This design comes from an exercise in tuning for small area and a short achievable clock period on the open sky130 flow, not from production work.
The RTL was checked by simulation tests, not by an equivalence proof against the original design.
Not every run is shown, and edits may drop behaviour that the tests do not exercise.

==> flow/design.v, too long to show whole: its modules and the start of the top module <==
// module neuron_intra_Nbits: 12440 lines
// module nfa: 4 lines
// module nha: 4 lines
module neuron_intra_Nbits #(
parameter N = 16,
parameter N_INPUTS = 16,
parameter LOG_N_INPUTS = 4
) (
    input  wire                         clk,
    input  wire                         rst,
    input  wire                         en,
    input  wire signed [N*N_INPUTS-1:0] W,
    input  wire signed [N*N_INPUTS-1:0] X_N,
    output reg signed [         N-1:0] Out
);
  // ...
==> flow/run.sh <==
#!/bin/bash
# synth_recipe.tcl (not shown) runs the flow's synth.tcl, then flattens the netlist and writes it again
# the make line also repeats each setting of config.mk as NAME=value (left out here)
make -C /OpenROAD-flow-scripts/flow DESIGN_CONFIG=/design/flow/config.mk WORK_HOME=/design/flow/orfs CLKGATE_MAP_FILE= SYNTH_SCRIPT=/design/flow/synth_recipe.tcl finish
==> flow/config.mk <==
export PLATFORM = sky130hd
export DESIGN_NAME = neuron_intra_Nbits
export DESIGN_NICKNAME = neuron_intra_Nbits
export VERILOG_FILES = /design/flow/design.v
export SDC_FILE = /design/flow/constraint.sdc
export NUM_CORES = 4
export LEC_CHECK = 0
export CAP_MARGIN = 40
export CORE_MARGIN = 2
export CORE_UTILIZATION = 40
export SLEW_MARGIN = 60
export SYNTH_HIERARCHICAL = 1
export SYNTH_MINIMUM_KEEP_SIZE = 0
==> flow/constraint.sdc <==
create_clock -name core_clock -period 14.0 [get_ports {clk}]
set_input_delay 2.8000 -clock core_clock [delete_from_list [all_inputs] [get_ports {clk}]]
set_output_delay 2.8000 -clock core_clock [all_outputs]
set_load 0.01 [all_outputs]
Run 1, cell classes on the final placement:
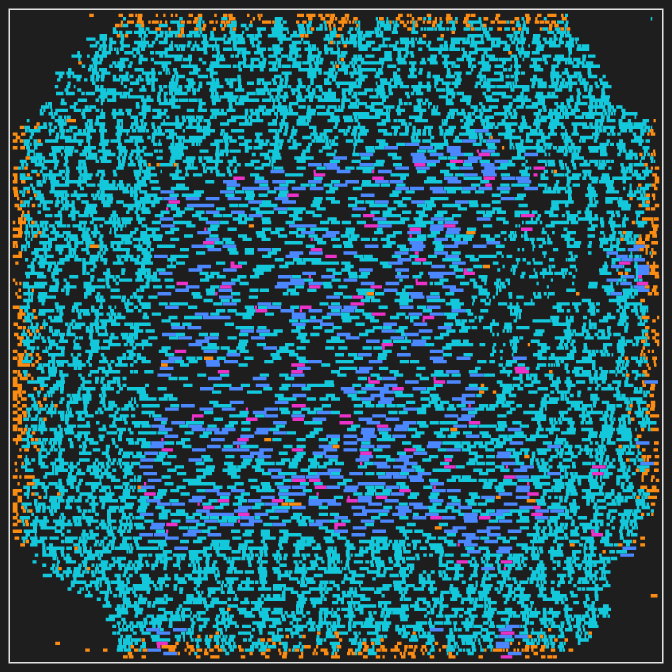
| colour | class | cells | share of their area |
|---|---|---|---|
| blue | flops | 518 | 14% |
| cyan | combinational and other logic | 8094 | 79% |
| magenta | clock drivers and dummy loads | 130 | 2.2% |
| orange | other buffers and delay cells | 722 | 5.1% |

Run 1, wires at chosen ports, followed through buffers:
Scale bar: 200 um.
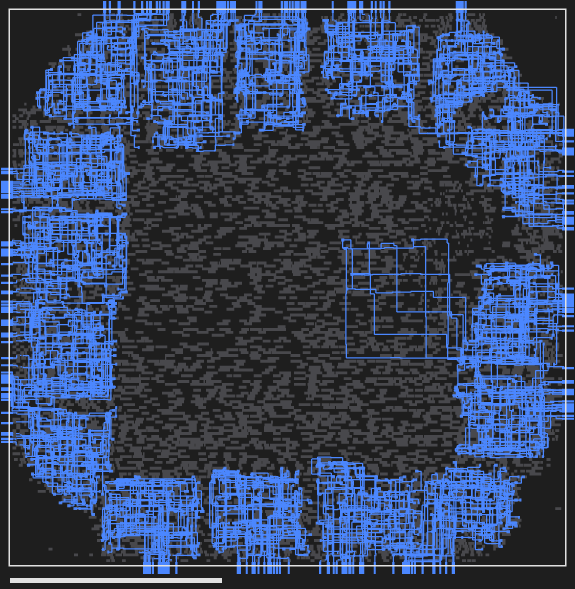
| colour | port | bits | direction | end cells | buffers | wire |
|---|---|---|---|---|---|---|
| blue | W | 256 | input | 2432 | 295 | 80.7 mm |

Run 1, supply network:
Pins as bars on the die edge.
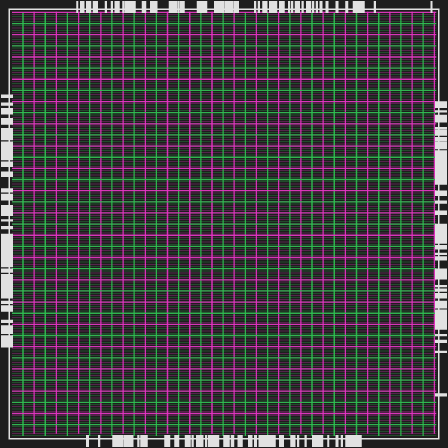
| colour | net |
|---|---|
| magenta | VDD |
| green | VSS |
met5 straps: 38
signal pins: 531
met4 straps: 38
met1 rails: 191
rows: 190

Run 1, full-chip view from the flow's report step:
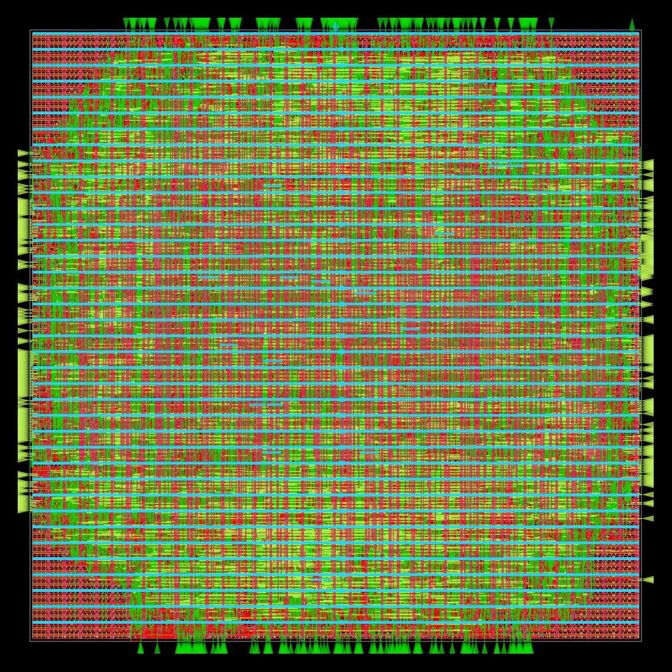
die span in y: 522 um
die width: 522 um
Total Wirelength: 637 mm

==> run summary, run 1 <==
* Share of layout cells above drive strength 1 at 0.0974
* Number of cells after detailed placement at 12900
* CTS H-Tree Depth at 3
* Max Clk Rate at 132 MHz
* Num sequential at 518
* Core area at 0.268 sq mm
* DRT met1 WL at ~240 mm
* Routed Antenna Nets at 0
* Area share of the largest cell type after synthesis at 0.417
* Multi-input logic area at 0.0875 sq mm
* # IOs at 531
* Seq/Total Area, Yosys at 0.144
* Clock sinks at 518
* Post-synthesis mux area share at 0.00208
* Min Clock Period, post-route at 7.58 ns
* CP Cell Sequence: clkdlybuf4s50_1 > ha_1 > nand2b_1 > clkinv_2 > fa_1 > fa_1 > fa_1 > fa_1 > fa_1 > fa_1
* Met3 Use GR at 0.150
* Pins Over Slew Limit at 0
* All-layer global routing usage at 0.461
* TritonCTS clock tree: built
* Hold_buf cts at 0
* Residual DRC at 0
* Non-clk invs at 360
* Final nets at 12300
* Clock buffer count from CTS at 74
* Mapped cell area at 0.108 sq mm
* Final cell count without fillers at 13000
* Post-Layout Inst Area at 0.117 sq mm
* CTS Root Cell: clkbuf_16
* Fin crit share at 0.541
* WL per Instance at between 40 and 50 um
* DPL Wire Length at about 530 mm
* Non-clk bufs at 722
* Iter 0 DRT Violations at approximately 14000
* Clock buffer cells at between 80 and 90
* Status: complete, no violations
* Met3 WL at 81.7 mm
* Met2 Track Usage GR at 0.645
* CP max stage delay at 0.89 ns
* Port buffer count at 529
* Synth unique cells at 66
* Final Skew at 0.0483 ns
* RSZ-0062 raised after global routing: false
* Most frequent cells in the layout: 2146 x fa_1, 2027 x xnor2_1, 1680 x a22oi_1
* First-pass GRT wire length at between 800 and 900 mm
* Post-Synth XOR/XNOR Area at 0.178
* Max reg flops at 502
* Post-Syn Instances at 9700
* Vias in the first global route at 84500
* Initial antenna violation count at 43
* Tapcell Cnt at 3552
* Crit path kind: input pin to flop
* Die footprint at 0.273 sq mm
* Max-slew headroom at 0.535
--- run 2 (diff from run 1) ---
--- a/flow/config.mk
+++ b/flow/config.mk
@@ -5,9 +5,9 @@
 export SDC_FILE = /design/flow/constraint.sdc
 export NUM_CORES = 4
 export LEC_CHECK = 0
-export CAP_MARGIN = 40
+export CAP_MARGIN = 20
 export CORE_MARGIN = 2
 export CORE_UTILIZATION = 40
-export SLEW_MARGIN = 60
+export SLEW_MARGIN = 20
 export SYNTH_HIERARCHICAL = 1
 export SYNTH_MINIMUM_KEEP_SIZE = 0
==> run 2 against run 1 <==
Net effect:
- still clean on timing, DRC and antenna
- wire length about the same
- synthesized area unchanged
==> run summary, run 2 <==
* Area share of the largest cell type after synthesis at 0.417 (unchanged)
* Highest Signal Layer: met5 (unchanged)
* Max Clk Rate at 130 MHz (was 132 MHz)
* WP data arrival at 8.13 ns (was 8.03 ns)
* CP Cell Sequence: clkdlybuf4s50_1 > ha_1 > a22oi_1 > xnor2_1 > fa_1 > fa_1 > fa_1 > fa_1 > fa_1 (was clkdlybuf4s50_1 > ha_1 > nand2b_1 > clkinv_2 > fa_1 > fa_1 > fa_1 > fa_1 > fa_1 > fa_1)
* Die span in y at 522 um (unchanged)
* RSZ-0062 raised after global routing: false (unchanged)
* Total Wirelength at 637 mm (about the same)
* CTS Root Cell: clkbuf_16 (unchanged)
* Non-clk bufs at 704 (was 722)
* Port buffer count at 529 (unchanged)
* Die footprint at 0.273 sq mm (unchanged)
* DRT met1 WL at 237 mm (was 236 mm)
* Clock sinks at 518 (unchanged)
* Status: complete, no violations (unchanged)
* Post-synth top cells: 2238 x fa_1, 2055 x xnor2_1, 1680 x a22oi_1 (unchanged)
* Post-Synth XOR/XNOR Area at 0.178 (unchanged)
* DPL Wire Length at 528 mm (about the same)
* Fin crit share at 0.549 (was 0.541)
* Max-slew headroom at 0.143 (was 0.535)
* Met3 Use GR at 0.140 (was 0.150)
* Synth unique cells at 66 (unchanged)
* Met3 WL at 80.2 mm (was 81.7 mm)
* Mapped cell area at 0.108 sq mm (unchanged)
* Clock buffer count from CTS at 72 (was 74)
* CTS H-Tree Depth at 3 (unchanged)
* Final cell count without fillers at 13000 (about the same)
* Tapcell Cnt at 3552 (unchanged)
* Non-clk invs at 360 (unchanged)
* Final nets at 12300 (about the same)
* Core area at 0.268 sq mm (unchanged)
* Max reg flops at 502 (unchanged)
* Met2 Track Usage GR at 0.648 (was 0.645)
* Iter 0 DRT Violations at 14400 (was 14000)
* CP max stage delay at 0.95 ns (was 0.89 ns)
* Number of cells after detailed placement at 12900 (about the same)
* Routed Antenna Nets at 0 (unchanged)
* Share of layout cells above drive strength 1 at 0.0485 (was 0.0974)
* WL per Instance at 48.9 um (about the same)
* Die width at 522 um (unchanged)
* Initial antenna violation count at 41 (was 43)
* Hold_buf cts at 0 (unchanged)
* Pins Over Slew Limit at 0 (unchanged)
* TritonCTS clock tree: built (unchanged)
* Vias in the first global route at 84600 (was 84500)
* Final Skew at 0.0551 ns (was 0.0483 ns)
* Seq/Total Area, Yosys at 0.144 (unchanged)
* Count of multi-input gates at 7734 (unchanged)
* Post-Layout Inst Area at 0.117 sq mm (about the same)
Run 2, wires at chosen ports, followed through buffers:
Scale bar: 200 um.
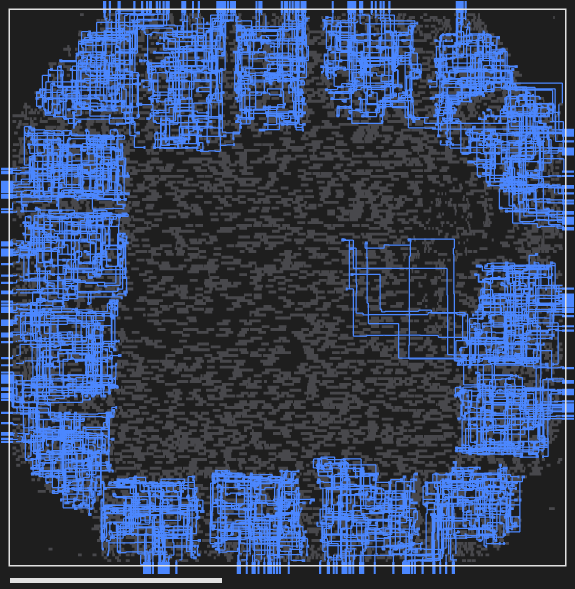
| colour | port | bits | direction | end cells | buffers | wire |
|---|---|---|---|---|---|---|
| blue | W | 256 | input | 2432 | 295 | 80.7 mm |

Run 2, full-chip view from the flow's report step:
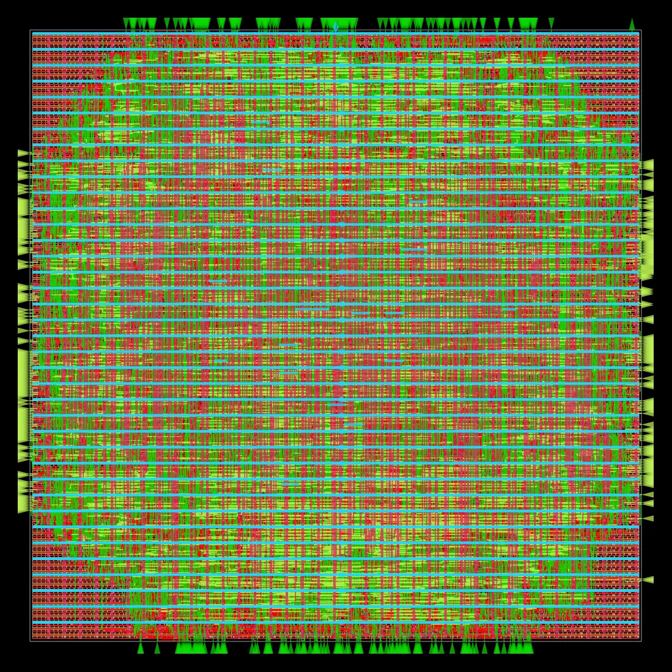
# IOs: 531
cell row count: 190

Run 2, cell classes on the final placement:
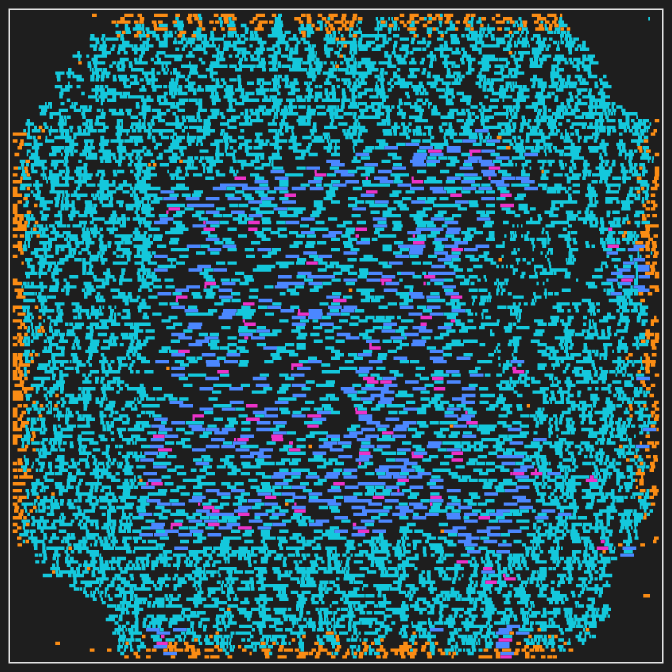
| colour | class | cells | share of their area |
|---|---|---|---|
| magenta | clock drivers and dummy loads | 129 | 2.1% |
| cyan | combinational and other logic | 8094 | 78% |
| orange | other buffers and delay cells | 704 | 5.8% |
| blue | flops | 518 | 14% |

--- run 3 (diff from run 2) ---
--- a/flow/config.mk
+++ b/flow/config.mk
@@ -7,7 +7,7 @@
 export LEC_CHECK = 0
 export CAP_MARGIN = 20
 export CORE_MARGIN = 2
-export CORE_UTILIZATION = 40
+export CORE_UTILIZATION = 60
 export SLEW_MARGIN = 20
 export SYNTH_HIERARCHICAL = 1
 export SYNTH_MINIMUM_KEEP_SIZE = 0
==> run 3 against run 2 <==
Net effect:
- still clean on timing, DRC and antenna
- via count increased by 4.9%
- count of clock-buffer cells in the layout shrank 21
- worst hold slack better by 0.0066 ns
- first-iteration DRC count rose by 34%
- sequential cell count stayed put
- core utilization rose by 21 points
- sequential share of layout area rose by 0.24 points
- largest cell class unchanged
- highest routed layer unchanged
==> run summary, run 3 <==
* Status: complete, no violations (unchanged)
* Iter 0 DRT Violations at 19300 (was 14400)
* Fin crit share at 0.552 (was 0.549)
* TritonCTS clock tree: built (unchanged)
* Post-synthesis mux area share at 0.00208 (unchanged)
* CP max stage delay at 0.76 ns (was 0.95 ns)
* Num sequential at 518 (unchanged)
* WL per Instance at 48.6 um (was 48.9 um)
* Port buffer count at 529 (unchanged)
* Max Clk Rate at 129 MHz (was 130 MHz)
* Die span in y at 427 um (was 522 um)
* Die width at 427 um (was 522 um)
* # IOs at 531 (unchanged)
* All-layer global routing usage at 0.622 (was 0.462)
* Highest Signal Layer: met5 (unchanged)
* Core area at 0.178 sq mm (was 0.268 sq mm)
* WP data arrival at 8.25 ns (was 8.13 ns)
* Max reg flops at 502 (unchanged)
* Tapcell Cnt at 2355 (was 3552)
* Crit path kind: flop to flop (was input pin to flop)
* Clock buffer count from CTS at 59 (was 72)
* Total Wirelength at 572 mm (was 637 mm)
* DPL Wire Length at 460 mm (was 528 mm)
* First-pass GRT wire length at 756 mm (was 829 mm)
* Hold_buf cts at 0 (unchanged)
* Final Skew at 0.0357 ns (was 0.0551 ns)
* CTS H-Tree Depth at 2 (was 3)
* Synth unique cells at 66 (unchanged)
* Pins Over Slew Limit at 0 (unchanged)
* Most frequent cells in the layout: 2238 x fa_1, 2055 x xnor2_1, 1680 x a22oi_1 (was 2238 x fa_1, 2054 x xnor2_1, 1680 x a22oi_1)
* Cell row count at 155 (was 190)
Run 3, supply network:
Pins as bars on the die edge.
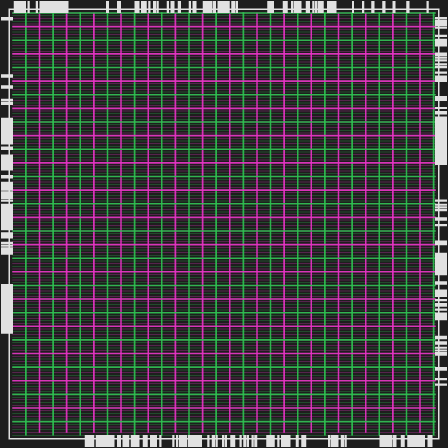
| colour | net |
|---|---|
| green | VSS |
| magenta | VDD |
met4 straps: 31
met1 rails: 156
signal pins: 531
met5 straps: 31
rows: 155

Run 3, cell classes on the final placement:
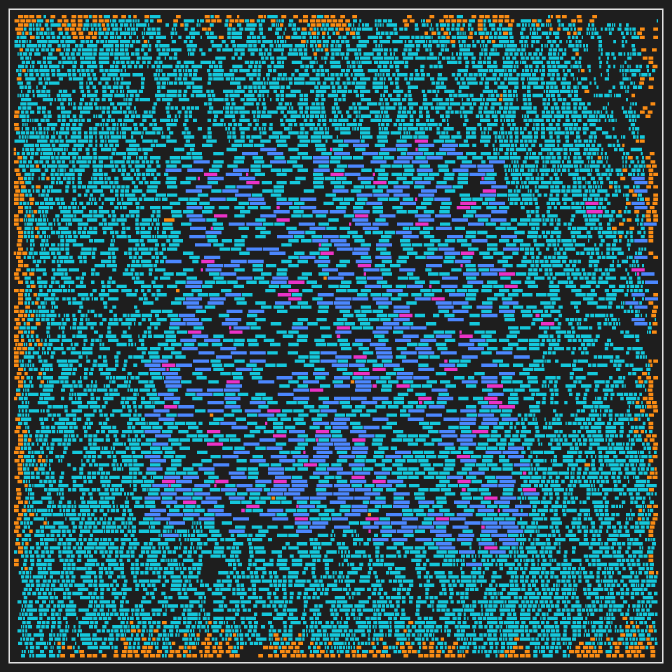
| colour | class | cells | share of their area |
|---|---|---|---|
| blue | flops | 518 | 14% |
| magenta | clock drivers and dummy loads | 105 | 1.7% |
| orange | other buffers and delay cells | 676 | 5.7% |
| cyan | combinational and other logic | 8094 | 79% |

Run 3, wires at chosen ports, followed through buffers:
Scale bar: 100 um.
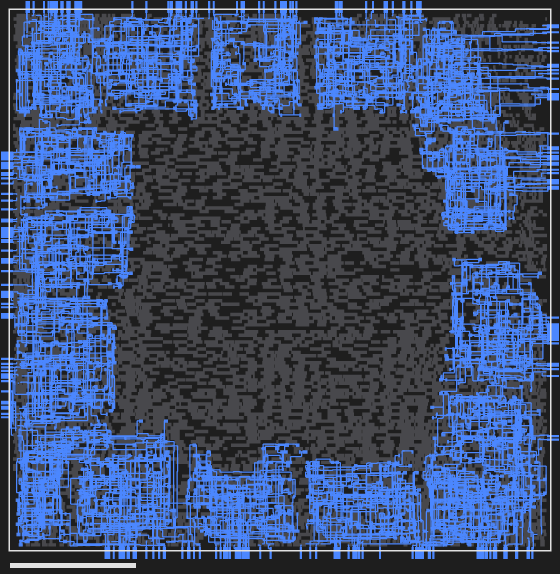
| colour | port | bits | direction | end cells | buffers | wire |
|---|---|---|---|---|---|---|
| blue | W | 256 | input | 2432 | 277 | 71.9 mm |

--- run 4: outline of the changes from run 3 ---
flow/design.v: 12448 -> 12434 lines; modules unchanged: 2
  neuron_intra_Nbits: edited, 12440 -> 12426 lines
--- a/flow/config.mk
+++ b/flow/config.mk
@@ -6,8 +6,8 @@
 export NUM_CORES = 4
 export LEC_CHECK = 0
-export CAP_MARGIN = 20
+export CAP_MARGIN = 40
 export CORE_MARGIN = 2
 export CORE_UTILIZATION = 60
-export SLEW_MARGIN = 20
+export SLEW_MARGIN = 60
 export SYNTH_HIERARCHICAL = 1
 export SYNTH_MINIMUM_KEEP_SIZE = 0
==> run 4 against run 3 <==
Net effect:
- core utilization grew 0.38 points
- via count down 1.9%
- wire length down 1.6%
- clock skew rose by 0.013 ns
- count of clock-buffer cells in the layout grew 9
- register-to-register slack improved by 0.67 ns
- synthesized cell count decreased by 0.89%
- sequential cell count shrank 21
- synthesized area is 0.80% lower
- critical path type is now input pin to flop
==> run summary, run 4 <==
* Number of cells after detailed placement at 11600 (about the same)
* Pins Over Slew Limit at 0 (unchanged)
* Clock buffer cells at 74 (was 65)
* Initial antenna violation count at 23 (was 29)
* TritonCTS clock tree: built (unchanged)
* First-pass GRT wire length at 744 mm (was 756 mm)
* DRT met1 WL at 170 mm (about the same)
* Post-Syn Instances at 9614 (was 9700)
* Most frequent cells in the layout: 2203 x fa_1, 2040 x xnor2_1, 1681 x a22oi_1 (was 2238 x fa_1, 2055 x xnor2_1, 1680 x a22oi_1)
* Status: complete, no violations (unchanged)
* Mapped cell area at 0.107 sq mm (was 0.108 sq mm)
* Tapcell Cnt at 2340 (was 2355)
* Multi-input logic area at 0.0869 sq mm (was 0.0866 sq mm)
* Iter 0 DRT Violations at 18500 (was 19300)
* Routed Antenna Nets at 0 (unchanged)
* Share of layout cells above drive strength 1 at 0.0898 (was 0.0426)
* Seq/Total Area, Yosys at 0.139 (was 0.144)
* Die footprint at 0.181 sq mm (was 0.183 sq mm)
* Residual DRC at 0 (unchanged)
* CTS Root Cell: clkbuf_16 (unchanged)
* Non-clk bufs at 741 (was 676)
* Met3 Use GR at 0.383 (was 0.371)
* Met2 Track Usage GR at 0.790 (was 0.813)
* Core area at 0.176 sq mm (was 0.178 sq mm)
* Post-Layout Inst Area at 0.114 sq mm (was 0.115 sq mm)
* Final nets at 12300 (about the same)
* Cell row count at 154 (was 155)
Run 4, full-chip view from the flow's report step:
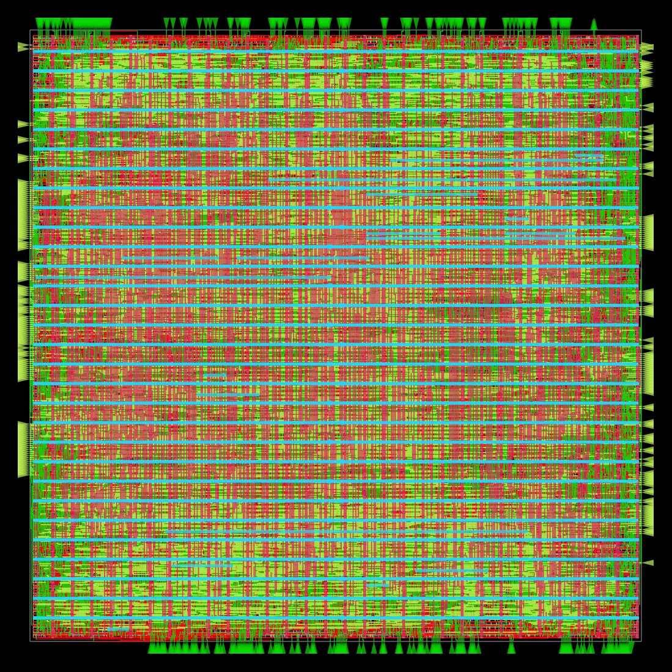
die width: 426 um
post-layout util: 0.648
Total Wirelength: 562 mm

Run 4, cell classes on the final placement:
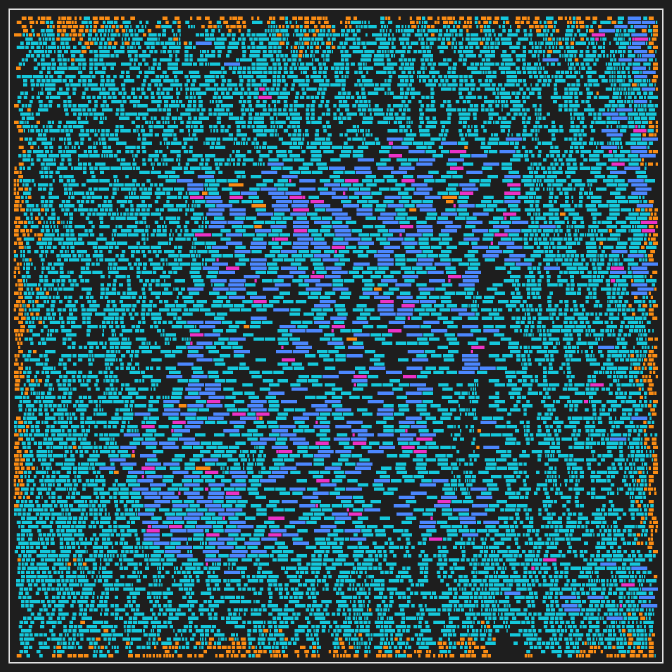
| colour | class | cells | share of their area |
|---|---|---|---|
| magenta | clock drivers and dummy loads | 112 | 1.7% |
| orange | other buffers and delay cells | 741 | 5.4% |
| blue | flops | 497 | 13% |
| cyan | combinational and other logic | 8046 | 80% |

Run 4, wires at chosen ports, followed through buffers:
Scale bar: 100 um.
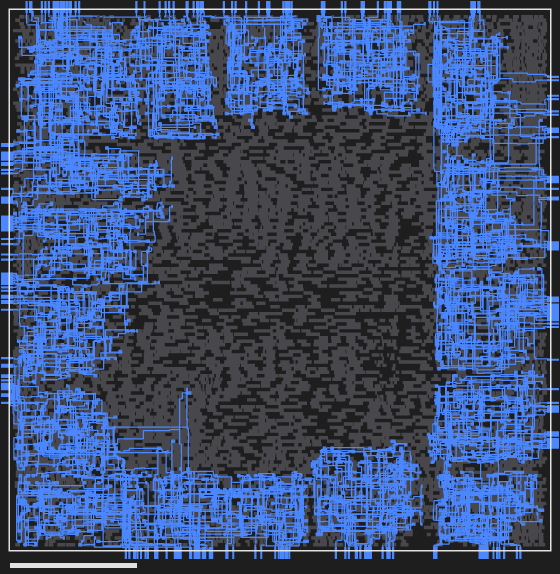
| colour | port | bits | direction | end cells | buffers | wire |
|---|---|---|---|---|---|---|
| blue | W | 256 | input | 2432 | 312 | 73.2 mm |

==> run 5: too many edits to list; what changed since run 4 <==
flow/design.v: 12434 -> 12442 lines; modules unchanged: 2
  neuron_intra_Nbits: edited, 12426 -> 12434 lines
--- a/flow/config.mk
+++ b/flow/config.mk
@@ -8,5 +8,5 @@
 export CAP_MARGIN = 40
 export CORE_MARGIN = 2
-export CORE_UTILIZATION = 60
+export CORE_UTILIZATION = 40
 export SLEW_MARGIN = 60
 export SYNTH_HIERARCHICAL = 1
==> run 5 against run 4 <==
Net effect:
- still clean on timing, DRC and antenna
- final area down 2.7%
- critical path depth unchanged
- sequential cell count up 16
- worst hold slack worse by 0.012 ns
- sequential share of layout area down 3.5 points
- synthesized area down 3.9%
- wire length up 0.79%
- non-clock buffer count down 37
- highest routed layer unchanged
==> run summary, run 5 <==
* Die footprint at 0.260 sq mm (was 0.181 sq mm)
* Count of multi-input gates at 7701 (was 7643)
* Routed Antenna Nets at 0 (unchanged)
* CP Cell Sequence: clkdlybuf4s50_1 > ha_2 > nand2b_1 > clkinv_2 > xnor2_1 > fa_1 > fa_1 > fa_1 > fa_1 > fa_1 > fa_1 (unchanged)
* Post-Layout Inst Area at 0.111 sq mm (was 0.114 sq mm)
* Core area at 0.254 sq mm (was 0.176 sq mm)
* Residual DRC at 0 (unchanged)
* Post-Synth XOR/XNOR Area at 0.187 (was 0.180)
* Non-clk invs at 389 (was 403)
* DRT met1 WL at 215 mm (was 170 mm)
* Total Wirelength at 567 mm (was 562 mm)
* Vias in the first global route at 82300 (was 86200)
* Share of layout cells above drive strength 1 at 0.0872 (was 0.0898)
* Post-synthesis mux area share at 0.00190 (was 0.00169)
* Post-Syn Instances at 9679 (was 9614)
* Min Clock Period, post-route at 7.32 ns (was 7.51 ns)
* Final nets at 12300 (about the same)
* WP data arrival at 7.89 ns (was 8.01 ns)
* Crit path kind: input pin to flop (unchanged)
* RSZ-0062 raised after global routing: false (unchanged)
* Iter 0 DRT Violations at 13800 (was 18500)
* Clock sinks at 513 (was 497)
* Met3 Use GR at 0.120 (was 0.383)
* Port buffer count at 529 (unchanged)
* Status: complete, no violations (unchanged)
* Num sequential at 513 (was 497)
* Max-slew headroom at 0.534 (was 0.517)
* Clock buffer count from CTS at 70 (was 60)
* Hold_buf cts at 0 (unchanged)
* All-layer global routing usage at 0.431 (was 0.615)
* CTS H-Tree Depth at 3 (was 2)
* DPL Wire Length at 471 mm (was 453 mm)
Run 5, wires at chosen ports, followed through buffers:
Scale bar: 200 um.
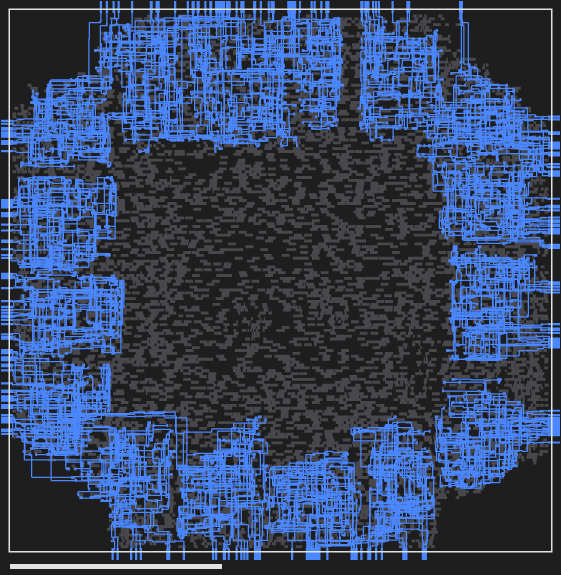
| colour | port | bits | direction | end cells | buffers | wire |
|---|---|---|---|---|---|---|
| blue | W | 256 | input | 2432 | 303 | 78.1 mm |

Run 5, metal 4:
Supply wires on this layer in grey.
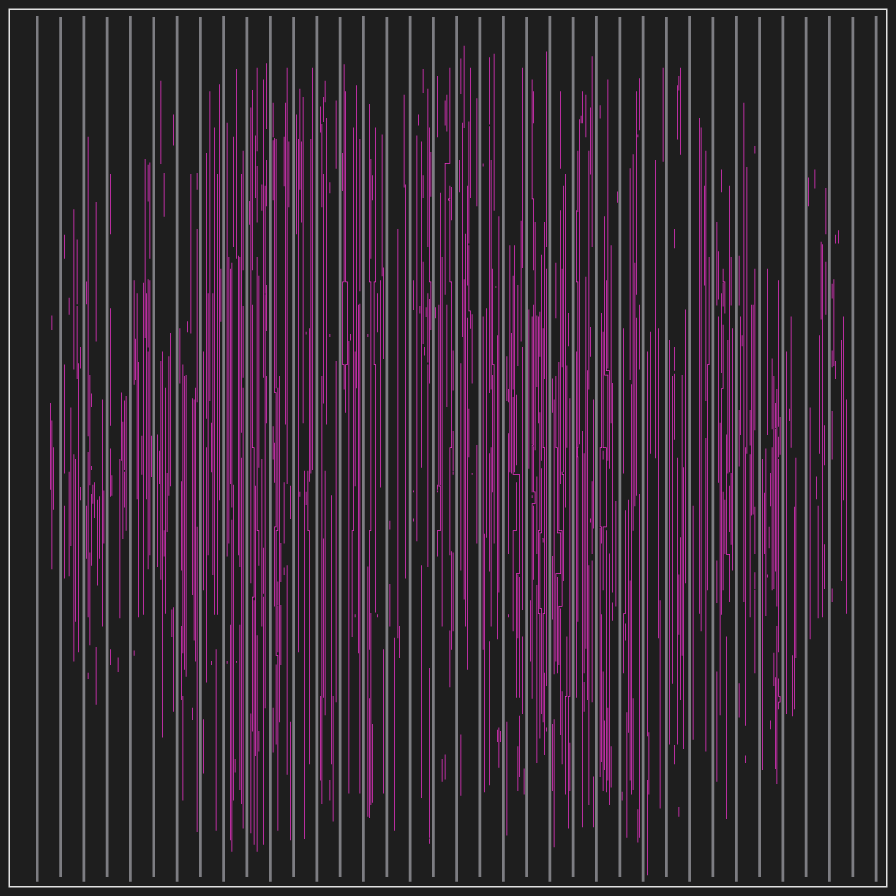
share of all routed wire: 8.5%
main direction: vertical
nets with wire on the layer: 484
wire length on this layer: 48.4 mm
longest straight run: 299 um

Run 5, full-chip view from the flow's report step:
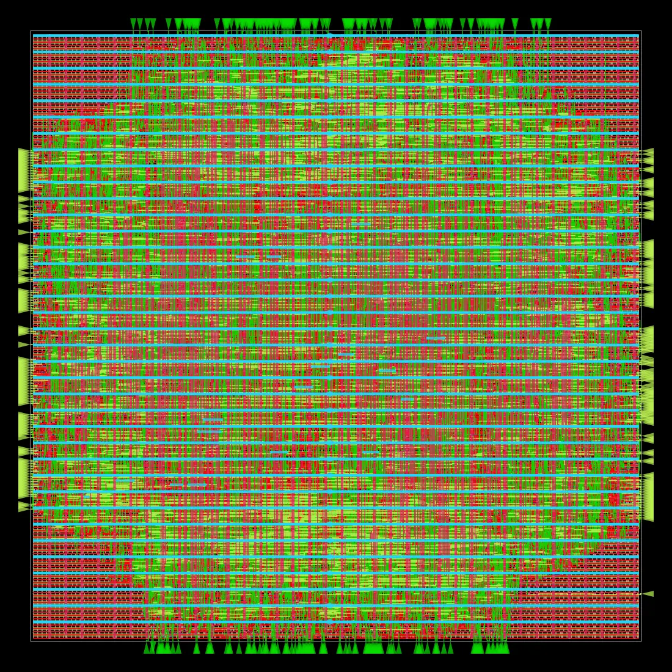
cell row count: 185
die width: 510 um
post-layout util: 0.437

--- run 6 (diff from run 5) ---
==> flow/flow/run.sh (new file) <==
#!/bin/bash
# Own layout flow: the standard flow (standard.sh: unchanged synthesis,
# constraints and steps), except that the port buffers that buffer_ports adds
# to every input and output are sky130_fd_sc_hd__buf_2 rather than the tool's
# default pick (clkdlybuf4s50_1, a slow delay cell twice the area).
# make's and each tool's full output goes to standard_finish.log here; ORFS
# also keeps a log per step under orfs/logs/.
set -euo pipefail
bash standard.sh "BUFFER_PORTS_ARGS=-buffer_cell sky130_fd_sc_hd__buf_2" finish > standard_finish.log 2>&1
test -s out/final.def
==> flow/standard.sh (new file) <==
#!/bin/bash
# synth_recipe.tcl (not shown) runs the flow's synth.tcl, then flattens the netlist and writes it again
# the make line also repeats each setting of config.mk as NAME=value (left out here)
make -C /OpenROAD-flow-scripts/flow DESIGN_CONFIG=/design/flow/config.mk WORK_HOME=/design/flow/orfs CLKGATE_MAP_FILE= SYNTH_SCRIPT=/design/flow/synth_recipe.tcl "${@:-finish}"
removed: flow/run.sh
==> run 6 against run 5 <==
Net effect:
- via count is 1.0% higher
- sequential share of layout area is 0.14 points higher
- global-route usage is 1.3 points higher
- clock skew is 0.0083 ns higher
- count of clock-buffer cells in the layout is 5 higher
- register-to-register slack worse by 0.44 ns
- wire length is 3.2% higher
==> run summary, run 6 <==
* Highest Signal Layer: met5 (unchanged)
* Number of cells after detailed placement at 12600 (was 12700)
* Most frequent cells in the layout: 2195 x fa_1, 2039 x xnor2_1, 1680 x a22oi_1 (was 2204 x fa_1, 2040 x xnor2_1, 1680 x a22oi_1)
* Post-synth top cells: 2238 x fa_1, 2056 x xnor2_1, 1680 x a22oi_1 (unchanged)
* Clock buffer count from CTS at 73 (was 70)
* Crit path kind: flop to flop (was input pin to flop)
* Final cell count without fillers at 12800 (about the same)
* CP max stage delay at 0.69 ns (was 0.76 ns)
* Iter 0 DRT Violations at 14900 (was 13800)
* Met3 Use GR at 0.107 (was 0.120)
* Post-Synth XOR/XNOR Area at 0.187 (unchanged)
* Die width at 510 um (unchanged)
* Initial antenna violation count at 43 (was 35)
* CTS Root Cell: clkbuf_16 (unchanged)
* Count of multi-input gates at 7701 (unchanged)
* Met3 WL at 67.5 mm (was 66.6 mm)
* DRT met1 WL at 226 mm (was 215 mm)
* DPL Wire Length at 485 mm (was 471 mm)
* Final Skew at 0.0499 ns (was 0.0416 ns)
* Max reg flops at 481 (unchanged)
* Final nets at 12300 (about the same)
* Multi-input logic area at 0.0871 sq mm (was 0.0870 sq mm)
* Status: complete, no violations (unchanged)
* First-pass GRT wire length at 769 mm (was 751 mm)
* Clock sinks at 513 (unchanged)
* RSZ-0062 raised after global routing: false (unchanged)
* Post-synthesis mux area share at 0.00190 (unchanged)
* # IOs at 531 (unchanged)
* Max-slew headroom at 0.520 (was 0.534)
* Residual DRC at 0 (unchanged)
* CTS H-Tree Depth at 3 (unchanged)
* Post-Syn Instances at 9679 (unchanged)
* Seq/Total Area, Yosys at 0.103 (unchanged)
* All-layer global routing usage at 0.444 (was 0.431)
* CP Cell Sequence: fa_1 > fa_1 > fa_1 > fa_1 > fa_1 > fa_1 > ha_1 > ha_1 > and4_1 > nand4_1 > a41oi_2 > a31oi_1 > xnor2_2 > and2_4 > nor2_1 (was clkdlybuf4s50_1 > ha_2 > nand2b_1 > clkinv_2 > xnor2_1 > fa_1 > fa_1 > fa_1 > fa_1 > fa_1 > fa_1)
* Area share of the largest cell type after synthesis at 0.437 (unchanged)
* Non-clk invs at 389 (unchanged)
Run 6, supply network:
Pins as bars on the die edge.
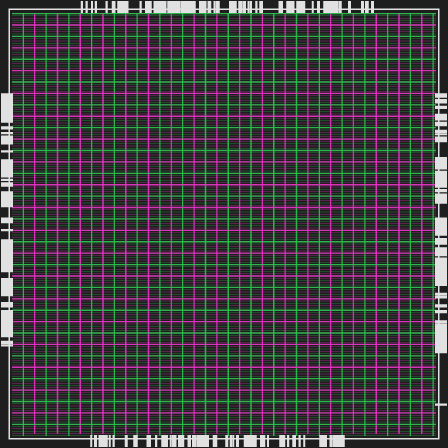
| colour | net |
|---|---|
| magenta | VDD |
| green | VSS |
met4 straps: 37
rows: 185
met1 rails: 186
met5 straps: 37

Run 6, metal 4:
Supply wires on this layer in grey.
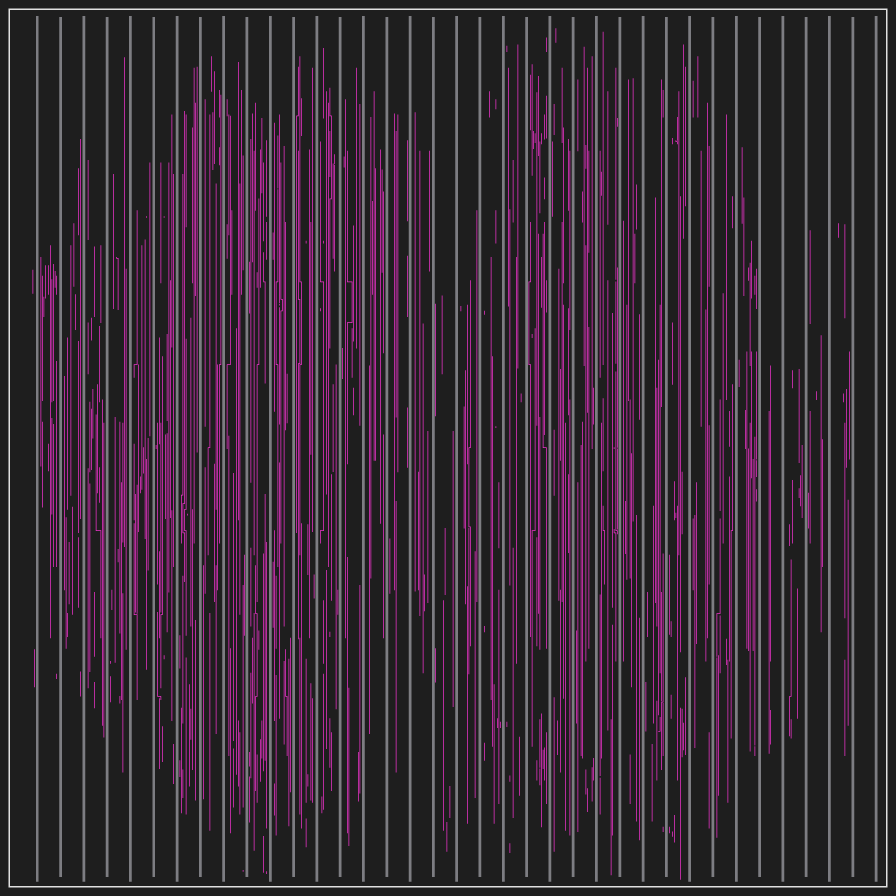
share of all routed wire: 8.0%
longest straight run: 314 um
nets with wire on the layer: 464
wire length on this layer: 47.0 mm

Run 6, full-chip view from the flow's report step:
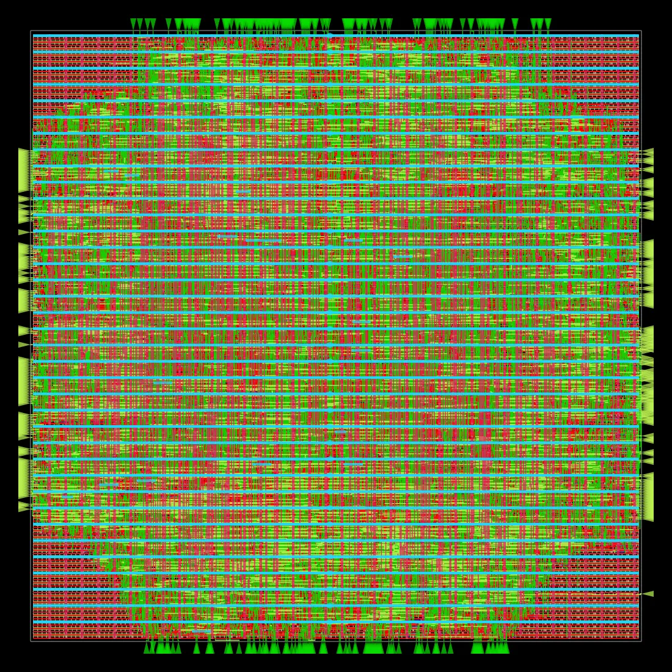
die span in y: 510 um
Post-Layout Inst Area: 0.109 sq mm
post-layout util: 0.430
die footprint: 0.260 sq mm

--- run 7 (diff from run 6) ---
==> flow/flow/run.sh (replaced) <==
#!/bin/bash
# Own layout flow: the standard flow (standard.sh: unchanged synthesis,
# constraints and steps) with two changes in how the layout is made:
#  - the port buffers that buffer_ports adds to every input and output are
#    sky130_fd_sc_hd__buf_2 rather than the tool's default pick
#    (clkdlybuf4s50_1, a slow delay cell twice the area);
#  - the repair_timing run after clock-tree synthesis aims for 7.6 ns of setup
#    slack (SETUP_SLACK_MARGIN), so the resizer keeps shortening the worst
#    paths after they meet the 14 ns clock. Every other step keeps the default.
# make's and each tool's full output goes to the standard_*.log files here;
# ORFS also keeps a log per step under orfs/logs/.
set -euo pipefail
BP="BUFFER_PORTS_ARGS=-buffer_cell sky130_fd_sc_hd__buf_2"
bash standard.sh "$BP" place > standard_place.log 2>&1
bash standard.sh "$BP" SETUP_SLACK_MARGIN=7.6 cts > standard_cts.log 2>&1
bash standard.sh "$BP" finish > standard_finish.log 2>&1
test -s out/final.def
==> run 7 against run 6 <==
Net effect:
- final cell count barely moved
- die area did not move
- wire length increased by 0.15%
- critical path depth up 2
- setup slack improved by 0.68 ns
- first-iteration DRC count fell by 1.9%
- final area is 0.96% higher
- core utilization up 0.41 points
- synthesized area did not move
- worst hold slack worse by 0.00096 ns
==> run summary, run 7 <==
* DPL Wire Length at 485 mm (unchanged)
* Non-clk bufs at 671 (was 657)
* CP Cell Sequence: fa_2 > fa_1 > fa_1 > fa_1 > fa_1 > fa_1 > ha_1 > ha_1 > o21a_1 > o21ai_0 > a31o_2 > nand4_1 > a31oi_4 > xnor2_2 > buf_12 > and2_2 > o31ai_1 (was fa_1 > fa_1 > fa_1 > fa_1 > fa_1 > fa_1 > ha_1 > ha_1 > and4_1 > nand4_1 > a41oi_2 > a31oi_1 > xnor2_2 > and2_4 > nor2_1)
* Vias in the first global route at 81800 (was 81500)
* Non-clk invs at 389 (unchanged)
* Post-Synth XOR/XNOR Area at 0.187 (unchanged)
* RSZ-0062 raised after global routing: false (unchanged)
* Tapcell Cnt at 3366 (unchanged)
* WL per Instance at 45.7 um (about the same)
* Die footprint at 0.260 sq mm (unchanged)
* Crit path kind: flop to flop (unchanged)
* Status: complete, no violations (unchanged)
* Met3 Use GR at 0.108 (was 0.107)
* Final Skew at 0.0468 ns (was 0.0499 ns)
* Count of multi-input gates at 7702 (was 7701)
* Seq/Total Area, Yosys at 0.103 (unchanged)
* Synth unique cells at 56 (unchanged)
* Initial antenna violation count at 44 (was 43)
* Highest Signal Layer: met5 (unchanged)
* Num sequential at 513 (unchanged)
* Post-synth top cells: 2238 x fa_1, 2056 x xnor2_1, 1680 x a22oi_1 (unchanged)
* Core area at 0.254 sq mm (unchanged)
* Cell row count at 185 (unchanged)
* WP data arrival at 7.21 ns (was 7.73 ns)
* Met3 WL at 66.9 mm (was 67.5 mm)
* All-layer global routing usage at 0.444 (about the same)
* Iter 0 DRT Violations at 14600 (was 14900)
* Clock buffer cells at 99 (unchanged)
* Post-synthesis mux area share at 0.00190 (unchanged)
Run 7, wires at chosen ports, followed through buffers:
Scale bar: 200 um.
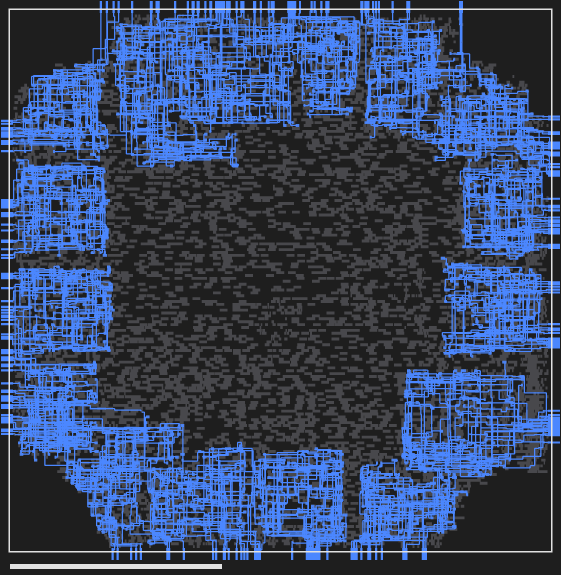
| colour | port | bits | direction | end cells | buffers | wire |
|---|---|---|---|---|---|---|
| blue | W | 256 | input | 2432 | 256 | 81.2 mm |

Run 7, full-chip view from the flow's report step:
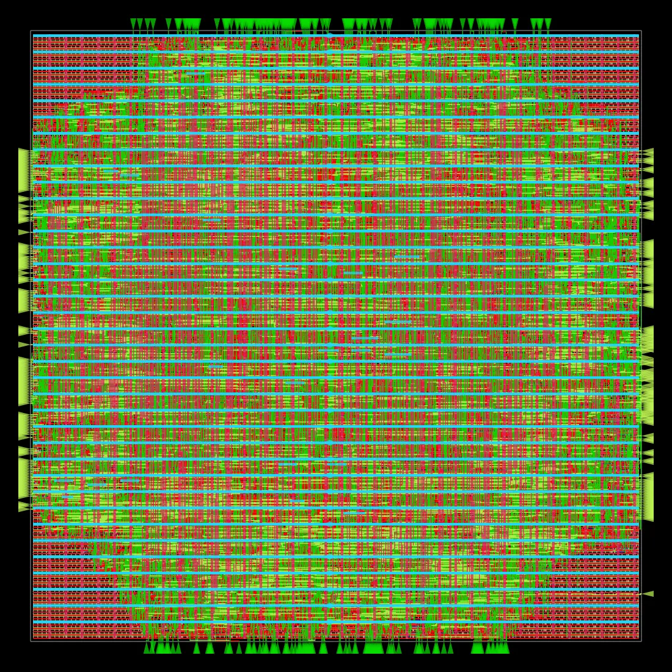
Post-Layout Inst Area: 0.111 sq mm
final cell count without fillers: 12800
post-layout util: 0.435
Total Wirelength: 585 mm

Run 7, metal 4:
Supply wires on this layer in grey.
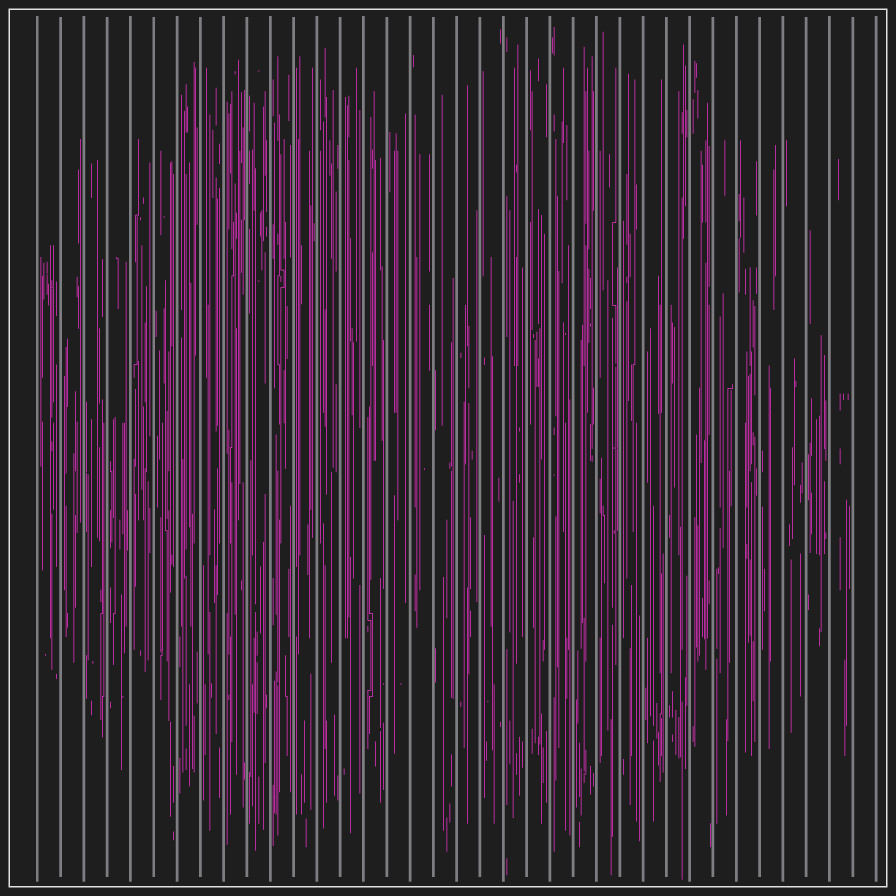
share of all routed wire: 8.2%
wire length on this layer: 48.1 mm
main direction: vertical
nets with wire on the layer: 481
longest straight run: 315 um

--- run 8 (diff from run 7) ---
==> flow/flow/run.sh (replaced) <==
#!/bin/bash
# Own layout flow: the standard flow (standard.sh: unchanged synthesis,
# constraints and steps) with these changes in how the layout is made:
#  - the port buffers that buffer_ports adds to every input and output are
#    sky130_fd_sc_hd__buf_2 rather than the tool's default pick
#    (clkdlybuf4s50_1, a slow delay cell twice the area);
#  - the repair_timing run after clock-tree synthesis aims for 7.6 ns of setup
#    slack, and the one after global routing for 7.5 ns (SETUP_SLACK_MARGIN),
#    so the resizer keeps shortening the worst paths after they meet the
#    14 ns clock. Floorplan and placement keep the default margin.
# make's and each tool's full output goes to the standard_*.log files here;
# ORFS also keeps a log per step under orfs/logs/.
set -euo pipefail
BP="BUFFER_PORTS_ARGS=-buffer_cell sky130_fd_sc_hd__buf_2"
bash standard.sh "$BP" place > standard_place.log 2>&1
bash standard.sh "$BP" SETUP_SLACK_MARGIN=7.6 cts > standard_cts.log 2>&1
bash standard.sh "$BP" SETUP_SLACK_MARGIN=7.5 finish > standard_finish.log 2>&1
test -s out/final.def
==> run 8 against run 7 <==
Net effect:
- register-to-register slack improved by 0.13 ns
- global-route usage did not move
- sequential share of layout area barely moved
- count of clock-buffer cells in the layout did not move
- non-clock buffer count rose by 7
- critical path type is now input pin to flop
- highest routed layer unchanged
==> run summary, run 8 <==
* Residual DRC at 0 (unchanged)
* Seq/Total Area, Yosys at 0.103 (unchanged)
* Final nets at 12300 (about the same)
* Hold_buf cts at 0 (unchanged)
* Non-clk bufs at 678 (was 671)
* Num sequential at 513 (unchanged)
* CTS Root Cell: clkbuf_16 (unchanged)
* Final Skew at 0.0466 ns (was 0.0468 ns)
* Iter 0 DRT Violations at 14600 (about the same)
* Met3 WL at 67.7 mm (was 66.9 mm)
* Area share of the largest cell type after synthesis at 0.437 (unchanged)
* WL per Instance at 45.8 um (was 45.7 um)
* First-pass GRT wire length at 770 mm (unchanged)
* CP Cell Sequence: buf_2 > ha_2 > nand2b_1 > inv_4 > xnor2_1 > fa_1 > fa_1 > fa_1 > fa_1 > fa_1 (was fa_2 > fa_1 > fa_1 > fa_1 > fa_1 > fa_1 > ha_1 > ha_1 > o21a_1 > o21ai_0 > a31o_2 > nand4_1 > a31oi_4 > xnor2_2 > buf_12 > and2_2 > o31ai_1)
* Post-Syn Instances at 9679 (unchanged)
* Non-clk invs at 389 (unchanged)
* Routed Antenna Nets at 0 (unchanged)
* Clock buffer count from CTS at 73 (unchanged)
* Synth unique cells at 56 (unchanged)
* Die footprint at 0.260 sq mm (unchanged)
* All-layer global routing usage at 0.444 (unchanged)
* Port buffer count at 529 (unchanged)
* RSZ-0062 raised after global routing: true (was false)
* Status: complete, no violations (unchanged)
* Post-Synth XOR/XNOR Area at 0.187 (unchanged)
* WP data arrival at 7.16 ns (was 7.21 ns)
* Clock buffer cells at 99 (unchanged)
* Core area at 0.254 sq mm (unchanged)
* Post-synthesis mux area share at 0.00190 (unchanged)
* # IOs at 531 (unchanged)
* CP max stage delay at 0.90 ns (was 0.65 ns)
* Most frequent cells in the layout: 2122 x fa_1, 2032 x xnor2_1, 1678 x a22oi_1 (was 2142 x fa_1, 2036 x xnor2_1, 1679 x a22oi_1)
* Clock sinks at 513 (unchanged)
* Tapcell Cnt at 3366 (unchanged)
* Die width at 510 um (unchanged)
* Count of multi-input gates at 7703 (was 7702)
* Met2 Track Usage GR at 0.634 (unchanged)
* Met3 Use GR at 0.108 (unchanged)
* Share of layout cells above drive strength 1 at 0.130 (was 0.126)
* Min Clock Period, post-route at 6.58 ns (was 6.60 ns)
Run 8, cell classes on the final placement:
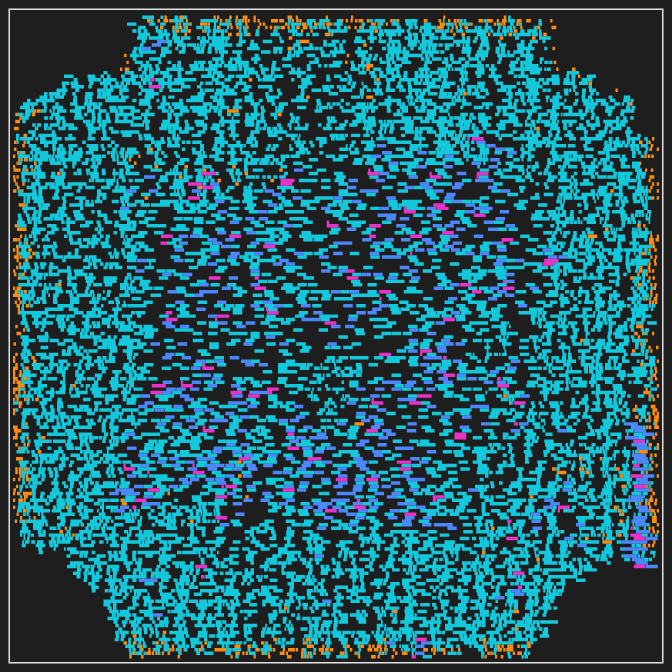
| colour | class | cells | share of their area |
|---|---|---|---|
| cyan | combinational and other logic | 8092 | 84% |
| orange | other buffers and delay cells | 678 | 3.8% |
| magenta | clock drivers and dummy loads | 130 | 2.3% |
| blue | flops | 513 | 9.9% |

Run 8, metal 4:
Supply wires on this layer in grey.
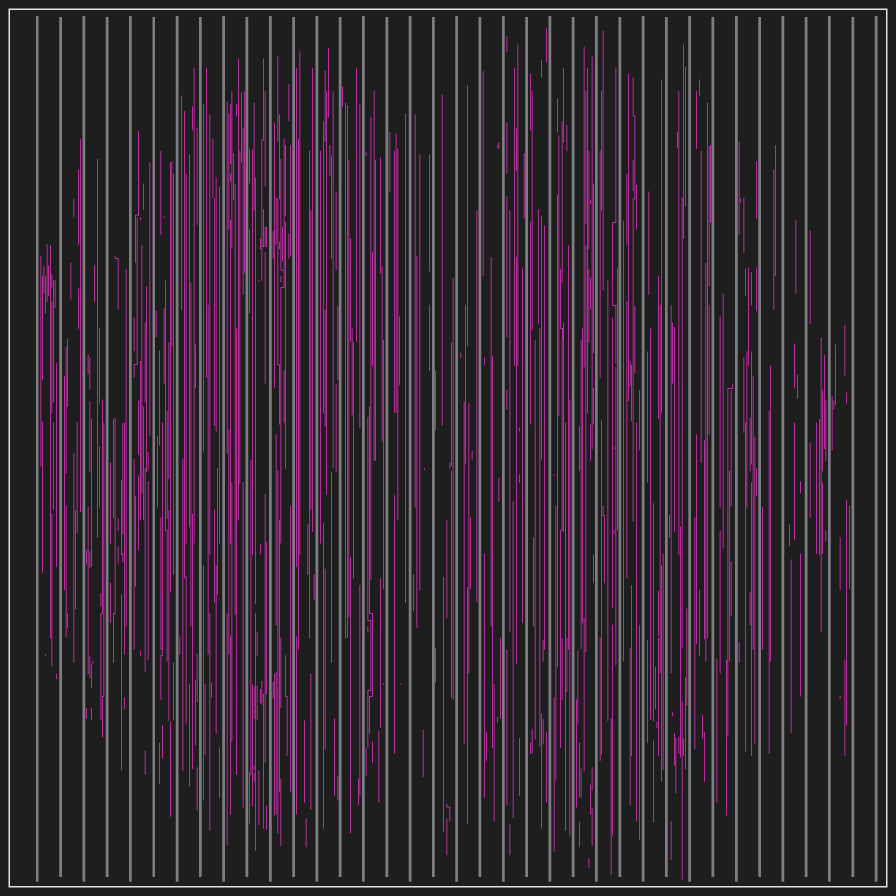
share of all routed wire: 8.1%
longest straight run: 311 um

Run 8, full-chip view from the flow's report step:
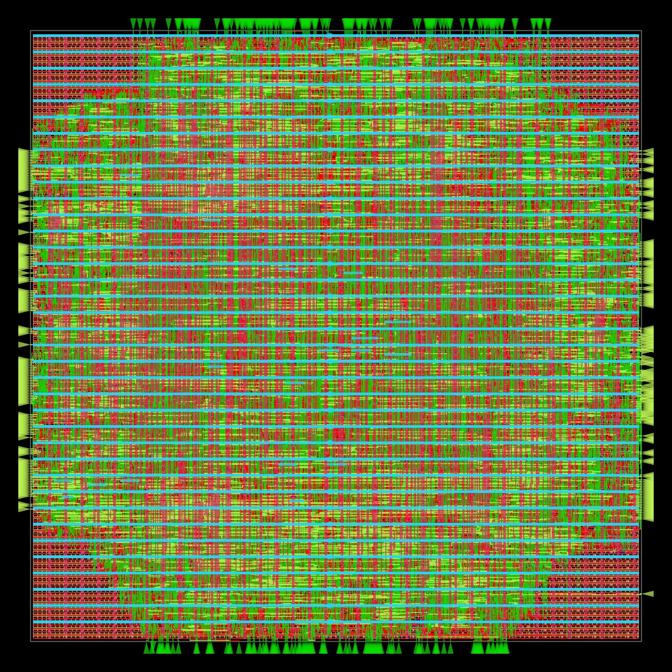
Total Wirelength: 586 mm
Post-Layout Inst Area: 0.111 sq mm
post-layout util: 0.436
final cell count without fillers: 12800

--- run 9 (diff from run 8) ---
==> flow/flow/run.sh (replaced) <==
#!/bin/bash
# Own layout flow: the standard flow (standard.sh: unchanged synthesis,
# constraints and steps) with these changes in how the layout is made:
#  - the port buffers that buffer_ports adds to every input and output are
#    sky130_fd_sc_hd__buf_2 rather than the tool's default pick
#    (clkdlybuf4s50_1, a slow delay cell twice the area);
#  - the repair_timing run after clock-tree synthesis aims for 7.8 ns of setup
#    slack, and the one after global routing for 7.7 ns (SETUP_SLACK_MARGIN),
#    so the resizer keeps shortening the worst paths after they meet the
#    14 ns clock. Floorplan and placement keep the default margin.
# make's and each tool's full output goes to the standard_*.log files here;
# ORFS also keeps a log per step under orfs/logs/.
set -euo pipefail
BP="BUFFER_PORTS_ARGS=-buffer_cell sky130_fd_sc_hd__buf_2"
bash standard.sh "$BP" place > standard_place.log 2>&1
bash standard.sh "$BP" SETUP_SLACK_MARGIN=7.8 cts > standard_cts.log 2>&1
bash standard.sh "$BP" SETUP_SLACK_MARGIN=7.7 finish > standard_finish.log 2>&1
test -s out/final.def
==> run 9 against run 8 <==
Net effect:
- still clean on timing, DRC and antenna
- via count is 1.1% higher
- register-to-register slack better by 0.12 ns
- sequential share of layout area is 0.31 points lower
- critical path depth is 7 higher
- clock skew fell by 0.0012 ns
- maximum frequency rose by 3.6%
- sequential cell count unchanged
- worst hold slack lost 0.0010 ns
- critical endpoint is now pend[0]
==> run summary, run 9 <==
* Status: complete, no violations (unchanged)
* Hold_buf cts at 0 (unchanged)
* Fin crit share at 0.453 (was 0.470)
* Clock buffer count from CTS at 73 (unchanged)
* Non-clk invs at 390 (was 389)
* Area share of the largest cell type after synthesis at 0.437 (unchanged)
* Post-Syn Instances at 9679 (unchanged)
* DPL Wire Length at 485 mm (unchanged)
* Multi-input logic area at 0.0893 sq mm (was 0.0878 sq mm)
* Post-synthesis mux area share at 0.00190 (unchanged)
* RSZ-0062 raised after global routing: true (unchanged)
* Clock buffer cells at 99 (unchanged)
* # IOs at 531 (unchanged)
* Num sequential at 513 (unchanged)
* Met1 usage at 0.602 (was 0.603)
* Max Clk Rate at 158 MHz (was 152 MHz)
* Most frequent cells in the layout: 2005 x xnor2_1, 1948 x fa_1, 1671 x a22oi_1 (was 2122 x fa_1, 2032 x xnor2_1, 1678 x a22oi_1)
* Final Skew at 0.0454 ns (was 0.0466 ns)
* Met3 WL at 70.3 mm (was 67.7 mm)
* First-pass GRT wire length at 774 mm (was 770 mm)
* Max reg flops at 481 (unchanged)
* All-layer global routing usage at 0.446 (was 0.444)
* DRT met1 WL at 225 mm (was 226 mm)
* CTS H-Tree Depth at 3 (unchanged)
* Die width at 510 um (unchanged)
* Residual DRC at 0 (unchanged)
* Final nets at 12500 (was 12300)
* Post-Synth XOR/XNOR Area at 0.187 (unchanged)
* Initial antenna violation count at 37 (was 44)
* Routed Antenna Nets at 0 (unchanged)
* Iter 0 DRT Violations at 14800 (was 14600)
* Max-slew headroom at 0.552 (was 0.551)
* Min Clock Period, post-route at 6.35 ns (was 6.58 ns)
* Pins Over Slew Limit at 0 (unchanged)
* Crit path kind: flop to flop (was input pin to flop)
* Met2 Track Usage GR at 0.644 (was 0.634)
* Die span in y at 510 um (unchanged)
* CP Cell Sequence: fa_2 > fa_1 > fa_1 > fa_1 > fa_1 > fa_1 > ha_1 > ha_1 > o21a_1 > o21ai_0 > a31o_2 > nand4_1 > a31oi_4 > xnor2_2 > buf_12 > and2_2 > nor2_1 (was buf_2 > ha_2 > nand2b_1 > inv_4 > xnor2_1 > fa_1 > fa_1 > fa_1 > fa_1 > fa_1)
* Core area at 0.254 sq mm (unchanged)
* CP max stage delay at 0.66 ns (was 0.90 ns)
* TritonCTS clock tree: built (unchanged)
* Fraction of area in multi-input gates at 0.778 (was 0.792)
* WP data arrival at 6.81 ns (was 7.16 ns)
* Vias in the first global route at 82200 (was 81800)
* Clock sinks at 513 (unchanged)
* Cell row count at 185 (unchanged)
* Seq/Total Area, Yosys at 0.103 (unchanged)
* Met3 Use GR at 0.113 (was 0.108)
* Longest Clk Path Bufs at 3 (unchanged)
* Highest Signal Layer: met5 (unchanged)
* Count of multi-input gates at 7703 (unchanged)
* Critical Path RT at 14.46 ns (was 14.59 ns)
* Non-clk bufs at 882 (was 678)
Run 9, wires at chosen ports, followed through buffers:
Scale bar: 200 um.
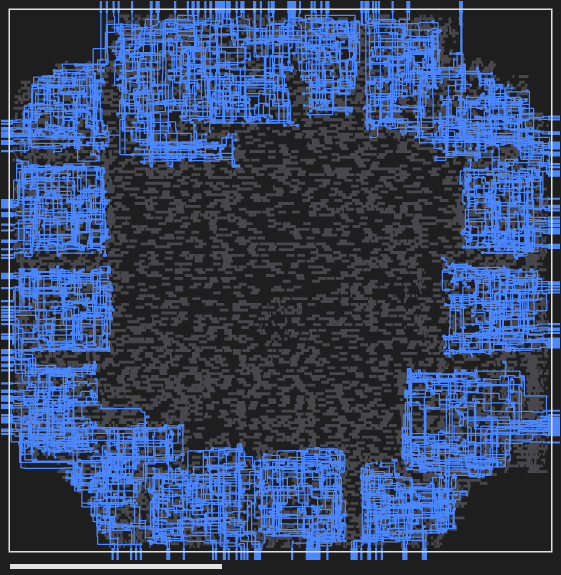
| colour | port | bits | direction | end cells | buffers | wire |
|---|---|---|---|---|---|---|
| blue | W | 256 | input | 2432 | 256 | 81.4 mm |

Run 9, full-chip view from the flow's report step:
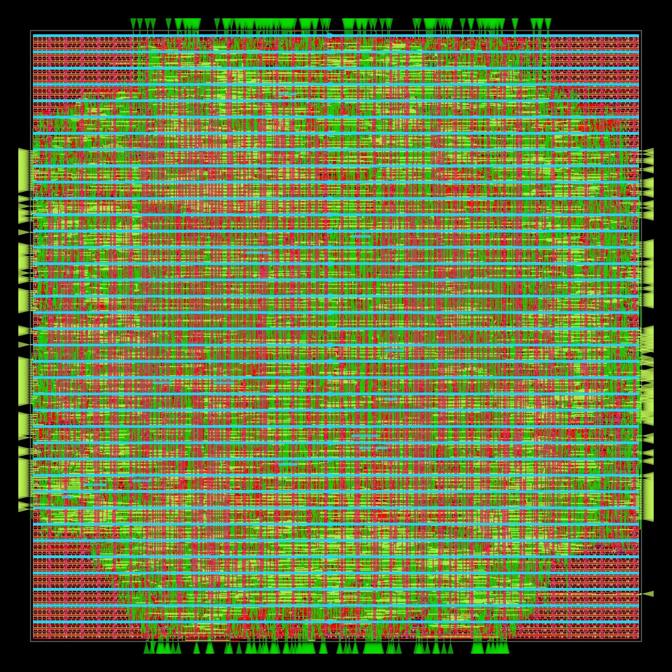
Total Wirelength: 591 mm
Post-Layout Inst Area: 0.115 sq mm
final cell count without fillers: 13000
post-layout util: 0.451

Run 9, metal 4:
Supply wires on this layer in grey.
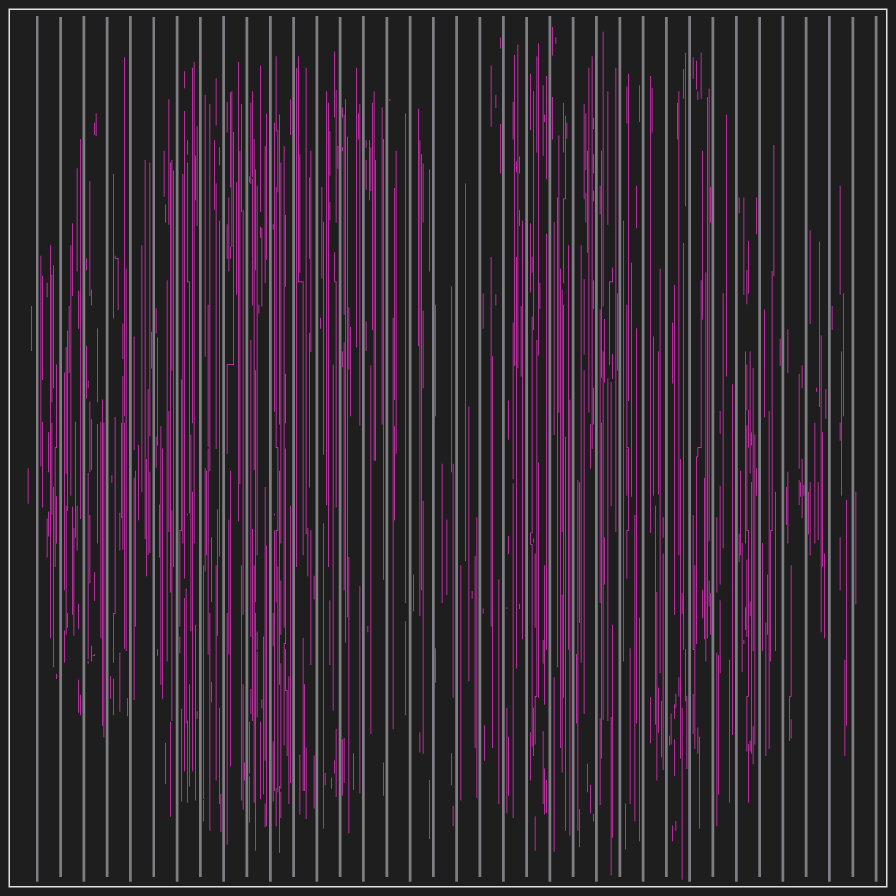
longest straight run: 316 um
nets with wire on the layer: 477
wire length on this layer: 46.4 mm
share of all routed wire: 7.9%

## Run 10: large edit since run 9, in outline
flow/design.v: 12442 -> 12328 lines; modules unchanged: 2
  neuron_intra_Nbits: edited, 12434 -> 12320 lines
==> flow/run.sh (new file) <==
#!/bin/bash
# synth_recipe.tcl (not shown) runs the flow's synth.tcl, then flattens the netlist and writes it again
# the make line also repeats each setting of config.mk as NAME=value (left out here)
make -C /OpenROAD-flow-scripts/flow DESIGN_CONFIG=/design/flow/config.mk WORK_HOME=/design/flow/orfs CLKGATE_MAP_FILE= SYNTH_SCRIPT=/design/flow/synth_recipe.tcl finish
--- a/flow/config.mk
+++ b/flow/config.mk
@@ -6,8 +6,8 @@
 export NUM_CORES = 4
 export LEC_CHECK = 0
-export CAP_MARGIN = 40
+export CAP_MARGIN = 20
 export CORE_MARGIN = 2
 export CORE_UTILIZATION = 40
-export SLEW_MARGIN = 60
+export SLEW_MARGIN = 20
 export SYNTH_HIERARCHICAL = 1
 export SYNTH_MINIMUM_KEEP_SIZE = 0
removed: flow/flow/run.sh
removed: flow/standard.sh
==> run 10 against run 9 <==
Net effect:
- final cell count shrank 2.3%
- wire length grew 6.1%
- maximum frequency shrank 21%
- global-route usage grew 2.1 points
- core utilization shrank 1.7 points
- first-iteration DRC count grew 6.4%
- count of clock-buffer cells in the layout shrank 42
- setup slack lost 1.6 ns
- via count grew 1.6%
- still clean on timing, DRC and antenna
==> run summary, run 10 <==
* Initial antenna violation count at 41 (was 37)
* Iter 0 DRT Violations at 15700 (was 14800)
* Crit path kind: input pin to flop (was flop to flop)
* Post-synth top cells: 2238 x fa_1, 2055 x xnor2_1, 1680 x a22oi_1 (was 2238 x fa_1, 2056 x xnor2_1, 1680 x a22oi_1)
* Post-synthesis mux area share at 0.00216 (was 0.00190)
* Post-Layout Inst Area at 0.113 sq mm (was 0.115 sq mm)
* Final nets at 12200 (was 12500)
* Core area at 0.259 sq mm (was 0.254 sq mm)
* CTS H-Tree Depth at 2 (was 3)
* Tapcell Cnt at 3402 (was 3366)
* DPL Wire Length at 520 mm (was 485 mm)
* Seq/Total Area, Yosys at 0.114 (was 0.103)
* Hold_buf cts at 0 (unchanged)
* Non-clk bufs at 705 (was 882)
* WP data arrival at 8.42 ns (was 6.81 ns)
* Residual DRC at 0 (unchanged)
* RSZ-0062 raised after global routing: false (was true)
* Fraction of area in multi-input gates at 0.770 (was 0.778)
* Non-clk invs at 360 (was 390)
* All-layer global routing usage at 0.468 (was 0.446)
* Final Skew at 0.0618 ns (was 0.0454 ns)
* Routed Antenna Nets at 0 (unchanged)
* CP Cell Sequence: buf_2 > nand2_1 > o21ai_2 > o21ai_0 > xnor2_1 > fa_1 > fa_1 > fa_1 > fa_1 > fa_1 > fa_1 (was fa_2 > fa_1 > fa_1 > fa_1 > fa_1 > fa_1 > ha_1 > ha_1 > o21a_1 > o21ai_0 > a31o_2 > nand4_1 > a31oi_4 > xnor2_2 > buf_12 > and2_2 > nor2_1)
* DRT met1 WL at 231 mm (was 225 mm)
* Met3 Use GR at 0.152 (was 0.113)
* Clock sinks at 398 (was 513)
* Synth unique cells at 66 (was 56)
* # IOs at 531 (unchanged)
* Min Clock Period, post-route at 8.00 ns (was 6.35 ns)
* CTS Root Cell: clkbuf_16 (unchanged)
* Status: complete, no violations (unchanged)
* Clock buffer cells at 57 (was 99)
* TritonCTS clock tree: built (unchanged)
* Longest Clk Path Bufs at 3 (unchanged)
* Met1 usage at 0.608 (was 0.602)
* Port buffer count at 529 (unchanged)
Run 10, wires at chosen ports, followed through buffers:
Scale bar: 200 um.
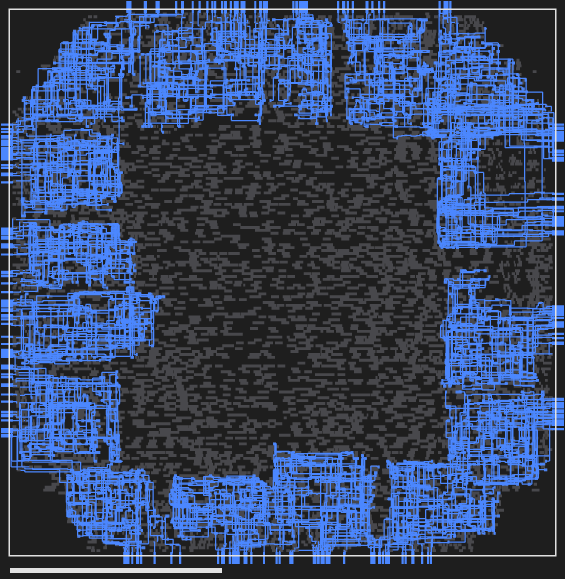
| colour | port | bits | direction | end cells | buffers | wire |
|---|---|---|---|---|---|---|
| blue | W | 256 | input | 2432 | 308 | 81.6 mm |

Run 10, full-chip view from the flow's report step:
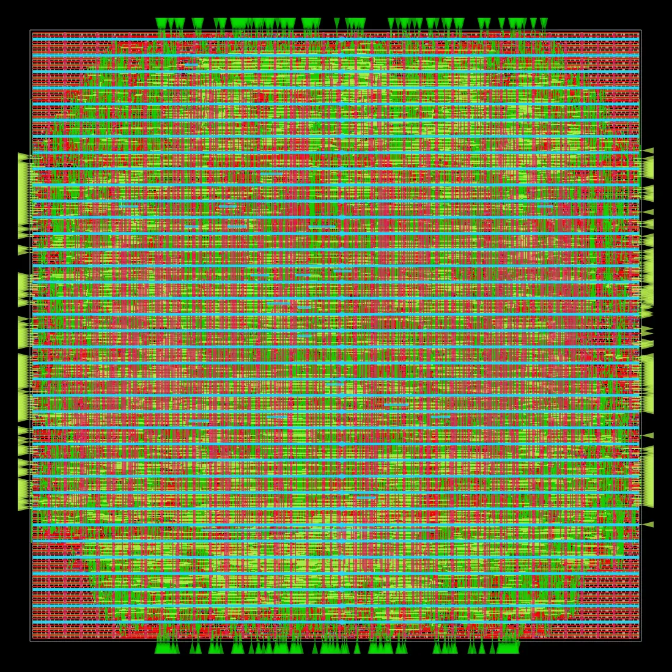
die width: 514 um
die span in y: 514 um
cell row count: 187
Total Wirelength: 627 mm

Run 10, metal 4:
Supply wires on this layer in grey.
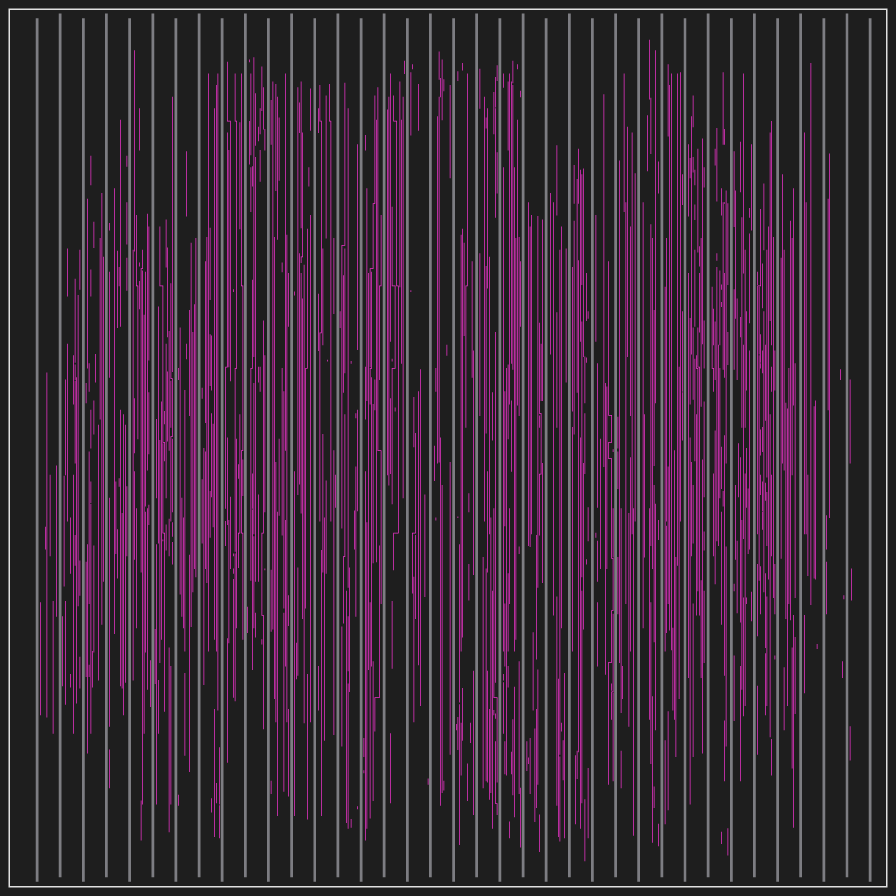
wire length on this layer: 58.1 mm
longest straight run: 373 um
nets with wire on the layer: 571
main direction: vertical

--- run 11: outline of the changes from run 10 ---
flow/design.v: 12328 -> 12342 lines; modules unchanged: 2
  neuron_intra_Nbits: edited, 12320 -> 12334 lines
--- a/flow/config.mk
+++ b/flow/config.mk
@@ -6,8 +6,8 @@
 export NUM_CORES = 4
 export LEC_CHECK = 0
-export CAP_MARGIN = 20
+export CAP_MARGIN = 40
 export CORE_MARGIN = 2
 export CORE_UTILIZATION = 40
-export SLEW_MARGIN = 20
+export SLEW_MARGIN = 60
 export SYNTH_HIERARCHICAL = 1
 export SYNTH_MINIMUM_KEEP_SIZE = 0
==> run 11 against run 10 <==
Net effect:
- still clean
- first-iteration DRC count decreased by 12%
- core utilization fell by 0.23 points
- sequential share of layout area increased by 0.24 points
- count of clock-buffer cells in the layout unchanged
- register-to-register slack gained 0.65 ns
- via count is 3.3% lower
- worst hold slack got worse by 0.041 ns
- maximum frequency increased by 3.8%
- critical path depth stayed put
- final cell count shrank 0.47%
- critical endpoint is now cs[205]
==> run summary, run 11 <==
* Met3 Use GR at 0.133 (was 0.152)
* DPL Wire Length at 472 mm (was 520 mm)
* Area share of the largest cell type after synthesis at 0.431 (about the same)
* Non-clk bufs at 688 (was 705)
* Longest Clk Path Bufs at 3 (unchanged)
* TritonCTS clock tree: built (unchanged)
* Met1 usage at 0.559 (was 0.608)
* Initial antenna violation count at 41 (unchanged)
* Total Wirelength at 570 mm (was 627 mm)
* Final cell count without fillers at 12600 (was 12700)
* CP max stage delay at 0.66 ns (was 0.82 ns)
* Core area at 0.259 sq mm (unchanged)
* Mapped cell area at 0.104 sq mm (about the same)
* Status: complete, no violations (unchanged)
* Critical Path RT at 14.38 ns (was 14.43 ns)
* Max-slew headroom at 0.515 (was 0.149)
* Routed Antenna Nets at 0 (unchanged)
* Post-synthesis mux area share at 0.00173 (was 0.00216)
* Die span in y at 514 um (about the same)
* Clock buffer cells at 57 (unchanged)
* CTS H-Tree Depth at 2 (unchanged)
* Final nets at 12100 (was 12200)
Run 11, wires at chosen ports, followed through buffers:
Scale bar: 200 um.
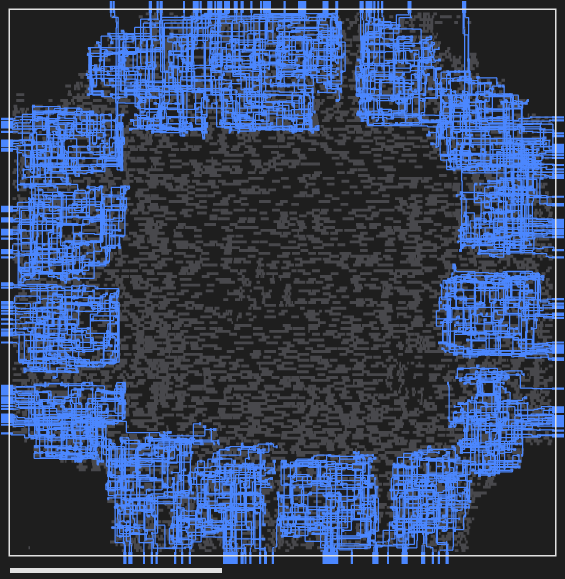
| colour | port | bits | direction | end cells | buffers | wire |
|---|---|---|---|---|---|---|
| blue | W | 256 | input | 2432 | 279 | 79.9 mm |

Run 11, supply network:
Pins as bars on the die edge.
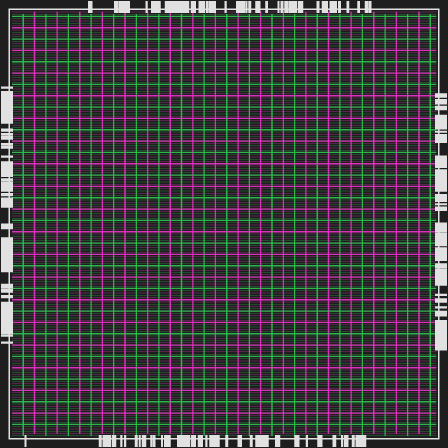
| colour | net |
|---|---|
| green | VSS |
| magenta | VDD |
rows: 187
met1 rails: 188
met5 straps: 37
met4 straps: 37

Run 11, metal 4:
Supply wires on this layer in grey.
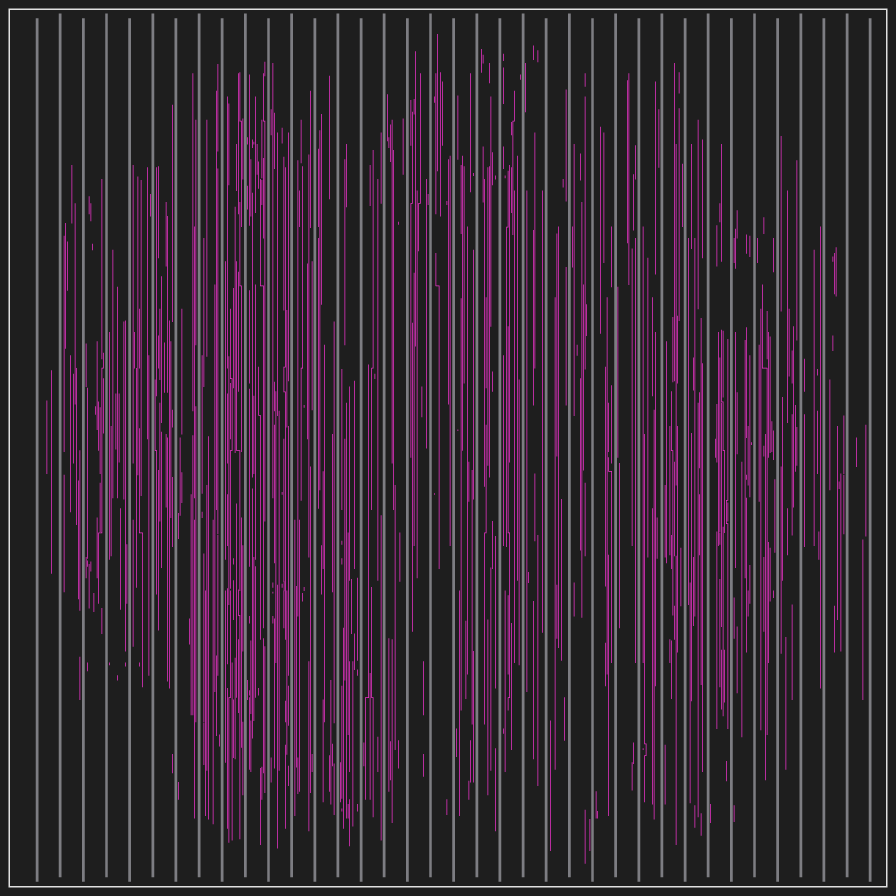
nets with wire on the layer: 457
longest straight run: 294 um
share of all routed wire: 8.0%
main direction: vertical
wire length on this layer: 45.5 mm


==> layout pictures side by side <==
Metal 4.
Supply wires on this layer in grey.
shot_01.png
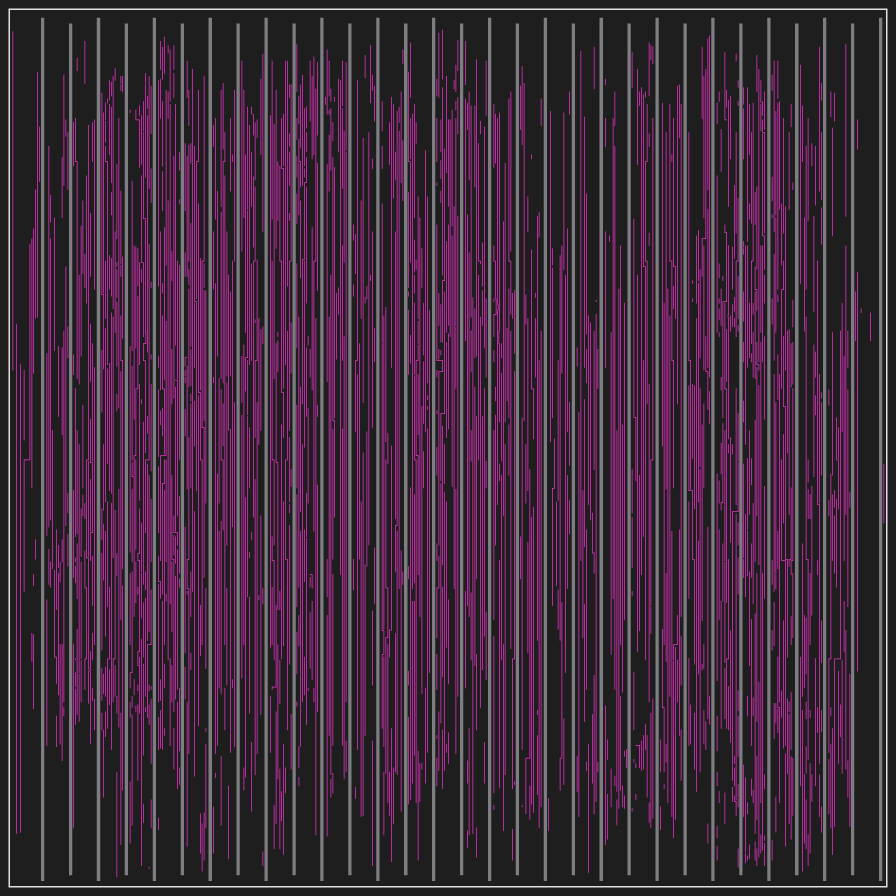
shot_02.png
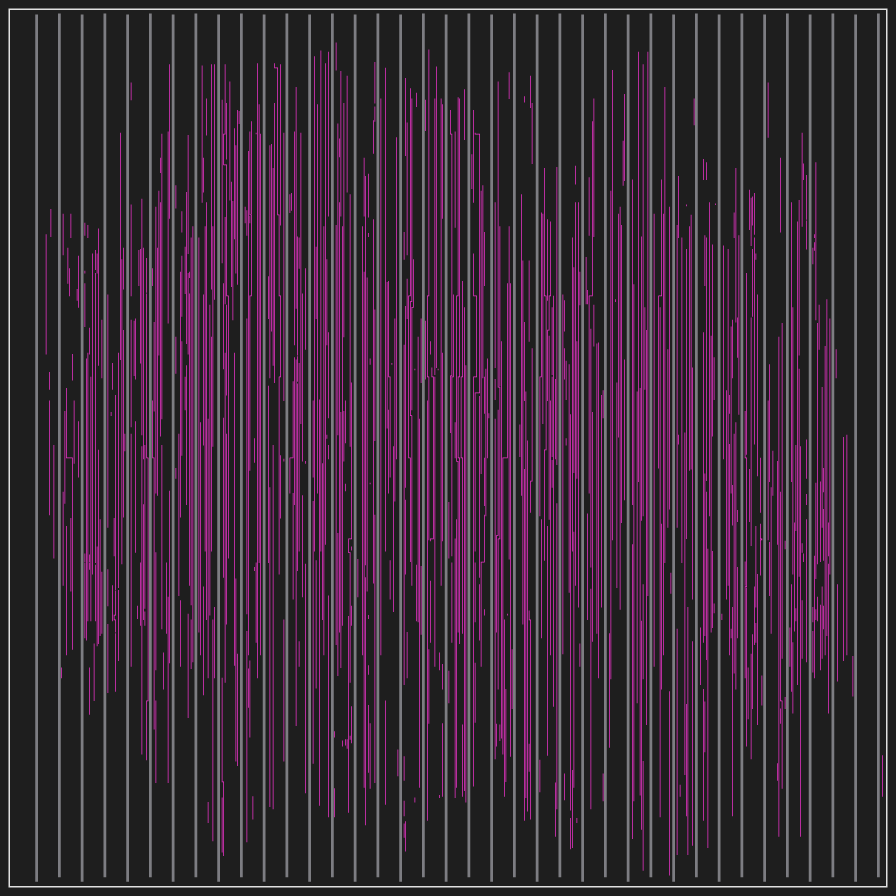
shot_03.png
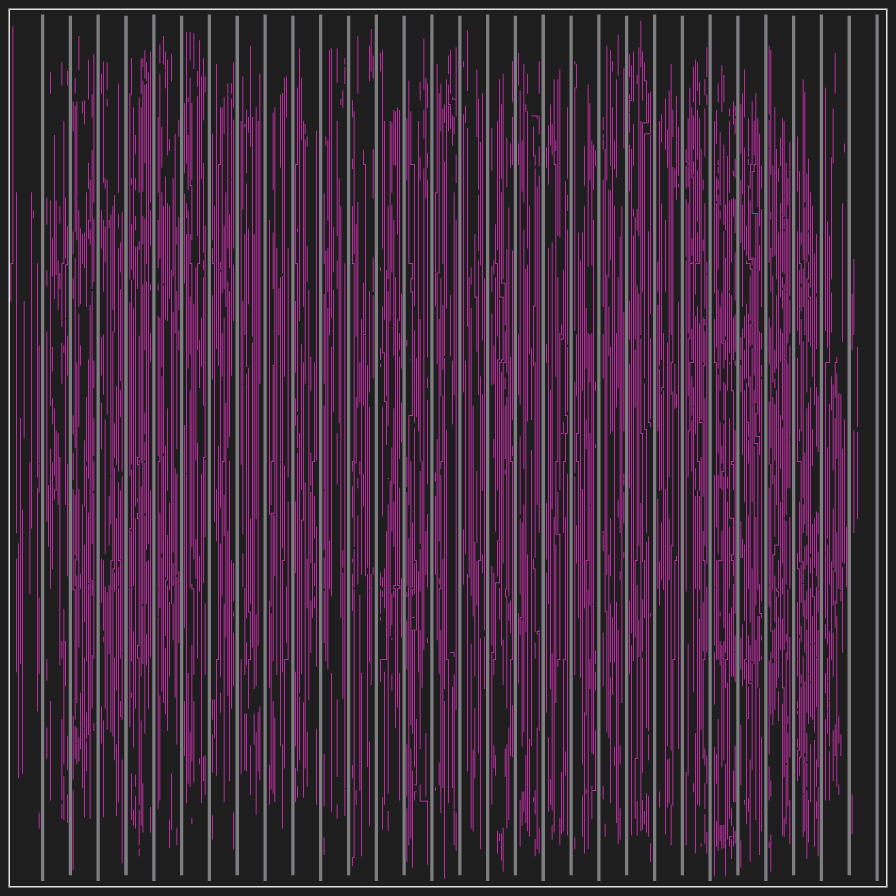
shot_01.png -> run 4
shot_03.png -> run 3
shot_02.png -> run 1

Key to shot_02.png:
main direction: vertical
longest straight run: 367 um

==> afterwards: timing with drivers on the ports <==
Ports are ideal in the flow. The routed layouts listed here were re-timed in OpenROAD. Step 1, drivers: a clkbuf_16 drives clk and a buf_2 each remaining input, both assumed. Step 2 moves the port delays by t, midway between the first and last clock arrival at a register: inputs arrive t later, outputs are due t later. That takes back most of the time a late clock gives input paths. Three values: ideal ports, drivers, drivers and shift; two values: the first two.
run	shift t [ns]	setup WS [ns]	worst slew at a driven data input, ns
run 1	0.788	6.420 / 6.473 / 5.686	0.18
run 2	0.812	6.317 / 6.385 / 5.573	0.17
run 3	0.805	6.273 / 6.273 / 5.653	0.14
run 4	0.840	6.491 / 6.577 / 5.737	0.17
run 5	0.794	6.680 / 6.756 / 5.961	0.19
run 6	0.805	6.722 / 6.722 / 6.077	0.13
run 7	0.808	7.399 / 7.399 / 6.682	0.14
run 8	0.807	7.424 / 7.494 / 6.687	0.14
run 9	0.804	7.652 / 7.640 / 6.835	0.14
run 10	0.767	6.003 / 6.061 / 5.294	0.13
run 11	0.748	6.295 / 6.358 / 5.611	0.12
After both steps every run listed still meets setup and hold. The setup slack of run 9, which loses most, moves by -0.012 ns with the drivers and by -0.817 ns with both steps.
